What follows belongs to an exercise in optimizing a design on an open flow for small area and a short achievable clock period; a production flow would make more cautious choices. The RTL was checked by simulation tests, not by an equivalence proof against the original design. The series may have gaps, and a smaller design here may also do less where the tests do not look.

`flow/design.v`:
```
`timescale 1ns/1ns
module block(inp_data, inp_weight,inp_mac, clk, reset, outp_data, outp_mac);
	input [15:0] inp_data, inp_weight,inp_mac;
	output reg [15:0] outp_data, outp_mac;
	input clk, reset;
	wire [15:0]outp_mac1;
	wire [15:0]outp_mac2;
    function automatic [1:0] full_adder(input a, input b, input cin);
        reg sum, carry;
        begin
            sum = a ^ b ^ cin;
            carry = (a & b) | (b & cin) | (a & cin);
            full_adder = {carry, sum};
        end
    endfunction
    function automatic [11:0] add_11bit(input [10:0] fractionA, input [10:0] fractionB);
        reg [10:0] result;
        reg carry_in, carry_out;
        integer i;
        begin
            carry_in = 0;
            carry_out = 0;
            for (i = 0; i < 11; i = i + 1) begin
                {carry_out, result[i]} = full_adder(fractionA[i], fractionB[i], carry_in);
                carry_in = carry_out;
            end
            add_11bit = {carry_out, result};
        end
    endfunction
    function automatic [11:0] sub_11bit(input [10:0] fractionB, input [10:0] fractionA);
        reg [10:0] A_inverted;
        reg [10:0] sum;
        reg [11:0] carry;
        integer i;
        begin
            A_inverted = ~fractionA;
            carry[0] = 1'b1;
            for (i = 0; i < 11; i = i + 1) begin
                sum[i] = fractionB[i] ^ A_inverted[i] ^ carry[i];
                carry[i+1] = (fractionB[i] & A_inverted[i]) | (fractionB[i] & carry[i]) | (A_inverted[i] & carry[i]);
            end
            sub_11bit = {~carry[11], sum};
        end
    endfunction
    function automatic [5:0] add_sub_exponent(input [5:0] exp1, input [5:0] exp2, input op);
        reg [5:0] result;
        reg carry;
        integer i;
        reg [5:0] operand_b;
        begin
            carry = op;
            operand_b = exp2 ^ {6{op}};
            for (i = 0; i < 6; i = i + 1) begin
                {carry, result[i]} = full_adder(exp1[i], operand_b[i], carry);
            end
            add_sub_exponent = result;
        end
    endfunction
    function automatic [15:0] fp16_add(input [15:0] floatA, input [15:0] floatB);
        reg sign;
        reg signed [5:0] exponent;
        reg [9:0] mantissa;
        reg [4:0] exponentA, exponentB;
        reg [10:0] fractionA, fractionB, fraction;
        reg [11:0] fraction1;
        reg [7:0] shiftAmount;
        reg cout;
        reg [15:0] sum;
    begin
        sign = 1'b0;
        cout = 1'b0;
        fraction = 11'd0;
        shiftAmount = 8'd0;
        exponentA = floatA[14:10];
        exponentB = floatB[14:10];
        fractionA = {1'b1,floatA[9:0]};
        fractionB = {1'b1,floatB[9:0]};
        exponent = exponentA;
        if (floatA == 0) begin
            sum = floatB;
        end else if (floatB == 0) begin
            sum = floatA;
        end else if (floatA[14:0] == floatB[14:0] && floatA[15]^floatB[15]==1'b1) begin
            sum=0;
        end else begin
            if (exponentB > exponentA) begin
                shiftAmount = add_sub_exponent(exponentB,exponentA,1);
                fractionA = fractionA >> (shiftAmount);
                exponent = exponentB;
            end else if (exponentA > exponentB) begin
                shiftAmount = add_sub_exponent(exponentA,exponentB,1);
                fractionB = fractionB >> (shiftAmount);
                exponent = exponentA;
            end
            if (floatA[15] == floatB[15]) begin
                fraction1 = add_11bit(fractionA ,fractionB);
                {cout,fraction} = fraction1;
                if (cout == 1'b1) begin
                    {cout,fraction} = {cout,fraction} >> 1;
                    exponent = add_sub_exponent(exponent,1,0);
                end
                sign = floatA[15];
            end else begin
                if (floatA[15] == 1'b1) begin
                    {cout,fraction}=sub_11bit(fractionB ,fractionA);
                end else begin
                    {cout,fraction} = sub_11bit(fractionA ,fractionB);
                end
                sign = cout;
                if (cout == 1'b1) begin
                    fraction = -fraction;
                end
                if (fraction [10] == 0) begin
                    if (fraction[9] == 1'b1) begin
                        fraction = fraction << 1;
                        exponent = add_sub_exponent(exponent, 1, 1);
                    end else if (fraction[8] == 1'b1) begin
                        fraction = fraction << 2;
                        exponent = add_sub_exponent(exponent, 2, 1);
                    end else if (fraction[7] == 1'b1) begin
                        fraction = fraction << 3;
                        exponent = add_sub_exponent(exponent, 3, 1);
                    end else if (fraction[6] == 1'b1) begin
                        fraction = fraction << 4;
                        exponent = add_sub_exponent(exponent, 4, 1);
                    end else if (fraction[5] == 1'b1) begin
                        fraction = fraction << 5;
                        exponent = add_sub_exponent(exponent, 5, 1);
                    end else if (fraction[4] == 1'b1) begin
                        fraction = fraction << 6;
                        exponent = add_sub_exponent(exponent, 6, 1);
                    end else if (fraction[3] == 1'b1) begin
                        fraction = fraction << 7;
                        exponent = add_sub_exponent(exponent, 7, 1);
                    end else if (fraction[2] == 1'b1) begin
                        fraction = fraction << 8;
                        exponent = add_sub_exponent(exponent, 8, 1);
                    end else if (fraction[1] == 1'b1) begin
                        fraction = fraction << 9;
                        exponent = add_sub_exponent(exponent, 9, 1);
                    end else if (fraction[0] == 1'b1) begin
                        fraction = fraction << 10;
                        exponent = add_sub_exponent(exponent, 10, 1);
                    end
                end
            end
            mantissa = fraction[9:0];
            if(exponent[5]==1'b1) begin
                sum = 16'b0000000000000000;
            end
            else begin
                sum = {sign,exponent[4:0],mantissa};
            end
        end
        fp16_add=sum;
    end
    endfunction
    function automatic [15:0] float_mult_function(input [15:0] floatA, input [15:0] floatB);
        reg sign;
        reg signed [5:0] exponent;
        reg [9:0] mantissa;
        reg [10:0] fractionA, fractionB;
        reg [21:0] fraction;
        reg [15:0] product_out;
        begin
            if (floatA == 16'b0 || floatB == 16'b0) begin
                product_out = 16'b0;
            end else begin
                sign = floatA[15] ^ floatB[15];
                exponent = floatA[14:10] + floatB[14:10] - 5'd15;
                fractionA = {1'b1, floatA[9:0]};
                fractionB = {1'b1, floatB[9:0]};
                fraction = fractionA * fractionB;
                if (fraction[21] == 1'b1) begin
                    fraction = fraction << 1;
                    exponent = exponent + 1;
                end else if (fraction[20] == 1'b1) begin
                    fraction = fraction << 2;
                    exponent = exponent + 0;
                end else if (fraction[19] == 1'b1) begin
                    fraction = fraction << 3;
                    exponent = exponent - 1;
                end else if (fraction[18] == 1'b1) begin
                    fraction = fraction << 4;
                    exponent = exponent - 2;
                end else if (fraction[17] == 1'b1) begin
                    fraction = fraction << 5;
                    exponent = exponent - 3;
                end else if (fraction[16] == 1'b1) begin
                    fraction = fraction << 6;
                    exponent = exponent - 4;
                end else if (fraction[15] == 1'b1) begin
                    fraction = fraction << 7;
                    exponent = exponent - 5;
                end else if (fraction[14] == 1'b1) begin
                    fraction = fraction << 8;
                    exponent = exponent - 6;
                end else if (fraction[13] == 1'b1) begin
                    fraction = fraction << 9;
                    exponent = exponent - 7;
                end else if (fraction[12] == 1'b1) begin
                    fraction = fraction << 10;
                    exponent = exponent - 8;
                end
                mantissa = fraction[21:12];
                if (exponent[5] == 1'b1) begin
                    product_out = 16'b0000000000000000;
                end else begin
                    product_out = {sign, exponent[4:0], mantissa};
                end
            end
            float_mult_function = product_out;
        end
    endfunction
	assign outp_mac1=float_mult_function(inp_data,inp_weight);
	assign outp_mac2=fp16_add(outp_mac1,inp_mac);
	always @(posedge reset or posedge clk) begin
		if(reset) begin
			outp_data <= 0;
			outp_mac <= 0;
		end
		else begin
			outp_data <= inp_data;
			outp_mac <=outp_mac2;
		end
	end
endmodule
```
`flow/run.sh`:
```
#!/bin/bash
# synth_recipe.tcl (not shown) runs the flow's synth.tcl, then flattens the netlist and writes it again
# the make line also repeats each setting of config.mk as NAME=value (left out here)
make -C /OpenROAD-flow-scripts/flow DESIGN_CONFIG=/design/flow/config.mk WORK_HOME=/design/flow/orfs CLKGATE_MAP_FILE= SYNTH_SCRIPT=/design/flow/synth_recipe.tcl finish
```
`flow/config.mk`:
```
export PLATFORM = sky130hd
export DESIGN_NAME = block
export DESIGN_NICKNAME = block
export VERILOG_FILES = /design/flow/design.v
export SDC_FILE = /design/flow/constraint.sdc
export NUM_CORES = 4
export LEC_CHECK = 0
export CAP_MARGIN = 20
export CORE_MARGIN = 2
export CORE_UTILIZATION = 40
export SLEW_MARGIN = 20
```
`flow/constraint.sdc`:
```
create_clock -name core_clock -period 22.0 [get_ports {clk}]
set_input_delay 4.4000 -clock core_clock [delete_from_list [all_inputs] [get_ports {clk}]]
set_output_delay 4.4000 -clock core_clock [all_outputs]
set_load 0.01 [all_outputs]
```
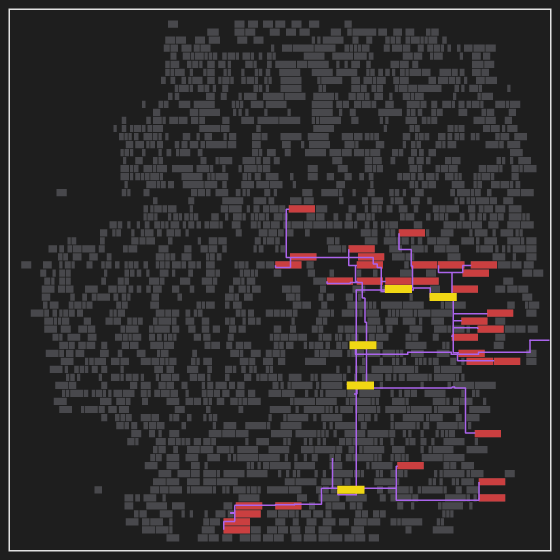
*Clock wires, drivers and flops, run 1*
[clock wires] purple | length: 634 µm
[cells driving clock nets] yellow | count: 5
[flip-flops] red | count: 32
routed clock nets: 6

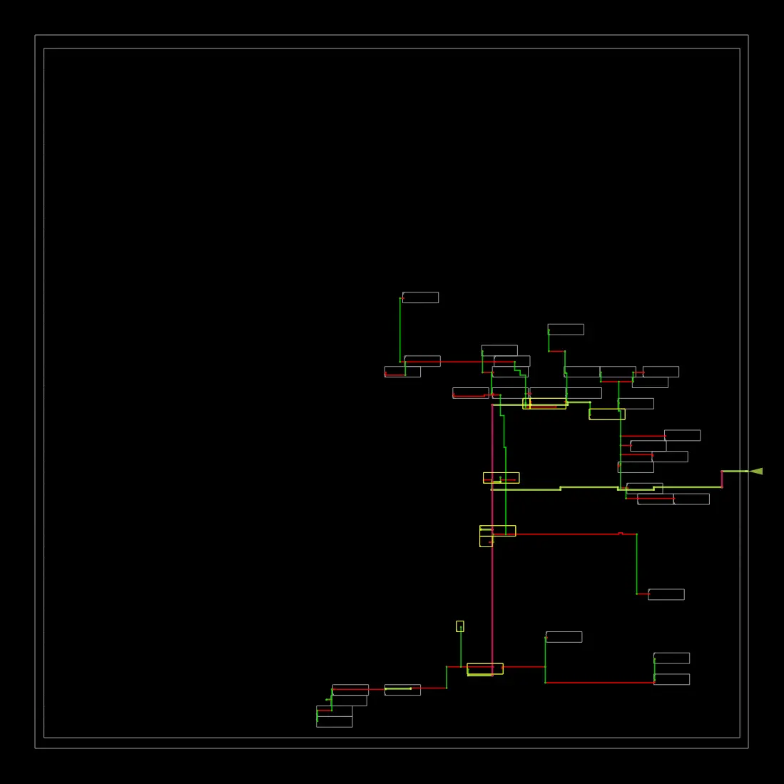
*Clock nets, run 1*
CTS buffer count: 5
FFs & Latches: 32
clk sink count: 32

==> qor.yml, run 1 <==
ys.flop_type: "dfrtp_1"
gp_congestion: 0.976
ios: 82
synth_cell_type_count: 91
cp-start-kind: "primary input"
post_drt_wl_per_cell_um: 21.3
grt_max_degree: 33
cts_root_buf: "clkbuf_16"
avgSynthCellArea_um2: 7.68
drv_cap: 0
final_cell_mix: "inv_1, nand2_1, ha_1"
ys_top_cells_by_area: "fa_1, ha_1, dfrtp_1"
crit_family: "adder cells"
start_util: 0.406
drive_gt1_frac: 0.0606
finalCritPeriodShare: 0.965
synth-edff-count: 0
crit_slowest_cell: "clkdlybuf4s50_1"
cts.repair.resized: 0
fin_cells: 2103
timing.critical_path.buf_inv: 10
timing.final.crit_period_ns: 21.23
dieArea_um2: 33500
max_freq_mhz: 47.1
synth_largest_type_area_fraction: 0.183
drtIter0Drc: 1537
post_drt_via_cell_ratio: 6.17
critPathMaxFanout: 18
min_path_type: "primary input to async pin"
nNetsFinal: 1996
cts_buffer_depth: 2
crit_top_cell: "fa_1"
antenna_found_initial: 1
fillers: 3159
required_ns: 22.14
run_status: "finished clean"
async_reset_ff_frac: 1.00
core_area_um2: 31600
setup_viol: 0
clk_pin_slew_ns: 0.06
fp.dieH_um: 183
synth_mux_area_frac: 0.0458
fin_util: 0.450
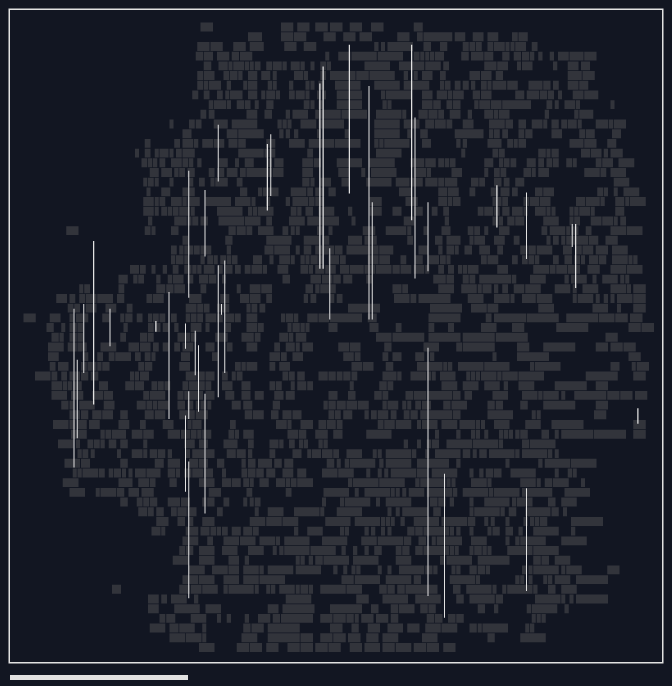
*Metal 4, run 1*
Bar = 50 µm. Cells faint in the background.
share of all routed wire: 2.4%
nets with wire on the layer: 36
vias post-DR: 13.0k
final WL: 44900 µm

-- run 1: stage by stage --
stage,setup slack [ns],area (µm²)
3_5_place_dp,0.377,14000
3_3_place_gp,0.652,14000
6_report,0.770,14200
2_1_floorplan,2.72,12800
4_1_cts,0.656,14100
5_1_grt,0.0144,14200
-- run 1: worst paths after layout --
kind                        startpoint  slack, ns           end  cells after the start
setup / recovery           inp_data[1]       0.77  outp_mac[14]                     59
hold / removal                   reset       4.53  outp_mac[15]                      3
max in group asynchronous        reset      17.16  outp_data[4]                      3
min in group core_clock    inp_data[6]       4.53  outp_data[6]                      1
-- run 1: per-layer routing --
layer / routed length [µm] / vias to the layer above / GRT usage
met5: 18 / - / 0
met4: 1070 / 2 / 0.0614
met3: 3690 / 91 / 0.0377
met2: 19000 / 653 / 0.400
met1: 21100 / 6252 / 0.413
li1: - / 5972 / -
-- run 1: area by class of cell --
type	count	area, µm²	area share
multi-input cells	1354	10900	0.770
repair buffers	117	1100	0.0778
flip-flops and latches	32	801	0.0564
inverters	190	713	0.0503
well taps	402	503	0.0354
clock buffers	5	125	0.00882
clock inverters	3	18.8	0.00132
-- run 1: flip-flops by register name, indices dropped and copies added, names as in the netlist --
register,flops
outp_data,16
outp_mac,16
==> run 2: a larger rewrite; changed files in full <==
==> flow/design.v <==
`timescale 1ns/1ns
module block(inp_data, inp_weight, inp_mac, clk, reset, outp_data, outp_mac);
	input [15:0] inp_data, inp_weight, inp_mac;
	output reg [15:0] outp_data, outp_mac;
	input clk, reset;
	wire [9:0] ma = inp_data[9:0];
	wire [9:0] mb = inp_weight[9:0];
	wire pp_0_0;
	wire pp_0_1;
	wire pp_0_2;
	wire pp_0_3;
	wire pp_0_4;
	wire pp_0_5;
	wire pp_0_6;
	wire pp_0_7;
	wire pp_0_8;
	wire pp_0_9;
	wire pp_1_0;
	wire pp_1_1;
	wire pp_1_2;
	wire pp_1_3;
	wire pp_1_4;
	wire pp_1_5;
	wire pp_1_6;
	wire pp_1_7;
	wire pp_1_8;
	wire pp_1_9;
	wire pp_2_0;
	wire pp_2_1;
	wire pp_2_2;
	wire pp_2_3;
	wire pp_2_4;
	wire pp_2_5;
	wire pp_2_6;
	wire pp_2_7;
	wire pp_2_8;
	wire pp_2_9;
	wire pp_3_0;
	wire pp_3_1;
	wire pp_3_2;
	wire pp_3_3;
	wire pp_3_4;
	wire pp_3_5;
	wire pp_3_6;
	wire pp_3_7;
	wire pp_3_8;
	wire pp_3_9;
	wire pp_4_0;
	wire pp_4_1;
	wire pp_4_2;
	wire pp_4_3;
	wire pp_4_4;
	wire pp_4_5;
	wire pp_4_6;
	wire pp_4_7;
	wire pp_4_8;
	wire pp_4_9;
	wire pp_5_0;
	wire pp_5_1;
	wire pp_5_2;
	wire pp_5_3;
	wire pp_5_4;
	wire pp_5_5;
	wire pp_5_6;
	wire pp_5_7;
	wire pp_5_8;
	wire pp_5_9;
	wire pp_6_0;
	wire pp_6_1;
	wire pp_6_2;
	wire pp_6_3;
	wire pp_6_4;
	wire pp_6_5;
	wire pp_6_6;
	wire pp_6_7;
	wire pp_6_8;
	wire pp_6_9;
	wire pp_7_0;
	wire pp_7_1;
	wire pp_7_2;
	wire pp_7_3;
	wire pp_7_4;
	wire pp_7_5;
	wire pp_7_6;
	wire pp_7_7;
	wire pp_7_8;
	wire pp_7_9;
	wire pp_8_0;
	wire pp_8_1;
	wire pp_8_2;
	wire pp_8_3;
	wire pp_8_4;
	wire pp_8_5;
	wire pp_8_6;
	wire pp_8_7;
	wire pp_8_8;
	wire pp_8_9;
	wire pp_9_0;
	wire pp_9_1;
	wire pp_9_2;
	wire pp_9_3;
	wire pp_9_4;
	wire pp_9_5;
	wire pp_9_6;
	wire pp_9_7;
	wire pp_9_8;
	wire pp_9_9;
	wire hs0;
	wire hc0;
	wire fs1;
	wire fc1;
	wire hs2;
	wire hc2;
	wire fs3;
	wire fc3;
	wire hs4;
	wire hc4;
	wire fs5;
	wire fc5;
	wire hs6;
	wire hc6;
	wire fs7;
	wire fc7;
	wire hs8;
	wire hc8;
	wire fs9;
	wire fc9;
	wire fs10;
	wire fc10;
	wire hs11;
	wire hc11;
	wire fs12;
	wire fc12;
	wire fs13;
	wire fc13;
	wire fs14;
	wire fc14;
	wire fs15;
	wire fc15;
	wire fs16;
	wire fc16;
	wire fs17;
	wire fc17;
	wire fs18;
	wire fc18;
	wire fs19;
	wire fc19;
	wire fs20;
	wire fc20;
	wire fs21;
	wire fc21;
	wire fs22;
	wire fc22;
	wire fs23;
	wire fc23;
	wire fs24;
	wire fc24;
	wire fs25;
	wire fc25;
	wire fs26;
	wire fc26;
	wire fs27;
	wire fc27;
	wire fs28;
	wire fc28;
	wire fs29;
	wire fc29;
	wire hs30;
	wire hc30;
	wire fs31;
	wire fc31;
	wire hs32;
	wire hc32;
	wire fs33;
	wire fc33;
	wire fs34;
	wire fc34;
	wire fs35;
	wire fc35;
	wire fs36;
	wire fc36;
	wire fs37;
	wire fc37;
	wire fs38;
	wire fc38;
	wire fs39;
	wire fc39;
	wire fs40;
	wire fc40;
	wire fs41;
	wire fc41;
	wire fs42;
	wire fc42;
	wire fs43;
	wire fc43;
	wire fs44;
	wire fc44;
	wire fs45;
	wire fc45;
	wire fs46;
	wire fc46;
	wire fs47;
	wire fc47;
	wire fs48;
	wire fc48;
	wire fs49;
	wire fc49;
	wire fs50;
	wire fc50;
	wire fs51;
	wire fc51;
	wire fs52;
	wire fc52;
	wire fs53;
	wire fc53;
	wire fs54;
	wire fc54;
	wire fs55;
	wire fc55;
	wire hs56;
	wire hc56;
	wire fs57;
	wire fc57;
	wire fs58;
	wire fc58;
	wire fs59;
	wire fc59;
	wire fs60;
	wire fc60;
	wire fs61;
	wire fc61;
	wire fs62;
	wire fc62;
	wire fs63;
	wire fc63;
	wire fs64;
	wire fc64;
	wire fs65;
	wire fc65;
	wire fs66;
	wire fc66;
	wire fs67;
	wire fc67;
	wire fs68;
	wire fc68;
	wire fs69;
	wire fc69;
	wire fs70;
	wire fc70;
	wire fs71;
	wire fc71;
	wire hs72;
	wire hc72;
	wire fs73;
	wire fc73;
	wire fs74;
	wire fc74;
	wire fs75;
	wire fc75;
	wire fs76;
	wire fc76;
	wire fs77;
	wire fc77;
	wire fs78;
	wire fc78;
	wire fs79;
	wire fc79;
	wire fs80;
	wire fc80;
	wire fs81;
	wire fc81;
	wire fs82;
	wire fc82;
	wire fs83;
	wire fc83;
	wire fs84;
	wire fc84;
	wire fs85;
	wire fc85;
	wire fs86;
	wire fc86;
	wire fs87;
	wire fc87;
	wire fs88;
	wire fc88;
	wire fs89;
	wire fc89;
	assign pp_0_0 = ma[0] & mb[0];
	assign pp_0_1 = ma[0] & mb[1];
	assign pp_0_2 = ma[0] & mb[2];
	assign pp_0_3 = ma[0] & mb[3];
	assign pp_0_4 = ma[0] & mb[4];
	assign pp_0_5 = ma[0] & mb[5];
	assign pp_0_6 = ma[0] & mb[6];
	assign pp_0_7 = ma[0] & mb[7];
	assign pp_0_8 = ma[0] & mb[8];
	assign pp_0_9 = ma[0] & mb[9];
	assign pp_1_0 = ma[1] & mb[0];
	assign pp_1_1 = ma[1] & mb[1];
	assign pp_1_2 = ma[1] & mb[2];
	assign pp_1_3 = ma[1] & mb[3];
	assign pp_1_4 = ma[1] & mb[4];
	assign pp_1_5 = ma[1] & mb[5];
	assign pp_1_6 = ma[1] & mb[6];
	assign pp_1_7 = ma[1] & mb[7];
	assign pp_1_8 = ma[1] & mb[8];
	assign pp_1_9 = ma[1] & mb[9];
	assign pp_2_0 = ma[2] & mb[0];
	assign pp_2_1 = ma[2] & mb[1];
	assign pp_2_2 = ma[2] & mb[2];
	assign pp_2_3 = ma[2] & mb[3];
	assign pp_2_4 = ma[2] & mb[4];
	assign pp_2_5 = ma[2] & mb[5];
	assign pp_2_6 = ma[2] & mb[6];
	assign pp_2_7 = ma[2] & mb[7];
	assign pp_2_8 = ma[2] & mb[8];
	assign pp_2_9 = ma[2] & mb[9];
	assign pp_3_0 = ma[3] & mb[0];
	assign pp_3_1 = ma[3] & mb[1];
	assign pp_3_2 = ma[3] & mb[2];
	assign pp_3_3 = ma[3] & mb[3];
	assign pp_3_4 = ma[3] & mb[4];
	assign pp_3_5 = ma[3] & mb[5];
	assign pp_3_6 = ma[3] & mb[6];
	assign pp_3_7 = ma[3] & mb[7];
	assign pp_3_8 = ma[3] & mb[8];
	assign pp_3_9 = ma[3] & mb[9];
	assign pp_4_0 = ma[4] & mb[0];
	assign pp_4_1 = ma[4] & mb[1];
	assign pp_4_2 = ma[4] & mb[2];
	assign pp_4_3 = ma[4] & mb[3];
	assign pp_4_4 = ma[4] & mb[4];
	assign pp_4_5 = ma[4] & mb[5];
	assign pp_4_6 = ma[4] & mb[6];
	assign pp_4_7 = ma[4] & mb[7];
	assign pp_4_8 = ma[4] & mb[8];
	assign pp_4_9 = ma[4] & mb[9];
	assign pp_5_0 = ma[5] & mb[0];
	assign pp_5_1 = ma[5] & mb[1];
	assign pp_5_2 = ma[5] & mb[2];
	assign pp_5_3 = ma[5] & mb[3];
	assign pp_5_4 = ma[5] & mb[4];
	assign pp_5_5 = ma[5] & mb[5];
	assign pp_5_6 = ma[5] & mb[6];
	assign pp_5_7 = ma[5] & mb[7];
	assign pp_5_8 = ma[5] & mb[8];
	assign pp_5_9 = ma[5] & mb[9];
	assign pp_6_0 = ma[6] & mb[0];
	assign pp_6_1 = ma[6] & mb[1];
	assign pp_6_2 = ma[6] & mb[2];
	assign pp_6_3 = ma[6] & mb[3];
	assign pp_6_4 = ma[6] & mb[4];
	assign pp_6_5 = ma[6] & mb[5];
	assign pp_6_6 = ma[6] & mb[6];
	assign pp_6_7 = ma[6] & mb[7];
	assign pp_6_8 = ma[6] & mb[8];
	assign pp_6_9 = ma[6] & mb[9];
	assign pp_7_0 = ma[7] & mb[0];
	assign pp_7_1 = ma[7] & mb[1];
	assign pp_7_2 = ma[7] & mb[2];
	assign pp_7_3 = ma[7] & mb[3];
	assign pp_7_4 = ma[7] & mb[4];
	assign pp_7_5 = ma[7] & mb[5];
	assign pp_7_6 = ma[7] & mb[6];
	assign pp_7_7 = ma[7] & mb[7];
	assign pp_7_8 = ma[7] & mb[8];
	assign pp_7_9 = ma[7] & mb[9];
	assign pp_8_0 = ma[8] & mb[0];
	assign pp_8_1 = ma[8] & mb[1];
	assign pp_8_2 = ma[8] & mb[2];
	assign pp_8_3 = ma[8] & mb[3];
	assign pp_8_4 = ma[8] & mb[4];
	assign pp_8_5 = ma[8] & mb[5];
	assign pp_8_6 = ma[8] & mb[6];
	assign pp_8_7 = ma[8] & mb[7];
	assign pp_8_8 = ma[8] & mb[8];
	assign pp_8_9 = ma[8] & mb[9];
	assign pp_9_0 = ma[9] & mb[0];
	assign pp_9_1 = ma[9] & mb[1];
	assign pp_9_2 = ma[9] & mb[2];
	assign pp_9_3 = ma[9] & mb[3];
	assign pp_9_4 = ma[9] & mb[4];
	assign pp_9_5 = ma[9] & mb[5];
	assign pp_9_6 = ma[9] & mb[6];
	assign pp_9_7 = ma[9] & mb[7];
	assign pp_9_8 = ma[9] & mb[8];
	assign pp_9_9 = ma[9] & mb[9];
	assign hs0 = pp_0_9 ^ pp_1_8;
	assign hc0 = pp_0_9 & pp_1_8;
	assign fs1 = pp_1_9 ^ pp_2_8 ^ pp_3_7;
	assign fc1 = (pp_1_9 & pp_2_8) | (pp_1_9 & pp_3_7) | (pp_2_8 & pp_3_7);
	assign hs2 = pp_4_6 ^ pp_5_5;
	assign hc2 = pp_4_6 & pp_5_5;
	assign fs3 = pp_2_9 ^ pp_3_8 ^ pp_4_7;
	assign fc3 = (pp_2_9 & pp_3_8) | (pp_2_9 & pp_4_7) | (pp_3_8 & pp_4_7);
	assign hs4 = pp_5_6 ^ pp_6_5;
	assign hc4 = pp_5_6 & pp_6_5;
	assign fs5 = pp_3_9 ^ pp_4_8 ^ pp_5_7;
	assign fc5 = (pp_3_9 & pp_4_8) | (pp_3_9 & pp_5_7) | (pp_4_8 & pp_5_7);
	assign hs6 = pp_0_6 ^ pp_1_5;
	assign hc6 = pp_0_6 & pp_1_5;
	assign fs7 = pp_0_7 ^ pp_1_6 ^ pp_2_5;
	assign fc7 = (pp_0_7 & pp_1_6) | (pp_0_7 & pp_2_5) | (pp_1_6 & pp_2_5);
	assign hs8 = pp_3_4 ^ pp_4_3;
	assign hc8 = pp_3_4 & pp_4_3;
	assign fs9 = pp_0_8 ^ pp_1_7 ^ pp_2_6;
	assign fc9 = (pp_0_8 & pp_1_7) | (pp_0_8 & pp_2_6) | (pp_1_7 & pp_2_6);
	assign fs10 = pp_3_5 ^ pp_4_4 ^ pp_5_3;
	assign fc10 = (pp_3_5 & pp_4_4) | (pp_3_5 & pp_5_3) | (pp_4_4 & pp_5_3);
	assign hs11 = pp_6_2 ^ pp_7_1;
	assign hc11 = pp_6_2 & pp_7_1;
	assign fs12 = hs0 ^ pp_2_7 ^ pp_3_6;
	assign fc12 = (hs0 & pp_2_7) | (hs0 & pp_3_6) | (pp_2_7 & pp_3_6);
	assign fs13 = pp_4_5 ^ pp_5_4 ^ pp_6_3;
	assign fc13 = (pp_4_5 & pp_5_4) | (pp_4_5 & pp_6_3) | (pp_5_4 & pp_6_3);
	assign fs14 = pp_7_2 ^ pp_8_1 ^ pp_9_0;
	assign fc14 = (pp_7_2 & pp_8_1) | (pp_7_2 & pp_9_0) | (pp_8_1 & pp_9_0);
	assign fs15 = hc0 ^ fs1 ^ hs2;
	assign fc15 = (hc0 & fs1) | (hc0 & hs2) | (fs1 & hs2);
	assign fs16 = pp_6_4 ^ pp_7_3 ^ pp_8_2;
	assign fc16 = (pp_6_4 & pp_7_3) | (pp_6_4 & pp_8_2) | (pp_7_3 & pp_8_2);
	assign fs17 = pp_9_1 ^ ma[0] ^ mb[0];
	assign fc17 = (pp_9_1 & ma[0]) | (pp_9_1 & mb[0]) | (ma[0] & mb[0]);
	assign fs18 = fc1 ^ hc2 ^ fs3;
	assign fc18 = (fc1 & hc2) | (fc1 & fs3) | (hc2 & fs3);
	assign fs19 = hs4 ^ pp_7_4 ^ pp_8_3;
	assign fc19 = (hs4 & pp_7_4) | (hs4 & pp_8_3) | (pp_7_4 & pp_8_3);
	assign fs20 = pp_9_2 ^ ma[1] ^ mb[1];
	assign fc20 = (pp_9_2 & ma[1]) | (pp_9_2 & mb[1]) | (ma[1] & mb[1]);
	assign fs21 = fc3 ^ hc4 ^ fs5;
	assign fc21 = (fc3 & hc4) | (fc3 & fs5) | (hc4 & fs5);
	assign fs22 = pp_6_6 ^ pp_7_5 ^ pp_8_4;
	assign fc22 = (pp_6_6 & pp_7_5) | (pp_6_6 & pp_8_4) | (pp_7_5 & pp_8_4);
	assign fs23 = pp_9_3 ^ ma[2] ^ mb[2];
	assign fc23 = (pp_9_3 & ma[2]) | (pp_9_3 & mb[2]) | (ma[2] & mb[2]);
	assign fs24 = fc5 ^ pp_4_9 ^ pp_5_8;
	assign fc24 = (fc5 & pp_4_9) | (fc5 & pp_5_8) | (pp_4_9 & pp_5_8);
	assign fs25 = pp_6_7 ^ pp_7_6 ^ pp_8_5;
	assign fc25 = (pp_6_7 & pp_7_6) | (pp_6_7 & pp_8_5) | (pp_7_6 & pp_8_5);
	assign fs26 = pp_9_4 ^ ma[3] ^ mb[3];
	assign fc26 = (pp_9_4 & ma[3]) | (pp_9_4 & mb[3]) | (ma[3] & mb[3]);
	assign fs27 = pp_5_9 ^ pp_6_8 ^ pp_7_7;
	assign fc27 = (pp_5_9 & pp_6_8) | (pp_5_9 & pp_7_7) | (pp_6_8 & pp_7_7);
	assign fs28 = pp_8_6 ^ pp_9_5 ^ ma[4];
	assign fc28 = (pp_8_6 & pp_9_5) | (pp_8_6 & ma[4]) | (pp_9_5 & ma[4]);
	assign fs29 = pp_6_9 ^ pp_7_8 ^ pp_8_7;
	assign fc29 = (pp_6_9 & pp_7_8) | (pp_6_9 & pp_8_7) | (pp_7_8 & pp_8_7);
	assign hs30 = pp_0_4 ^ pp_1_3;
	assign hc30 = pp_0_4 & pp_1_3;
	assign fs31 = pp_0_5 ^ pp_1_4 ^ pp_2_3;
	assign fc31 = (pp_0_5 & pp_1_4) | (pp_0_5 & pp_2_3) | (pp_1_4 & pp_2_3);
	assign hs32 = pp_3_2 ^ pp_4_1;
	assign hc32 = pp_3_2 & pp_4_1;
	assign fs33 = hs6 ^ pp_2_4 ^ pp_3_3;
	assign fc33 = (hs6 & pp_2_4) | (hs6 & pp_3_3) | (pp_2_4 & pp_3_3);
	assign fs34 = pp_4_2 ^ pp_5_1 ^ pp_6_0;
	assign fc34 = (pp_4_2 & pp_5_1) | (pp_4_2 & pp_6_0) | (pp_5_1 & pp_6_0);
	assign fs35 = hc6 ^ fs7 ^ hs8;
	assign fc35 = (hc6 & fs7) | (hc6 & hs8) | (fs7 & hs8);
	assign fs36 = pp_5_2 ^ pp_6_1 ^ pp_7_0;
	assign fc36 = (pp_5_2 & pp_6_1) | (pp_5_2 & pp_7_0) | (pp_6_1 & pp_7_0);
	assign fs37 = fc7 ^ hc8 ^ fs9;
	assign fc37 = (fc7 & hc8) | (fc7 & fs9) | (hc8 & fs9);
	assign fs38 = fs10 ^ hs11 ^ pp_8_0;
	assign fc38 = (fs10 & hs11) | (fs10 & pp_8_0) | (hs11 & pp_8_0);
	assign fs39 = fc9 ^ fc10 ^ hc11;
	assign fc39 = (fc9 & fc10) | (fc9 & hc11) | (fc10 & hc11);
	assign fs40 = fs12 ^ fs13 ^ fs14;
	assign fc40 = (fs12 & fs13) | (fs12 & fs14) | (fs13 & fs14);
	assign fs41 = fc12 ^ fc13 ^ fc14;
	assign fc41 = (fc12 & fc13) | (fc12 & fc14) | (fc13 & fc14);
	assign fs42 = fs15 ^ fs16 ^ fs17;
	assign fc42 = (fs15 & fs16) | (fs15 & fs17) | (fs16 & fs17);
	assign fs43 = fc15 ^ fc16 ^ fc17;
	assign fc43 = (fc15 & fc16) | (fc15 & fc17) | (fc16 & fc17);
	assign fs44 = fs18 ^ fs19 ^ fs20;
	assign fc44 = (fs18 & fs19) | (fs18 & fs20) | (fs19 & fs20);
	assign fs45 = fc18 ^ fc19 ^ fc20;
	assign fc45 = (fc18 & fc19) | (fc18 & fc20) | (fc19 & fc20);
	assign fs46 = fs21 ^ fs22 ^ fs23;
	assign fc46 = (fs21 & fs22) | (fs21 & fs23) | (fs22 & fs23);
	assign fs47 = fc21 ^ fc22 ^ fc23;
	assign fc47 = (fc21 & fc22) | (fc21 & fc23) | (fc22 & fc23);
	assign fs48 = fs24 ^ fs25 ^ fs26;
	assign fc48 = (fs24 & fs25) | (fs24 & fs26) | (fs25 & fs26);
	assign fs49 = fc24 ^ fc25 ^ fc26;
	assign fc49 = (fc24 & fc25) | (fc24 & fc26) | (fc25 & fc26);
	assign fs50 = fs27 ^ fs28 ^ mb[4];
	assign fc50 = (fs27 & fs28) | (fs27 & mb[4]) | (fs28 & mb[4]);
	assign fs51 = fc27 ^ fc28 ^ fs29;
	assign fc51 = (fc27 & fc28) | (fc27 & fs29) | (fc28 & fs29);
	assign fs52 = pp_9_6 ^ ma[5] ^ mb[5];
	assign fc52 = (pp_9_6 & ma[5]) | (pp_9_6 & mb[5]) | (ma[5] & mb[5]);
	assign fs53 = fc29 ^ pp_7_9 ^ pp_8_8;
	assign fc53 = (fc29 & pp_7_9) | (fc29 & pp_8_8) | (pp_7_9 & pp_8_8);
	assign fs54 = pp_9_7 ^ ma[6] ^ mb[6];
	assign fc54 = (pp_9_7 & ma[6]) | (pp_9_7 & mb[6]) | (ma[6] & mb[6]);
	assign fs55 = pp_8_9 ^ pp_9_8 ^ ma[7];
	assign fc55 = (pp_8_9 & pp_9_8) | (pp_8_9 & ma[7]) | (pp_9_8 & ma[7]);
	assign hs56 = pp_0_3 ^ pp_1_2;
	assign hc56 = pp_0_3 & pp_1_2;
	assign fs57 = hs30 ^ pp_2_2 ^ pp_3_1;
	assign fc57 = (hs30 & pp_2_2) | (hs30 & pp_3_1) | (pp_2_2 & pp_3_1);
	assign fs58 = hc30 ^ fs31 ^ hs32;
	assign fc58 = (hc30 & fs31) | (hc30 & hs32) | (fs31 & hs32);
	assign fs59 = fc31 ^ hc32 ^ fs33;
	assign fc59 = (fc31 & hc32) | (fc31 & fs33) | (hc32 & fs33);
	assign fs60 = fc33 ^ fc34 ^ fs35;
	assign fc60 = (fc33 & fc34) | (fc33 & fs35) | (fc34 & fs35);
	assign fs61 = fc35 ^ fc36 ^ fs37;
	assign fc61 = (fc35 & fc36) | (fc35 & fs37) | (fc36 & fs37);
	assign fs62 = fc37 ^ fc38 ^ fs39;
	assign fc62 = (fc37 & fc38) | (fc37 & fs39) | (fc38 & fs39);
	assign fs63 = fc39 ^ fc40 ^ fs41;
	assign fc63 = (fc39 & fc40) | (fc39 & fs41) | (fc40 & fs41);
	assign fs64 = fc41 ^ fc42 ^ fs43;
	assign fc64 = (fc41 & fc42) | (fc41 & fs43) | (fc42 & fs43);
	assign fs65 = fc43 ^ fc44 ^ fs45;
	assign fc65 = (fc43 & fc44) | (fc43 & fs45) | (fc44 & fs45);
	assign fs66 = fc45 ^ fc46 ^ fs47;
	assign fc66 = (fc45 & fc46) | (fc45 & fs47) | (fc46 & fs47);
	assign fs67 = fc47 ^ fc48 ^ fs49;
	assign fc67 = (fc47 & fc48) | (fc47 & fs49) | (fc48 & fs49);
	assign fs68 = fc49 ^ fc50 ^ fs51;
	assign fc68 = (fc49 & fc50) | (fc49 & fs51) | (fc50 & fs51);
	assign fs69 = fc51 ^ fc52 ^ fs53;
	assign fc69 = (fc51 & fc52) | (fc51 & fs53) | (fc52 & fs53);
	assign fs70 = fc53 ^ fc54 ^ fs55;
	assign fc70 = (fc53 & fc54) | (fc53 & fs55) | (fc54 & fs55);
	assign fs71 = fc55 ^ pp_9_9 ^ ma[8];
	assign fc71 = (fc55 & pp_9_9) | (fc55 & ma[8]) | (pp_9_9 & ma[8]);
	assign hs72 = pp_0_2 ^ pp_1_1;
	assign hc72 = pp_0_2 & pp_1_1;
	assign fs73 = hs56 ^ pp_2_1 ^ pp_3_0;
	assign fc73 = (hs56 & pp_2_1) | (hs56 & pp_3_0) | (pp_2_1 & pp_3_0);
	assign fs74 = hc56 ^ fs57 ^ pp_4_0;
	assign fc74 = (hc56 & fs57) | (hc56 & pp_4_0) | (fs57 & pp_4_0);
	assign fs75 = fc57 ^ fs58 ^ pp_5_0;
	assign fc75 = (fc57 & fs58) | (fc57 & pp_5_0) | (fs58 & pp_5_0);
	assign fs76 = fc58 ^ fs59 ^ fs34;
	assign fc76 = (fc58 & fs59) | (fc58 & fs34) | (fs59 & fs34);
	assign fs77 = fc59 ^ fs60 ^ fs36;
	assign fc77 = (fc59 & fs60) | (fc59 & fs36) | (fs60 & fs36);
	assign fs78 = fc60 ^ fs61 ^ fs38;
	assign fc78 = (fc60 & fs61) | (fc60 & fs38) | (fs61 & fs38);
	assign fs79 = fc61 ^ fs62 ^ fs40;
	assign fc79 = (fc61 & fs62) | (fc61 & fs40) | (fs62 & fs40);
	assign fs80 = fc62 ^ fs63 ^ fs42;
	assign fc80 = (fc62 & fs63) | (fc62 & fs42) | (fs63 & fs42);
	assign fs81 = fc63 ^ fs64 ^ fs44;
	assign fc81 = (fc63 & fs64) | (fc63 & fs44) | (fs64 & fs44);
	assign fs82 = fc64 ^ fs65 ^ fs46;
	assign fc82 = (fc64 & fs65) | (fc64 & fs46) | (fs65 & fs46);
	assign fs83 = fc65 ^ fs66 ^ fs48;
	assign fc83 = (fc65 & fs66) | (fc65 & fs48) | (fs66 & fs48);
	assign fs84 = fc66 ^ fs67 ^ fs50;
	assign fc84 = (fc66 & fs67) | (fc66 & fs50) | (fs67 & fs50);
	assign fs85 = fc67 ^ fs68 ^ fs52;
	assign fc85 = (fc67 & fs68) | (fc67 & fs52) | (fs68 & fs52);
	assign fs86 = fc68 ^ fs69 ^ fs54;
	assign fc86 = (fc68 & fs69) | (fc68 & fs54) | (fs69 & fs54);
	assign fs87 = fc69 ^ fs70 ^ mb[7];
	assign fc87 = (fc69 & fs70) | (fc69 & mb[7]) | (fs70 & mb[7]);
	assign fs88 = fc70 ^ fs71 ^ mb[8];
	assign fc88 = (fc70 & fs71) | (fc70 & mb[8]) | (fs71 & mb[8]);
	assign fs89 = fc71 ^ ma[9] ^ mb[9];
	assign fc89 = (fc71 & ma[9]) | (fc71 & mb[9]) | (ma[9] & mb[9]);
	wire [21:0] mx = {1'b0, fc89, fc88, fc87, fc86, fc85, fc84, fc83, fc82, fc81, fc80, fc79, fc78, fc77, fc76, fc75, fc74, fc73, hc72, hs72, pp_0_1, pp_0_0};
	wire [21:0] my = {1'b0, 1'b1, fs89, fs88, fs87, fs86, fs85, fs84, fs83, fs82, fs81, fs80, fs79, fs78, fs77, fs76, fs75, fs74, fs73, pp_2_0, pp_1_0, 1'b0};
	wire [21:0] F = mx + my;
	wire [11:0] G = F[21:10];
	wire p21 = G[11];
	wire [4:0] ea = inp_data[14:10];
	wire [4:0] eb = inp_weight[14:10];
	wire [4:0] em = inp_mac[14:10];
	wire sP = inp_data[15] ^ inp_weight[15];
	wire sM = inp_mac[15];
	wire [5:0] eq0 = {1'b0, ea} + {1'b0, eb} + 6'd49;    
	wire [5:0] eq1 = {1'b0, ea} + {1'b0, eb} + 6'd50;    
	wire [5:0] ep = p21 ? eq1 : eq0;
	wire pz = (inp_data == 16'd0) | (inp_weight == 16'd0) | ep[5];
	wire [9:0] mp = p21 ? G[10:1] : G[9:0];
	wire pnat0 = ~sP & (ep[4:0] == 5'd0) & (mp == 10'd0);
	wire Pzero = pz | pnat0;
	wire Mzero = (inp_mac == 16'd0);
	wire [6:0] A0 = {2'b00, em} - {eq0[5], eq0};    
	wire mbig = ~A0[6] & (A0 != 7'd0);        
	wire [6:0] nA0 = -A0;
	wire [11:0] Gs = G >> A0[5:0];
	wire [10:0] Gn = p21 ? G[11:1] : G[10:0];
	wire [10:0] X = mbig ? Gs[10:0] : Gn;
	wire [10:0] fM = {1'b1, inp_mac[9:0]};
	wire [10:0] Ms = ~A0[6] ? fM : (fM >> nA0[5:0]);
	wire [10:0] Y = (p21 & ~mbig) ? {1'b0, Ms[10:1]} : Ms;
	wire [4:0] eL = mbig ? em : (p21 ? eq1[4:0] : eq0[4:0]);
	wire sub = sP ^ sM;
	wire [11:0] S = sub ? ({1'b0, X} - {1'b0, Y}) : ({1'b0, X} + {1'b0, Y});
	wire neg = sub & S[11];
	wire [11:0] V = neg ? -S : S;
	wire sign = neg ? sM : sP;
	reg [3:0] lz;
	integer i;
	always @* begin
		lz = 4'd12;
		for (i = 0; i <= 11; i = i + 1)
			if (V[i]) lz = 4'd11 - i[3:0];
	end
	wire [11:0] Vn = V << lz;
	wire [5:0] er = {1'b0, eL} + 6'd1 - {2'b00, lz};
	wire Vz = (V == 12'd0);
	reg [15:0] R;
	always @* begin
		if (Mzero) R = Pzero ? 16'd0 : {sP, ep[4:0], mp};
		else if (Pzero) R = inp_mac;
		else if (Vz | er[5]) R = 16'd0;
		else R = {sign, er[4:0], Vn[10:1]};
	end
	always @(posedge reset or posedge clk) begin
		if (reset) begin
			outp_data <= 0;
			outp_mac <= 0;
		end else begin
			outp_data <= inp_data;
			outp_mac <= R;
		end
	end
endmodule
==> flow/config.mk <==
export PLATFORM = sky130hd
export DESIGN_NAME = block
export DESIGN_NICKNAME = block
export VERILOG_FILES = /design/flow/design.v
export SDC_FILE = /design/flow/constraint.sdc
export NUM_CORES = 4
export LEC_CHECK = 0
export ABC_AREA = 1
export CAP_MARGIN = 20
export CORE_MARGIN = 2
export CORE_UTILIZATION = 40
export SLEW_MARGIN = 20
==> qor.yml, run 2 <==
nNetsFinal: 1579
synth-edff-count: 0
grt_util_met2: 0.356
synth_top_area_cell: "fa_1"
postSynthCellCount: 1337
wl_met1_um: 12300
setup_viol: 0
critical_path_cell_count: 57
post_drt_via_cell_ratio: 5.21
synth_cell_type_count: 59
post_drt_wl_per_cell_um: 15.4
grt_util_met3: 0.0156
clock_area_frac: 0.0149
synth.most_common_cell: "nand2_1"
crit_family: "adder cells"
crit_start: "inp_data[4]"
ys.flop_type: "dfrtp_1"
numClockSinks: 32
numCtsBuffers: 5
finalCritPeriodShare: 0.730
ios: 82
drv_cap: 0
clk_pin_slew_ns: 0.06
clkbuf_count: 6
dr_wl_met2_um: 11400
timing.final.crit_period_ns: 16.07
worst_slack_ns: 5.93
crit_path_end: "outp_mac[0]"
crit_top_cell: "inv_1"
run_status: "finished clean"
cts_root_buf: "clkbuf_16"
pre_cts_slack_ns: 5.65
largestRegisters: "outp_data: 16 flops, outp_mac: 16 flops"
min_path_type: "primary input to async pin"
start_util: 0.408
crit_slowest_cell: "clkdlybuf4s50_1"
place_area_um2: 9870
required_ns: 22.20
signal_buffers: 83
drive_gt1_frac: 0.0629
buf_share: 0.0824
antenna_found_initial: 0
multi_input_area_share: 0.681
critPathMaxFanout: 25
cts_max_level: 2
n_antenna_cell: 0
cts_buffer_depth: 2
ys_top_cells_by_area: "fa_1, nand2_1, inv_1"
max_freq_mhz: 62.2
final_cell_mix: "nand2_1, inv_1, nand3_1"
multi_input_cells: 978
seq_area_frac: 0.0799
dieArea_um2: 23500
taps: 280
n_all_inverters: 283
timing.critical_path.buf_inv: 11
largest_cell_class: "multi-input combinational cells"
busiest_layer: "met2"
async_reset_ff_frac: 1.00
synth_largest_type_area_fraction: 0.189
cts.repair.resized: 0
cp-start-kind: "primary input"
avgSynthCellArea_um2: 6.66
multiInputGateArea_um2: 6820
wl_met3_um: 1480
gp_congestion: 0.906
grt_max_degree: 33
design.seq.count: 32
regArea_um2: 801
fp.dieH_um: 153
drtIter0Drc: 720
==> run 2: cell count changes after synthesis, moves of 29 or more <==
cell / change
and2_1: -68
clkbuf_1: -39
nor3_1: -38
inv_1: +83
ha_1: -67
nand2_1: +171
nor2_1: -63
nand3_1: +59
mux2i_1: -33
a211oi_1: -29
fa_1: -33
==> run 2: cells by family (layout without fill, tap and decap cells) <==
| kind of cell | after synthesis | after routing | synth area share |
|---|---|---|---|
| and+or+nand+nor | 576 | 576 | 0.301 |
| buffers and inverters | 327 | 374 | 0.145 |
| AOI/OAI and AO/OA | 208 | 208 | 0.138 |
| adders and majority gates | 146 | 146 | 0.276 |
| xor gates and xnor gates | 46 | 46 | 0.0482 |
| DFF | 32 | 32 | 0.0899 |
| muxes | 2 | 2 | 0.00225 |
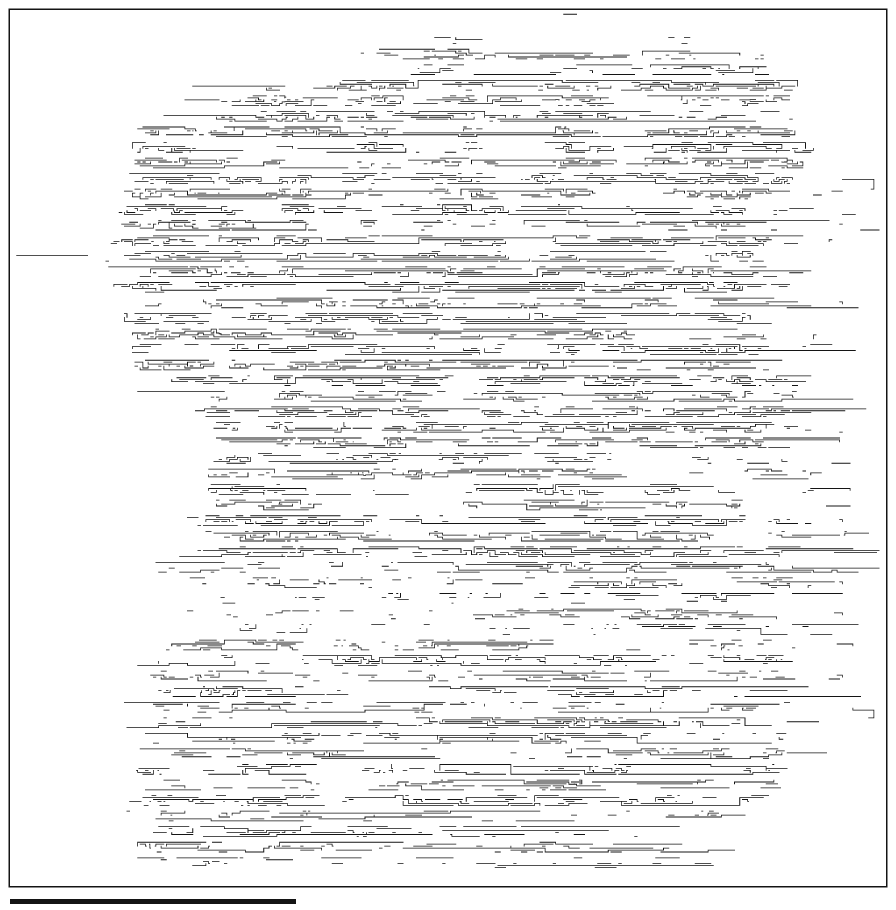
*Met1 routing, run 2*
Bar = 50 µm.
main direction: horizontal
wire length on this layer: 12300 µm
longest straight run: 44.6 µm
vias post-DR: 8677
final WL: 25700 µm
met1 global-route usage: 0.334

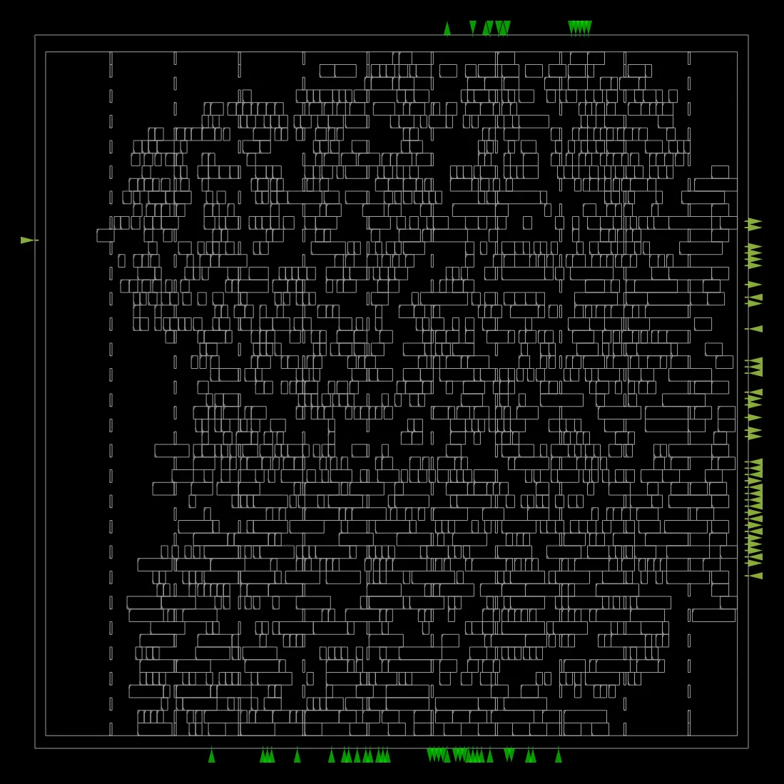
*Cell placement, run 2*
post-route insts no fill: 1664
Fillers: 2284
Row Count: 54
final core occ: 0.459
placeable core area: 21800 µm²

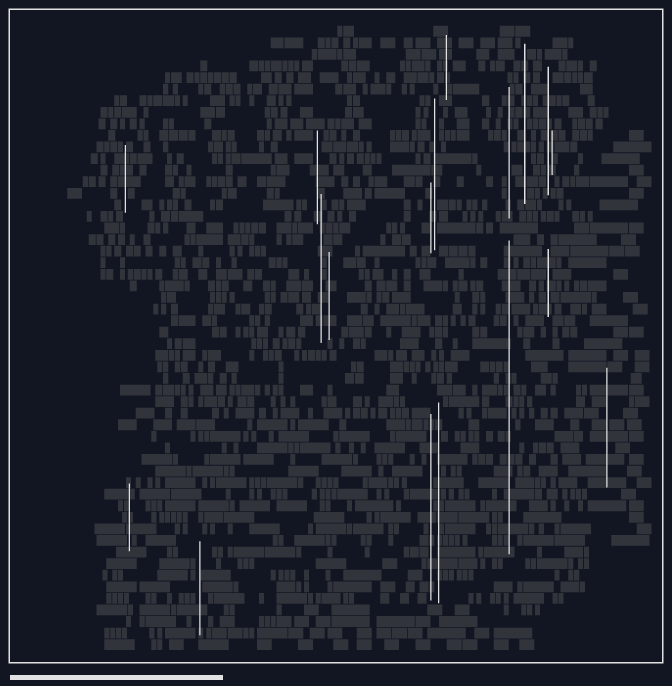
*Metal 4, run 2*
Bar = 50 µm. Cells faint in the background.
share of all routed wire: 2.0%
longest straight run: 73.4 µm

## Run 3: files that changed since run 2, shown whole
==> flow/design.v <==
`timescale 1ns/1ns
module block(inp_data, inp_weight, inp_mac, clk, reset, outp_data, outp_mac);
	input [15:0] inp_data, inp_weight, inp_mac;
	output reg [15:0] outp_data, outp_mac;
	input clk, reset;
	wire [9:0] ma = inp_data[9:0];
	wire [9:0] mb = inp_weight[9:0];
	wire pp_0_0;
	wire pp_0_1;
	wire pp_0_2;
	wire pp_0_3;
	wire pp_0_4;
	wire pp_0_5;
	wire pp_0_6;
	wire pp_0_7;
	wire pp_0_8;
	wire pp_0_9;
	wire pp_1_0;
	wire pp_1_1;
	wire pp_1_2;
	wire pp_1_3;
	wire pp_1_4;
	wire pp_1_5;
	wire pp_1_6;
	wire pp_1_7;
	wire pp_1_8;
	wire pp_1_9;
	wire pp_2_0;
	wire pp_2_1;
	wire pp_2_2;
	wire pp_2_3;
	wire pp_2_4;
	wire pp_2_5;
	wire pp_2_6;
	wire pp_2_7;
	wire pp_2_8;
	wire pp_2_9;
	wire pp_3_0;
	wire pp_3_1;
	wire pp_3_2;
	wire pp_3_3;
	wire pp_3_4;
	wire pp_3_5;
	wire pp_3_6;
	wire pp_3_7;
	wire pp_3_8;
	wire pp_3_9;
	wire pp_4_0;
	wire pp_4_1;
	wire pp_4_2;
	wire pp_4_3;
	wire pp_4_4;
	wire pp_4_5;
	wire pp_4_6;
	wire pp_4_7;
	wire pp_4_8;
	wire pp_4_9;
	wire pp_5_0;
	wire pp_5_1;
	wire pp_5_2;
	wire pp_5_3;
	wire pp_5_4;
	wire pp_5_5;
	wire pp_5_6;
	wire pp_5_7;
	wire pp_5_8;
	wire pp_5_9;
	wire pp_6_0;
	wire pp_6_1;
	wire pp_6_2;
	wire pp_6_3;
	wire pp_6_4;
	wire pp_6_5;
	wire pp_6_6;
	wire pp_6_7;
	wire pp_6_8;
	wire pp_6_9;
	wire pp_7_0;
	wire pp_7_1;
	wire pp_7_2;
	wire pp_7_3;
	wire pp_7_4;
	wire pp_7_5;
	wire pp_7_6;
	wire pp_7_7;
	wire pp_7_8;
	wire pp_7_9;
	wire pp_8_0;
	wire pp_8_1;
	wire pp_8_2;
	wire pp_8_3;
	wire pp_8_4;
	wire pp_8_5;
	wire pp_8_6;
	wire pp_8_7;
	wire pp_8_8;
	wire pp_8_9;
	wire pp_9_0;
	wire pp_9_1;
	wire pp_9_2;
	wire pp_9_3;
	wire pp_9_4;
	wire pp_9_5;
	wire pp_9_6;
	wire pp_9_7;
	wire pp_9_8;
	wire pp_9_9;
	wire hs0;
	wire hc0;
	wire fs1;
	wire fc1;
	wire hs2;
	wire hc2;
	wire fs3;
	wire fc3;
	wire hs4;
	wire hc4;
	wire fs5;
	wire fc5;
	wire hs6;
	wire hc6;
	wire fs7;
	wire fc7;
	wire hs8;
	wire hc8;
	wire fs9;
	wire fc9;
	wire fs10;
	wire fc10;
	wire hs11;
	wire hc11;
	wire fs12;
	wire fc12;
	wire fs13;
	wire fc13;
	wire fs14;
	wire fc14;
	wire fs15;
	wire fc15;
	wire fs16;
	wire fc16;
	wire fs17;
	wire fc17;
	wire fs18;
	wire fc18;
	wire fs19;
	wire fc19;
	wire fs20;
	wire fc20;
	wire fs21;
	wire fc21;
	wire fs22;
	wire fc22;
	wire fs23;
	wire fc23;
	wire fs24;
	wire fc24;
	wire fs25;
	wire fc25;
	wire fs26;
	wire fc26;
	wire fs27;
	wire fc27;
	wire fs28;
	wire fc28;
	wire fs29;
	wire fc29;
	wire hs30;
	wire hc30;
	wire fs31;
	wire fc31;
	wire hs32;
	wire hc32;
	wire fs33;
	wire fc33;
	wire fs34;
	wire fc34;
	wire fs35;
	wire fc35;
	wire fs36;
	wire fc36;
	wire fs37;
	wire fc37;
	wire fs38;
	wire fc38;
	wire fs39;
	wire fc39;
	wire fs40;
	wire fc40;
	wire fs41;
	wire fc41;
	wire fs42;
	wire fc42;
	wire fs43;
	wire fc43;
	wire fs44;
	wire fc44;
	wire fs45;
	wire fc45;
	wire fs46;
	wire fc46;
	wire fs47;
	wire fc47;
	wire fs48;
	wire fc48;
	wire fs49;
	wire fc49;
	wire fs50;
	wire fc50;
	wire fs51;
	wire fc51;
	wire fs52;
	wire fc52;
	wire fs53;
	wire fc53;
	wire fs54;
	wire fc54;
	wire fs55;
	wire fc55;
	wire hs56;
	wire hc56;
	wire fs57;
	wire fc57;
	wire fs58;
	wire fc58;
	wire fs59;
	wire fc59;
	wire fs60;
	wire fc60;
	wire fs61;
	wire fc61;
	wire fs62;
	wire fc62;
	wire fs63;
	wire fc63;
	wire fs64;
	wire fc64;
	wire fs65;
	wire fc65;
	wire fs66;
	wire fc66;
	wire fs67;
	wire fc67;
	wire fs68;
	wire fc68;
	wire fs69;
	wire fc69;
	wire fs70;
	wire fc70;
	wire fs71;
	wire fc71;
	wire hs72;
	wire hc72;
	wire fs73;
	wire fc73;
	wire fs74;
	wire fc74;
	wire fs75;
	wire fc75;
	wire fs76;
	wire fc76;
	wire fs77;
	wire fc77;
	wire fs78;
	wire fc78;
	wire fs79;
	wire fc79;
	wire fs80;
	wire fc80;
	wire fs81;
	wire fc81;
	wire fs82;
	wire fc82;
	wire fs83;
	wire fc83;
	wire fs84;
	wire fc84;
	wire fs85;
	wire fc85;
	wire fs86;
	wire fc86;
	wire fs87;
	wire fc87;
	wire fs88;
	wire fc88;
	wire fs89;
	wire fc89;
	assign pp_0_0 = ma[0] & mb[0];
	assign pp_0_1 = ma[0] & mb[1];
	assign pp_0_2 = ma[0] & mb[2];
	assign pp_0_3 = ma[0] & mb[3];
	assign pp_0_4 = ma[0] & mb[4];
	assign pp_0_5 = ma[0] & mb[5];
	assign pp_0_6 = ma[0] & mb[6];
	assign pp_0_7 = ma[0] & mb[7];
	assign pp_0_8 = ma[0] & mb[8];
	assign pp_0_9 = ma[0] & mb[9];
	assign pp_1_0 = ma[1] & mb[0];
	assign pp_1_1 = ma[1] & mb[1];
	assign pp_1_2 = ma[1] & mb[2];
	assign pp_1_3 = ma[1] & mb[3];
	assign pp_1_4 = ma[1] & mb[4];
	assign pp_1_5 = ma[1] & mb[5];
	assign pp_1_6 = ma[1] & mb[6];
	assign pp_1_7 = ma[1] & mb[7];
	assign pp_1_8 = ma[1] & mb[8];
	assign pp_1_9 = ma[1] & mb[9];
	assign pp_2_0 = ma[2] & mb[0];
	assign pp_2_1 = ma[2] & mb[1];
	assign pp_2_2 = ma[2] & mb[2];
	assign pp_2_3 = ma[2] & mb[3];
	assign pp_2_4 = ma[2] & mb[4];
	assign pp_2_5 = ma[2] & mb[5];
	assign pp_2_6 = ma[2] & mb[6];
	assign pp_2_7 = ma[2] & mb[7];
	assign pp_2_8 = ma[2] & mb[8];
	assign pp_2_9 = ma[2] & mb[9];
	assign pp_3_0 = ma[3] & mb[0];
	assign pp_3_1 = ma[3] & mb[1];
	assign pp_3_2 = ma[3] & mb[2];
	assign pp_3_3 = ma[3] & mb[3];
	assign pp_3_4 = ma[3] & mb[4];
	assign pp_3_5 = ma[3] & mb[5];
	assign pp_3_6 = ma[3] & mb[6];
	assign pp_3_7 = ma[3] & mb[7];
	assign pp_3_8 = ma[3] & mb[8];
	assign pp_3_9 = ma[3] & mb[9];
	assign pp_4_0 = ma[4] & mb[0];
	assign pp_4_1 = ma[4] & mb[1];
	assign pp_4_2 = ma[4] & mb[2];
	assign pp_4_3 = ma[4] & mb[3];
	assign pp_4_4 = ma[4] & mb[4];
	assign pp_4_5 = ma[4] & mb[5];
	assign pp_4_6 = ma[4] & mb[6];
	assign pp_4_7 = ma[4] & mb[7];
	assign pp_4_8 = ma[4] & mb[8];
	assign pp_4_9 = ma[4] & mb[9];
	assign pp_5_0 = ma[5] & mb[0];
	assign pp_5_1 = ma[5] & mb[1];
	assign pp_5_2 = ma[5] & mb[2];
	assign pp_5_3 = ma[5] & mb[3];
	assign pp_5_4 = ma[5] & mb[4];
	assign pp_5_5 = ma[5] & mb[5];
	assign pp_5_6 = ma[5] & mb[6];
	assign pp_5_7 = ma[5] & mb[7];
	assign pp_5_8 = ma[5] & mb[8];
	assign pp_5_9 = ma[5] & mb[9];
	assign pp_6_0 = ma[6] & mb[0];
	assign pp_6_1 = ma[6] & mb[1];
	assign pp_6_2 = ma[6] & mb[2];
	assign pp_6_3 = ma[6] & mb[3];
	assign pp_6_4 = ma[6] & mb[4];
	assign pp_6_5 = ma[6] & mb[5];
	assign pp_6_6 = ma[6] & mb[6];
	assign pp_6_7 = ma[6] & mb[7];
	assign pp_6_8 = ma[6] & mb[8];
	assign pp_6_9 = ma[6] & mb[9];
	assign pp_7_0 = ma[7] & mb[0];
	assign pp_7_1 = ma[7] & mb[1];
	assign pp_7_2 = ma[7] & mb[2];
	assign pp_7_3 = ma[7] & mb[3];
	assign pp_7_4 = ma[7] & mb[4];
	assign pp_7_5 = ma[7] & mb[5];
	assign pp_7_6 = ma[7] & mb[6];
	assign pp_7_7 = ma[7] & mb[7];
	assign pp_7_8 = ma[7] & mb[8];
	assign pp_7_9 = ma[7] & mb[9];
	assign pp_8_0 = ma[8] & mb[0];
	assign pp_8_1 = ma[8] & mb[1];
	assign pp_8_2 = ma[8] & mb[2];
	assign pp_8_3 = ma[8] & mb[3];
	assign pp_8_4 = ma[8] & mb[4];
	assign pp_8_5 = ma[8] & mb[5];
	assign pp_8_6 = ma[8] & mb[6];
	assign pp_8_7 = ma[8] & mb[7];
	assign pp_8_8 = ma[8] & mb[8];
	assign pp_8_9 = ma[8] & mb[9];
	assign pp_9_0 = ma[9] & mb[0];
	assign pp_9_1 = ma[9] & mb[1];
	assign pp_9_2 = ma[9] & mb[2];
	assign pp_9_3 = ma[9] & mb[3];
	assign pp_9_4 = ma[9] & mb[4];
	assign pp_9_5 = ma[9] & mb[5];
	assign pp_9_6 = ma[9] & mb[6];
	assign pp_9_7 = ma[9] & mb[7];
	assign pp_9_8 = ma[9] & mb[8];
	assign pp_9_9 = ma[9] & mb[9];
	ha_cell u_hs0 (.a(pp_0_9), .b(pp_1_8), .s(hs0), .co(hc0));
	fa_cell u_fs1 (.a(pp_1_9), .b(pp_2_8), .c(pp_3_7), .s(fs1), .co(fc1));
	ha_cell u_hs2 (.a(pp_4_6), .b(pp_5_5), .s(hs2), .co(hc2));
	fa_cell u_fs3 (.a(pp_2_9), .b(pp_3_8), .c(pp_4_7), .s(fs3), .co(fc3));
	ha_cell u_hs4 (.a(pp_5_6), .b(pp_6_5), .s(hs4), .co(hc4));
	fa_cell u_fs5 (.a(pp_3_9), .b(pp_4_8), .c(pp_5_7), .s(fs5), .co(fc5));
	ha_cell u_hs6 (.a(pp_0_6), .b(pp_1_5), .s(hs6), .co(hc6));
	fa_cell u_fs7 (.a(pp_0_7), .b(pp_1_6), .c(pp_2_5), .s(fs7), .co(fc7));
	ha_cell u_hs8 (.a(pp_3_4), .b(pp_4_3), .s(hs8), .co(hc8));
	fa_cell u_fs9 (.a(pp_0_8), .b(pp_1_7), .c(pp_2_6), .s(fs9), .co(fc9));
	fa_cell u_fs10 (.a(pp_3_5), .b(pp_4_4), .c(pp_5_3), .s(fs10), .co(fc10));
	ha_cell u_hs11 (.a(pp_6_2), .b(pp_7_1), .s(hs11), .co(hc11));
	fa_cell u_fs12 (.a(hs0), .b(pp_2_7), .c(pp_3_6), .s(fs12), .co(fc12));
	fa_cell u_fs13 (.a(pp_4_5), .b(pp_5_4), .c(pp_6_3), .s(fs13), .co(fc13));
	fa_cell u_fs14 (.a(pp_7_2), .b(pp_8_1), .c(pp_9_0), .s(fs14), .co(fc14));
	fa_cell u_fs15 (.a(hc0), .b(fs1), .c(hs2), .s(fs15), .co(fc15));
	fa_cell u_fs16 (.a(pp_6_4), .b(pp_7_3), .c(pp_8_2), .s(fs16), .co(fc16));
	fa_cell u_fs17 (.a(pp_9_1), .b(ma[0]), .c(mb[0]), .s(fs17), .co(fc17));
	fa_cell u_fs18 (.a(fc1), .b(hc2), .c(fs3), .s(fs18), .co(fc18));
	fa_cell u_fs19 (.a(hs4), .b(pp_7_4), .c(pp_8_3), .s(fs19), .co(fc19));
	fa_cell u_fs20 (.a(pp_9_2), .b(ma[1]), .c(mb[1]), .s(fs20), .co(fc20));
	fa_cell u_fs21 (.a(fc3), .b(hc4), .c(fs5), .s(fs21), .co(fc21));
	fa_cell u_fs22 (.a(pp_6_6), .b(pp_7_5), .c(pp_8_4), .s(fs22), .co(fc22));
	fa_cell u_fs23 (.a(pp_9_3), .b(ma[2]), .c(mb[2]), .s(fs23), .co(fc23));
	fa_cell u_fs24 (.a(fc5), .b(pp_4_9), .c(pp_5_8), .s(fs24), .co(fc24));
	fa_cell u_fs25 (.a(pp_6_7), .b(pp_7_6), .c(pp_8_5), .s(fs25), .co(fc25));
	fa_cell u_fs26 (.a(pp_9_4), .b(ma[3]), .c(mb[3]), .s(fs26), .co(fc26));
	fa_cell u_fs27 (.a(pp_5_9), .b(pp_6_8), .c(pp_7_7), .s(fs27), .co(fc27));
	fa_cell u_fs28 (.a(pp_8_6), .b(pp_9_5), .c(ma[4]), .s(fs28), .co(fc28));
	fa_cell u_fs29 (.a(pp_6_9), .b(pp_7_8), .c(pp_8_7), .s(fs29), .co(fc29));
	ha_cell u_hs30 (.a(pp_0_4), .b(pp_1_3), .s(hs30), .co(hc30));
	fa_cell u_fs31 (.a(pp_0_5), .b(pp_1_4), .c(pp_2_3), .s(fs31), .co(fc31));
	ha_cell u_hs32 (.a(pp_3_2), .b(pp_4_1), .s(hs32), .co(hc32));
	fa_cell u_fs33 (.a(hs6), .b(pp_2_4), .c(pp_3_3), .s(fs33), .co(fc33));
	fa_cell u_fs34 (.a(pp_4_2), .b(pp_5_1), .c(pp_6_0), .s(fs34), .co(fc34));
	fa_cell u_fs35 (.a(hc6), .b(fs7), .c(hs8), .s(fs35), .co(fc35));
	fa_cell u_fs36 (.a(pp_5_2), .b(pp_6_1), .c(pp_7_0), .s(fs36), .co(fc36));
	fa_cell u_fs37 (.a(fc7), .b(hc8), .c(fs9), .s(fs37), .co(fc37));
	fa_cell u_fs38 (.a(fs10), .b(hs11), .c(pp_8_0), .s(fs38), .co(fc38));
	fa_cell u_fs39 (.a(fc9), .b(fc10), .c(hc11), .s(fs39), .co(fc39));
	fa_cell u_fs40 (.a(fs12), .b(fs13), .c(fs14), .s(fs40), .co(fc40));
	fa_cell u_fs41 (.a(fc12), .b(fc13), .c(fc14), .s(fs41), .co(fc41));
	fa_cell u_fs42 (.a(fs15), .b(fs16), .c(fs17), .s(fs42), .co(fc42));
	fa_cell u_fs43 (.a(fc15), .b(fc16), .c(fc17), .s(fs43), .co(fc43));
	fa_cell u_fs44 (.a(fs18), .b(fs19), .c(fs20), .s(fs44), .co(fc44));
	fa_cell u_fs45 (.a(fc18), .b(fc19), .c(fc20), .s(fs45), .co(fc45));
	fa_cell u_fs46 (.a(fs21), .b(fs22), .c(fs23), .s(fs46), .co(fc46));
	fa_cell u_fs47 (.a(fc21), .b(fc22), .c(fc23), .s(fs47), .co(fc47));
	fa_cell u_fs48 (.a(fs24), .b(fs25), .c(fs26), .s(fs48), .co(fc48));
	fa_cell u_fs49 (.a(fc24), .b(fc25), .c(fc26), .s(fs49), .co(fc49));
	fa_cell u_fs50 (.a(fs27), .b(fs28), .c(mb[4]), .s(fs50), .co(fc50));
	fa_cell u_fs51 (.a(fc27), .b(fc28), .c(fs29), .s(fs51), .co(fc51));
	fa_cell u_fs52 (.a(pp_9_6), .b(ma[5]), .c(mb[5]), .s(fs52), .co(fc52));
	fa_cell u_fs53 (.a(fc29), .b(pp_7_9), .c(pp_8_8), .s(fs53), .co(fc53));
	fa_cell u_fs54 (.a(pp_9_7), .b(ma[6]), .c(mb[6]), .s(fs54), .co(fc54));
	fa_cell u_fs55 (.a(pp_8_9), .b(pp_9_8), .c(ma[7]), .s(fs55), .co(fc55));
	ha_cell u_hs56 (.a(pp_0_3), .b(pp_1_2), .s(hs56), .co(hc56));
	fa_cell u_fs57 (.a(hs30), .b(pp_2_2), .c(pp_3_1), .s(fs57), .co(fc57));
	fa_cell u_fs58 (.a(hc30), .b(fs31), .c(hs32), .s(fs58), .co(fc58));
	fa_cell u_fs59 (.a(fc31), .b(hc32), .c(fs33), .s(fs59), .co(fc59));
	fa_cell u_fs60 (.a(fc33), .b(fc34), .c(fs35), .s(fs60), .co(fc60));
	fa_cell u_fs61 (.a(fc35), .b(fc36), .c(fs37), .s(fs61), .co(fc61));
	fa_cell u_fs62 (.a(fc37), .b(fc38), .c(fs39), .s(fs62), .co(fc62));
	fa_cell u_fs63 (.a(fc39), .b(fc40), .c(fs41), .s(fs63), .co(fc63));
	fa_cell u_fs64 (.a(fc41), .b(fc42), .c(fs43), .s(fs64), .co(fc64));
	fa_cell u_fs65 (.a(fc43), .b(fc44), .c(fs45), .s(fs65), .co(fc65));
	fa_cell u_fs66 (.a(fc45), .b(fc46), .c(fs47), .s(fs66), .co(fc66));
	fa_cell u_fs67 (.a(fc47), .b(fc48), .c(fs49), .s(fs67), .co(fc67));
	fa_cell u_fs68 (.a(fc49), .b(fc50), .c(fs51), .s(fs68), .co(fc68));
	fa_cell u_fs69 (.a(fc51), .b(fc52), .c(fs53), .s(fs69), .co(fc69));
	fa_cell u_fs70 (.a(fc53), .b(fc54), .c(fs55), .s(fs70), .co(fc70));
	fa_cell u_fs71 (.a(fc55), .b(pp_9_9), .c(ma[8]), .s(fs71), .co(fc71));
	ha_cell u_hs72 (.a(pp_0_2), .b(pp_1_1), .s(hs72), .co(hc72));
	fa_cell u_fs73 (.a(hs56), .b(pp_2_1), .c(pp_3_0), .s(fs73), .co(fc73));
	fa_cell u_fs74 (.a(hc56), .b(fs57), .c(pp_4_0), .s(fs74), .co(fc74));
	fa_cell u_fs75 (.a(fc57), .b(fs58), .c(pp_5_0), .s(fs75), .co(fc75));
	fa_cell u_fs76 (.a(fc58), .b(fs59), .c(fs34), .s(fs76), .co(fc76));
	fa_cell u_fs77 (.a(fc59), .b(fs60), .c(fs36), .s(fs77), .co(fc77));
	fa_cell u_fs78 (.a(fc60), .b(fs61), .c(fs38), .s(fs78), .co(fc78));
	fa_cell u_fs79 (.a(fc61), .b(fs62), .c(fs40), .s(fs79), .co(fc79));
	fa_cell u_fs80 (.a(fc62), .b(fs63), .c(fs42), .s(fs80), .co(fc80));
	fa_cell u_fs81 (.a(fc63), .b(fs64), .c(fs44), .s(fs81), .co(fc81));
	fa_cell u_fs82 (.a(fc64), .b(fs65), .c(fs46), .s(fs82), .co(fc82));
	fa_cell u_fs83 (.a(fc65), .b(fs66), .c(fs48), .s(fs83), .co(fc83));
	fa_cell u_fs84 (.a(fc66), .b(fs67), .c(fs50), .s(fs84), .co(fc84));
	fa_cell u_fs85 (.a(fc67), .b(fs68), .c(fs52), .s(fs85), .co(fc85));
	fa_cell u_fs86 (.a(fc68), .b(fs69), .c(fs54), .s(fs86), .co(fc86));
	fa_cell u_fs87 (.a(fc69), .b(fs70), .c(mb[7]), .s(fs87), .co(fc87));
	fa_cell u_fs88 (.a(fc70), .b(fs71), .c(mb[8]), .s(fs88), .co(fc88));
	fa_cell u_fs89 (.a(fc71), .b(ma[9]), .c(mb[9]), .s(fs89), .co(fc89));
	wire [21:0] mx = {1'b0, fc89, fc88, fc87, fc86, fc85, fc84, fc83, fc82, fc81, fc80, fc79, fc78, fc77, fc76, fc75, fc74, fc73, hc72, hs72, pp_0_1, pp_0_0};
	wire [21:0] my = {1'b0, 1'b1, fs89, fs88, fs87, fs86, fs85, fs84, fs83, fs82, fs81, fs80, fs79, fs78, fs77, fs76, fs75, fs74, fs73, pp_2_0, pp_1_0, 1'b0};
	wire [21:0] F = mx + my;
	wire [11:0] G = F[21:10];
	wire p21 = G[11];
	wire [4:0] ea = inp_data[14:10];
	wire [4:0] eb = inp_weight[14:10];
	wire [4:0] em = inp_mac[14:10];
	wire sP = inp_data[15] ^ inp_weight[15];
	wire sM = inp_mac[15];
	wire [5:0] eq0 = {1'b0, ea} + {1'b0, eb} + 6'd49;    
	wire [5:0] eq1 = {1'b0, ea} + {1'b0, eb} + 6'd50;    
	wire [5:0] ep = p21 ? eq1 : eq0;
	wire pz = (inp_data == 16'd0) | (inp_weight == 16'd0) | ep[5];
	wire [9:0] mp = p21 ? G[10:1] : G[9:0];
	wire pnat0 = ~sP & (ep[4:0] == 5'd0) & (mp == 10'd0);
	wire Pzero = pz | pnat0;
	wire Mzero = (inp_mac == 16'd0);
	wire [6:0] A0 = {2'b00, em} - {eq0[5], eq0};    
	wire mbig = ~A0[6] & (A0 != 7'd0);        
	wire [6:0] nA0 = -A0;
	wire [11:0] Gs = G >> A0[5:0];
	wire [10:0] Gn = p21 ? G[11:1] : G[10:0];
	wire [10:0] X = mbig ? Gs[10:0] : Gn;
	wire [10:0] fM = {1'b1, inp_mac[9:0]};
	wire [10:0] Ms = ~A0[6] ? fM : (fM >> nA0[5:0]);
	wire [10:0] Y = (p21 & ~mbig) ? {1'b0, Ms[10:1]} : Ms;
	wire [4:0] eL = mbig ? em : (p21 ? eq1[4:0] : eq0[4:0]);
	wire sub = sP ^ sM;
	wire [11:0] S = sub ? ({1'b0, X} - {1'b0, Y}) : ({1'b0, X} + {1'b0, Y});
	wire neg = sub & S[11];
	wire [11:0] V = neg ? -S : S;
	wire sign = neg ? sM : sP;
	reg [3:0] lz;
	integer i;
	always @* begin
		lz = 4'd12;
		for (i = 0; i <= 11; i = i + 1)
			if (V[i]) lz = 4'd11 - i[3:0];
	end
	wire [11:0] Vn = V << lz;
	wire [5:0] er = {1'b0, eL} + 6'd1 - {2'b00, lz};
	wire Vz = (V == 12'd0);
	reg [15:0] R;
	always @* begin
		if (Mzero) R = Pzero ? 16'd0 : {sP, ep[4:0], mp};
		else if (Pzero) R = inp_mac;
		else if (Vz | er[5]) R = 16'd0;
		else R = {sign, er[4:0], Vn[10:1]};
	end
	always @(posedge reset or posedge clk) begin
		if (reset) begin
			outp_data <= 0;
			outp_mac <= 0;
		end else begin
			outp_data <= inp_data;
			outp_mac <= R;
		end
	end
endmodule
module fa_cell(input a, input b, input c, output s, output co);
	assign s = a ^ b ^ c;
	assign co = (a & b) | (a & c) | (b & c);
endmodule
module ha_cell(input a, input b, output s, output co);
	assign s = a ^ b;
	assign co = a & b;
endmodule
==> flow/config.mk <==
export PLATFORM = sky130hd
export DESIGN_NAME = block
export DESIGN_NICKNAME = block
export VERILOG_FILES = /design/flow/design.v
export SDC_FILE = /design/flow/constraint.sdc
export NUM_CORES = 4
export LEC_CHECK = 0
export ABC_AREA = 1
export CAP_MARGIN = 20
export CORE_MARGIN = 2
export CORE_UTILIZATION = 40
export SLEW_MARGIN = 20
export SYNTH_HIERARCHICAL = 1
export SYNTH_MINIMUM_KEEP_SIZE = 0
==> qor.yml, run 3 <==
critPathMaxFanout: 24
numClockSinks: 32
crit_family: "simple AND/OR/NAND/NOR gates"
setup_viol: 0
grt_use_met1: 0.345
cp-start-kind: "primary input"
synth.most_common_cell: "nand2_1"
async_reset_ff_frac: 1.00
avgSynthCellArea_um2: 6.62
crit_path_end: "outp_mac[0]"
ys_top_cells_by_area: "fa_1, nand2_1, inv_1"
cts_root_buf: "clkbuf_16"
drv_cap: 0
critical_path_cell_count: 58
worst_slack_ns: 5.74
fin_util: 0.464
grt_util_met2: 0.374
fp.dieH_um: 151
drive_gt1_frac: 0.0540
wl_met3_um: 1800
run_status: "finished clean"
dr_wl_met2_um: 11400
gp_congestion: 0.990
n_antenna_cell: 0
placementRows: 53
clk_pin_slew_ns: 0.06
grt_max_degree: 33
synth-edff-count: 0
max_freq_mhz: 61.5
final_cell_mix: "nand2_1, inv_1, nand3_1"
finalCritPeriodShare: 0.739
crit_start: "inp_data[3]"
nNetsFinal: 1548
timing.final.crit_period_ns: 16.26
ios: 82
fillers: 2211
cts_max_level: 2
largestRegisters: "outp_data: 16 flops, outp_mac: 16 flops"
fin_cells: 1628
wl_met1_um: 12400
synth_cell_type_count: 53
final_area_um2: 9790
==> run 3: cell types whose count changed in the layout (fill, tap and decap cells not counted), moves of 5 or more <==
| cell | before | now |
|---|---|---|
| nand3_2 | 15 | 10 |
| nand3_1 | 104 | 118 |
| inv_1 | 270 | 221 |
| nand2_1 | 331 | 357 |
| o21ai_1 | 9 | 14 |
| nor2_1 | 42 | 53 |
| nand4_1 | 10 | 5 |
| a22oi_2 | 0 | 6 |
==> run 3: modules after synthesis (local to each module, per instance) <==
module   copies in the design  cell area (µm²)  flip-flops and latches  cells inside
block                       1             6920                      32          1216
fa_cell                    80             20.0                       0             1
ha_cell                    10             12.5                       0             1
==> run 3: final cells by class <==
class                           count  area [µm²]  area share
Clock inverter                      1        30.0     0.00307
Timing Repair Buffer               83         826      0.0844
Clock buffer                        7         153      0.0156
Multi-Input combinational cell    999        6770       0.691
Sequential cell                    32         801      0.0818
Tap cell                          275         344      0.0352
Inverter                          231         867      0.0886
==> run 3: logic make-up after synthesis <==
kind of cell	after synthesis	synth area share
DFF	32	0.0926
buffers and inverters	275	0.125
and+or+nand+nor	612	0.319
adders and majority gates	146	0.284
AOI/OAI and AO/OA	197	0.133
muxes	2	0.00232
xor gates and xnor gates	42	0.0443
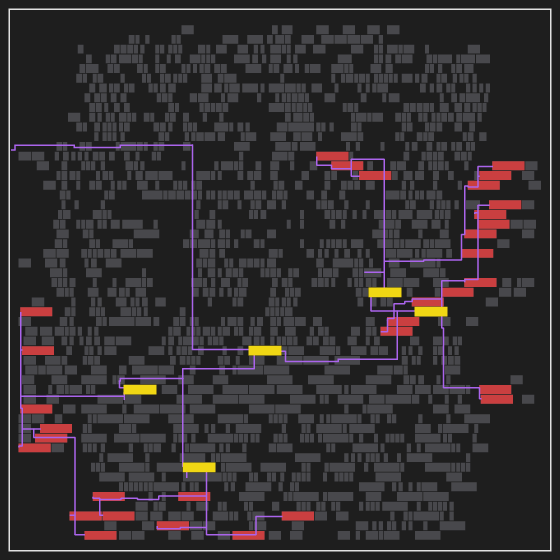
*Clock wires, drivers and flops, run 3*

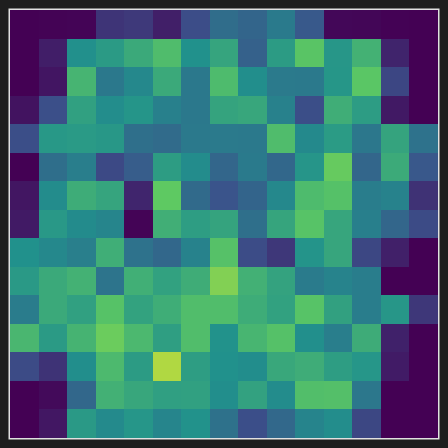
*Cell density map, run 3*
15 x 15 tiles, from dark purple (low) to yellow (high), 0 to 100% covered.
tiles over 75% full: 1.8%
densest ninth of the die: south
nearly empty tiles: 11%
fullest tile: 88%
placeable core area: 21100 µm²
Starting Density: 0.410

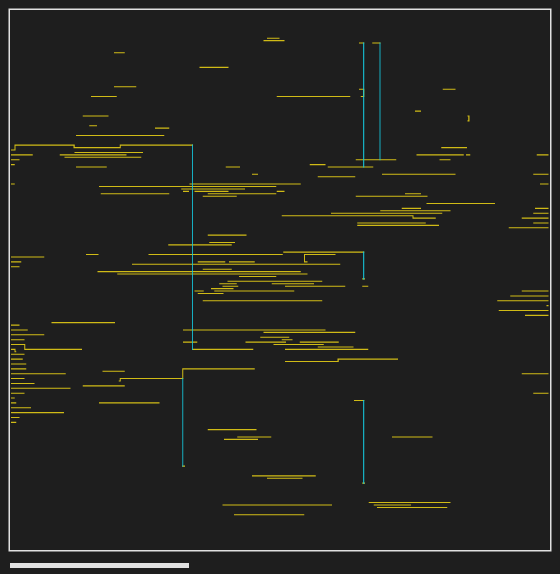
*Wiring by layer, run 3*
Bar = 50 µm. Two of the layers only.
[met4] cyan | wire length: 180 µm
[met3] yellow | wire length: 1800 µm
post-DR wirelength/cell: 15.9 µm
total global-route track usage: 0.236
vias post-DR: 8617
final WL: 25800 µm

--- run 4 (diff from run 3) ---
--- a/flow/design.v
+++ b/flow/design.v
@@ -486,28 +486,47 @@
 	wire sP = inp_data[15] ^ inp_weight[15];
 	wire sM = inp_mac[15];
 	wire [5:0] eq0 = {1'b0, ea} + {1'b0, eb} + 6'd49;    
-	wire [5:0] eq1 = {1'b0, ea} + {1'b0, eb} + 6'd50;    
+	wire [5:0] eq1 = eq0 + 6'd1;                          
 	wire [5:0] ep = p21 ? eq1 : eq0;
 	wire pz = (inp_data == 16'd0) | (inp_weight == 16'd0) | ep[5];
 	wire [9:0] mp = p21 ? G[10:1] : G[9:0];
 	wire pnat0 = ~sP & (ep[4:0] == 5'd0) & (mp == 10'd0);
 	wire Pzero = pz | pnat0;
 	wire Mzero = (inp_mac == 16'd0);
-	wire [6:0] A0 = {2'b00, em} - {eq0[5], eq0};    
-	wire mbig = ~A0[6] & (A0 != 7'd0);        
-	wire [6:0] nA0 = -A0;
-	wire [11:0] Gs = G >> A0[5:0];
-	wire [10:0] Gn = p21 ? G[11:1] : G[10:0];
-	wire [10:0] X = mbig ? Gs[10:0] : Gn;
+	wire [6:0] A0 = {2'b00, em} - {eq0[5], eq0};
+	wire a0neg = A0[6];
+	wire mbig = ~a0neg & (A0 != 7'd0);       
 	wire [10:0] fM = {1'b1, inp_mac[9:0]};
-	wire [10:0] Ms = ~A0[6] ? fM : (fM >> nA0[5:0]);
-	wire [10:0] Y = (p21 & ~mbig) ? {1'b0, Ms[10:1]} : Ms;
-	wire [4:0] eL = mbig ? em : (p21 ? eq1[4:0] : eq0[4:0]);
+	wire [11:0] Z = mbig ? G : (a0neg ? {2'b00, fM[10:1]} : {1'b0, fM});
+	wire [5:0] k = mbig ? A0[5:0] : (a0neg ? ~A0[5:0] : 6'd0);
+	wire far = k[5] | k[4];
+	wire [11:0] z1 = k[0] ? {1'b0, Z[11:1]} : Z;
+	wire [11:0] z2 = k[1] ? {2'b0, z1[11:2]} : z1;
+	wire [11:0] z4 = k[2] ? {4'b0, z2[11:4]} : z2;
+	wire [10:0] z8 = k[3] ? {3'b0, z4[11:8]} : z4[10:0];
+	wire [10:0] zf = far ? 11'd0 : z8;
+	wire [10:0] Sx = (p21 & ~mbig) ? {1'b0, zf[10:1]} : zf;
+	wire [10:0] Gn = p21 ? G[11:1] : G[10:0];
+	wire [10:0] Lx = mbig ? fM : Gn;
+	wire sL = mbig ? sM : sP;
+	wire sS = mbig ? sP : sM;
+	wire [4:0] eL = mbig ? em : ep[4:0];
 	wire sub = sP ^ sM;
-	wire [11:0] S = sub ? ({1'b0, X} - {1'b0, Y}) : ({1'b0, X} + {1'b0, Y});
-	wire neg = sub & S[11];
-	wire [11:0] V = neg ? -S : S;
-	wire sign = neg ? sM : sP;
+	wire [10:0] Sy = Sx ^ {11{sub}};
+	wire [11:0] t = {1'b0, Lx} + {1'b0, Sy};
+	wire cout = t[11];
+	wire [10:0] pr = Lx ^ Sy;
+	reg [10:0] pp;                             
+	integer j;
+	always @* begin
+		pp[0] = 1'b1;
+		for (j = 1; j <= 10; j = j + 1)
+			pp[j] = pp[j-1] & pr[j-1];
+	end
+	wire [10:0] flip = {11{sub}} & (~{11{cout}} | pp);
+	wire [11:0] V = {cout & ~sub, t[10:0] ^ flip};
+	wire neg = sub & ~cout;
+	wire sign = neg ? sS : sL;
 	reg [3:0] lz;
 	integer i;
 	always @* begin
@@ -515,9 +534,12 @@
 		for (i = 0; i <= 11; i = i + 1)
 			if (V[i]) lz = 4'd11 - i[3:0];
 	end
-	wire [11:0] Vn = V << lz;
+	wire [11:0] v1 = lz[0] ? {V[10:0], 1'b0} : V;
+	wire [11:0] v2 = lz[1] ? {v1[9:0], 2'b0} : v1;
+	wire [11:0] v4 = lz[2] ? {v2[7:0], 4'b0} : v2;
+	wire [11:0] Vn = lz[3] ? {v4[3:0], 8'b0} : v4;
 	wire [5:0] er = {1'b0, eL} + 6'd1 - {2'b00, lz};
-	wire Vz = (V == 12'd0);
+	wire Vz = ~|V;
 	reg [15:0] R;
 	always @* begin
 		if (Mzero) R = Pzero ? 16'd0 : {sP, ep[4:0], mp};
==> qor.yml, run 4 <==
run_status: "finished clean"
synth.most_common_cell: "nand2_1"
post_drt_via_cell_ratio: 5.09
setup_viol: 0
synth_top_area_cell: "fa_1"
drive_gt1_frac: 0.0439
largestRegisters: "outp_data: 16 flops, outp_mac: 16 flops"
placementRows: 52
fp.dieH_um: 148
busiest_layer: "met2"
multi_input_cells: 965
clkbuf_count: 5
ys_top_cells_by_area: "fa_1, nand2_1, dfrtp_1"
wl_met3_um: 1300
dr_wl_met2_um: 11600
cts_max_level: 2
antenna_found_initial: 0
synth_compound_area_frac: 0.119
clk_pin_slew_ns: 0.07
drtIter0Drc: 527
final_cell_mix: "nand2_1, inv_1, nand3_1"
synth_top_family_by_area: "simple AND/OR/NAND/NOR gates"
wl_met1_um: 10600
cts_root_buf: "clkbuf_16"
min_path_type: "primary input to async pin"
finalCritPeriodShare: 0.677
synth_cell_type_count: 54
dieArea_um2: 21900
buf_share: 0.0877
multiInputGateArea_um2: 6500
top_layer_used: "met4"
grt_util_met3: 0.0331
max_freq_mhz: 67.2
postSynthCellCount: 1248
multi_input_area_share: 0.690
grt_util_met2: 0.402
clock_area_frac: 0.0178
drv_cap: 0
largest_cell_class: "multi-input combinational cells"
seq_area_frac: 0.0850
crit_slowest_cell: "clkdlybuf4s50_1"
crit_start: "inp_weight[9]"
nNetsFinal: 1492
gp_congestion: 0.925
crit_top_cell: "nand2_1"
crit_type: "primary input to register"
synthAdderAreaFrac: 0.296
synthXorXnorAreaFrac: 0.0484
ys.flop_type: "dfrtp_1"
grt_use_met1: 0.294
synthSimpleGateAreaFrac: 0.318
regArea_um2: 801
signal_buffers: 83
design.seq.count: 32
grt_max_degree: 38
synth_mux_area_frac: 0.00121
numClockSinks: 32
synth_largest_type_area_fraction: 0.203
worst_slack_ns: 7.12
grtUsageTotal: 0.229
-- run 4: changes by cell type after synthesis, sizes merged, moves of 5 or more --
cell	previous run	this run
a22oi	11	4
buf	13	18
inv	231	206
clkbuf	30	24
a21oi	65	51
nand4	5	13
nand3	128	121
o22ai	6	1
nor3	12	5
nand2	380	388
-- run 4: Yosys stat by module, one instance, submodules excluded --
module,times used,cells inside
fa_cell,80,1
block,1,1158
ha_cell,10,1
-- run 4: through the flow --
stage / area (µm²) / hold WS, ns / std cells
after floorplan: 8300 / 4.43 / 1248
final: 9420 / 4.51 / 1567
after detailed placement: 9250 / 4.86 / 1559
after CTS: 9420 / 4.53 / 1567
after global placement: 9250 / 4.85 / 1559
after global routing: 9420 / 4.57 / 1567
-- run 4: worst max-delay path, delay by kind of cell --
family,cells,cell delay [ns]
AND/OR/NAND/NOR,26,3.95
adder cells (fa/ha/maj),10,4.08
AO/OA/AOI/OAI,5,0.50
XOR/XNOR,1,0.29
buffers and inverters,10,1.84
-- run 4: path summary, 6_finish.rpt --
path                                 end  slack, ns  depth (start not counted)
min                          outp_mac[2]       4.51                          3
min in group core_clock    outp_data[14]       4.62                          1
max in group asynchronous  outp_data[11]      17.14                          3
max                         outp_mac[11]       7.12                         52
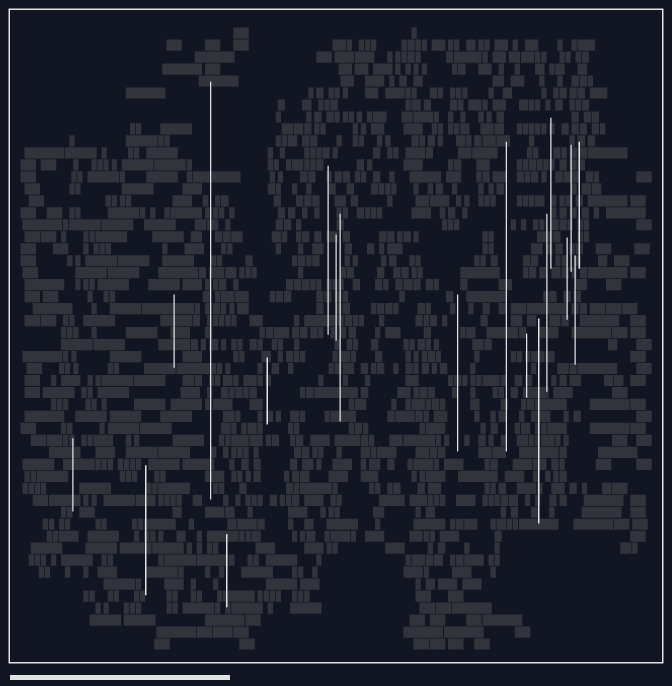
*Metal 4, run 4*
Bar = 50 µm. Cells faint in the background.
nets with wire on the layer: 17
main direction: vertical
longest straight run: 94.5 µm
wire length on this layer: 637 µm
vias post-DR: 7979
final WL: 24100 µm

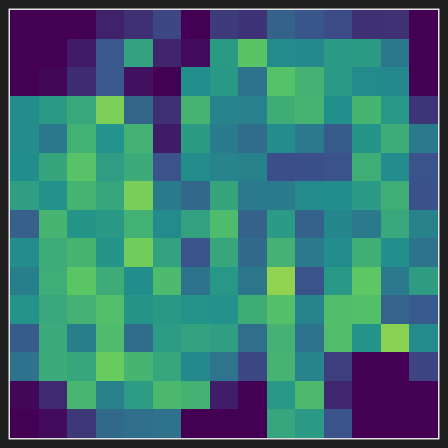
*Cell density map, run 4*
15 x 15 tiles, from dark purple (low) to yellow (high), 0 to 100% covered.
mean over tiles: 41%
nearly empty tiles: 12%
tiles over 75% full: 2.7%
fullest tile: 83%
placeable core area: 20300 µm²
final core occ: 0.464
Starting Density: 0.409

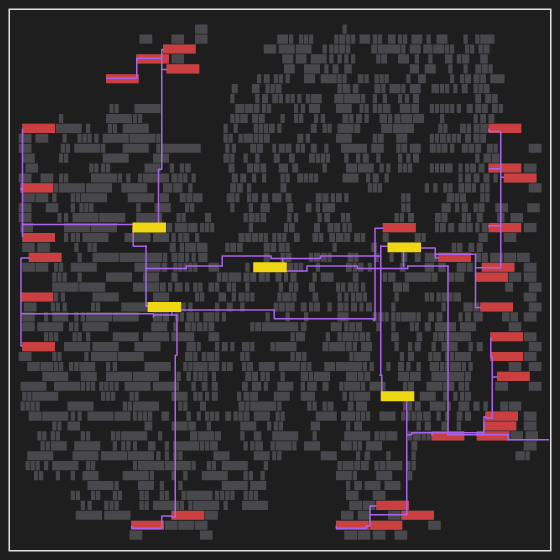
*Clock wires, drivers and flops, run 4*
[flip-flops] red | count: 32
[cells driving clock nets] yellow | count: 5
[clock wires] purple | length: 857 µm
routed clock nets: 6


## Gallery

Met1 routing.
Bar = 50 µm.
picture 1
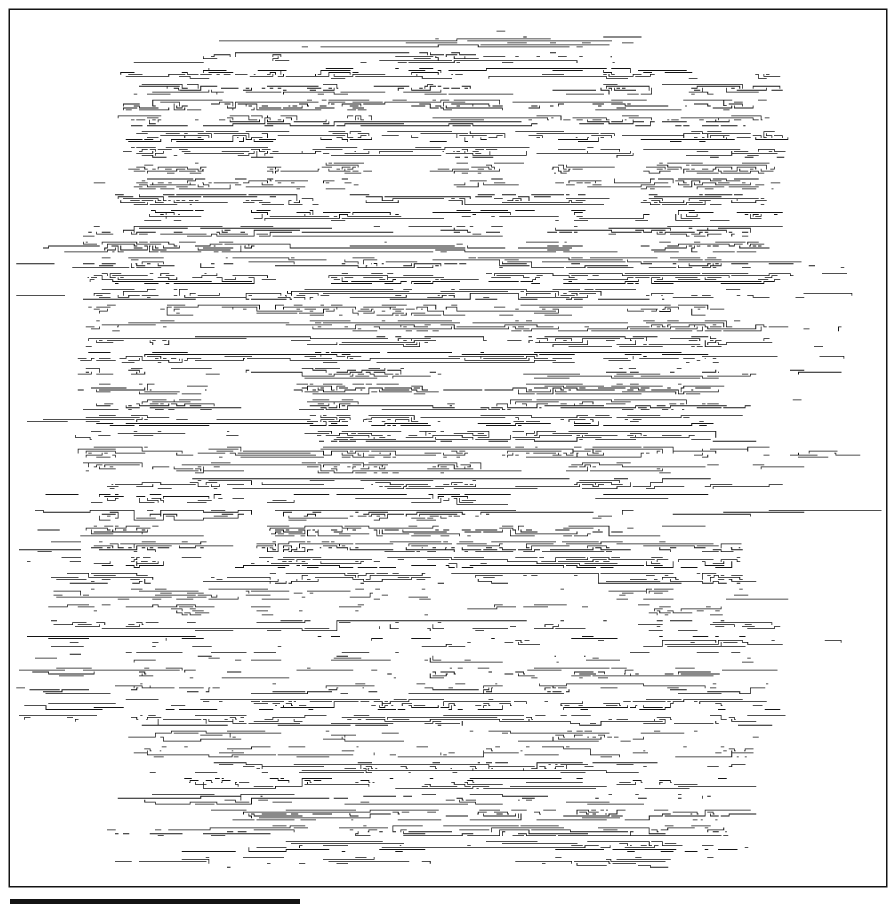
picture 2
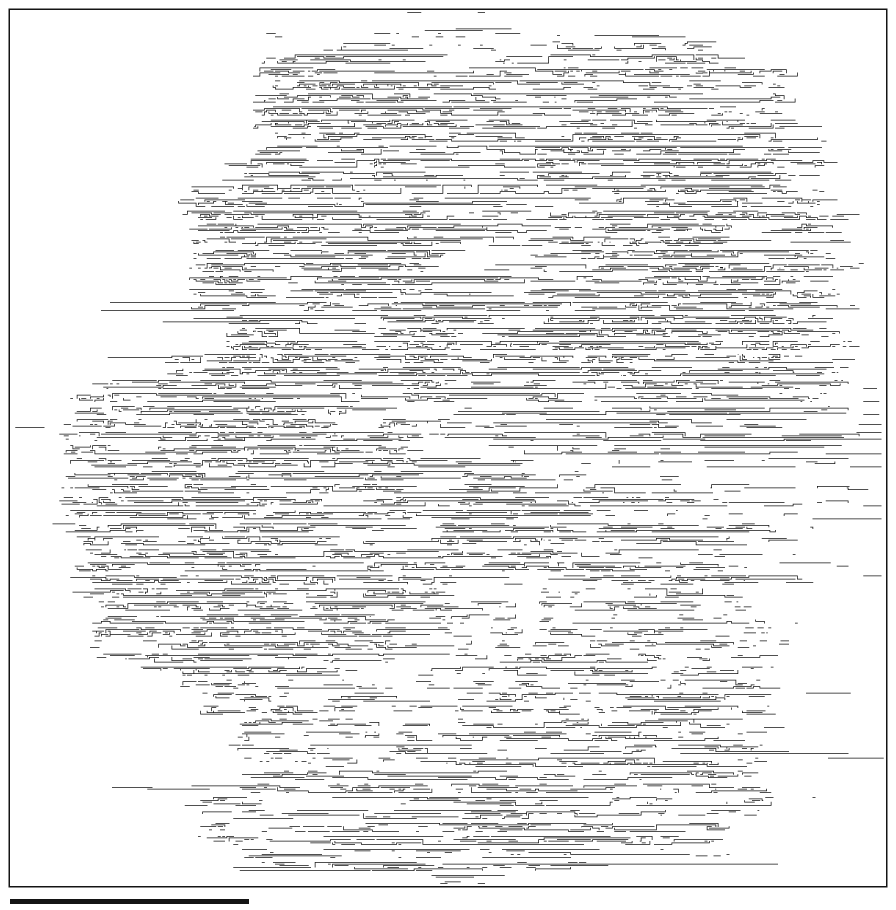
picture 3
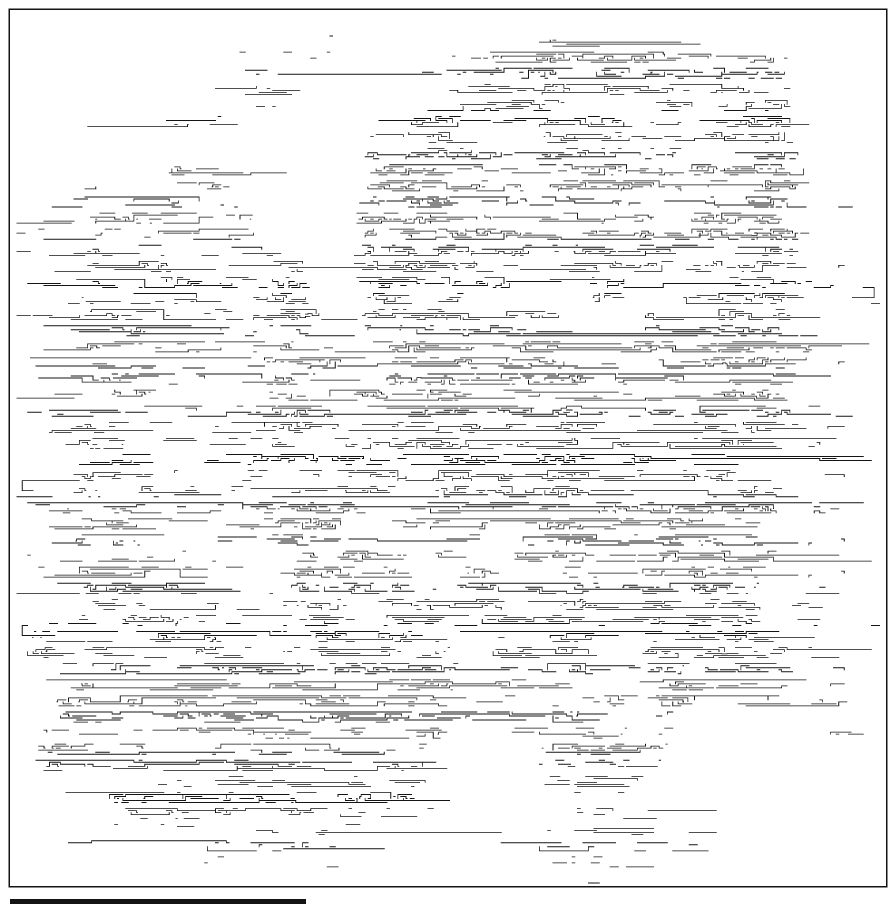
The one with the largest die is picture 2.
| from | picture |
|---|---|
| run 4 | picture 3 |
| run 1 | picture 2 |
| run 3 | picture 1 |

Key to picture 2:
longest straight run: 69.9 µm
wire length on this layer: 21.1 mm

-- static timing again, ports no longer ideal --
In the flow no input, the clock included, has a driving cell. The finished layouts below were timed again as built, in two steps.
Step 1, drivers: a clkbuf_16 drives clk and a buf_2 each remaining input, both assumed.
Step 2 adds t to the input delays and takes it off the output delays; t is the mean of the earliest and latest rising clock arrival at the registers after step 1. Input paths then give back, and output paths get back, about the clock's delay inside the block.
Three values: ideal, step 1, step 2; two values: the first two.
run | shift t [ns] | setup WS [ns] | worst setup path at the end | worst register clock-pin slew, ns | worst slew at a driven data input, ns
run 1 | 0.320 | 0.770 / 0.779 / 0.459 | input to register | 0.06 / 0.06 | 0.05
run 2 | 0.314 | 5.935 / 5.942 / 5.628 | input to register | 0.06 / 0.06 | 0.04
run 3 | 0.334 | 5.744 / 5.768 / 5.434 | input to register | 0.06 / 0.06 | 0.04
run 4 | 0.344 | 7.117 / 7.139 / 6.795 | input to register | 0.07 / 0.07 | 0.05
After both steps every run listed still meets setup and hold. The setup slack of run 4, which loses most, moves by +0.022 ns with the drivers and by -0.322 ns with both steps.
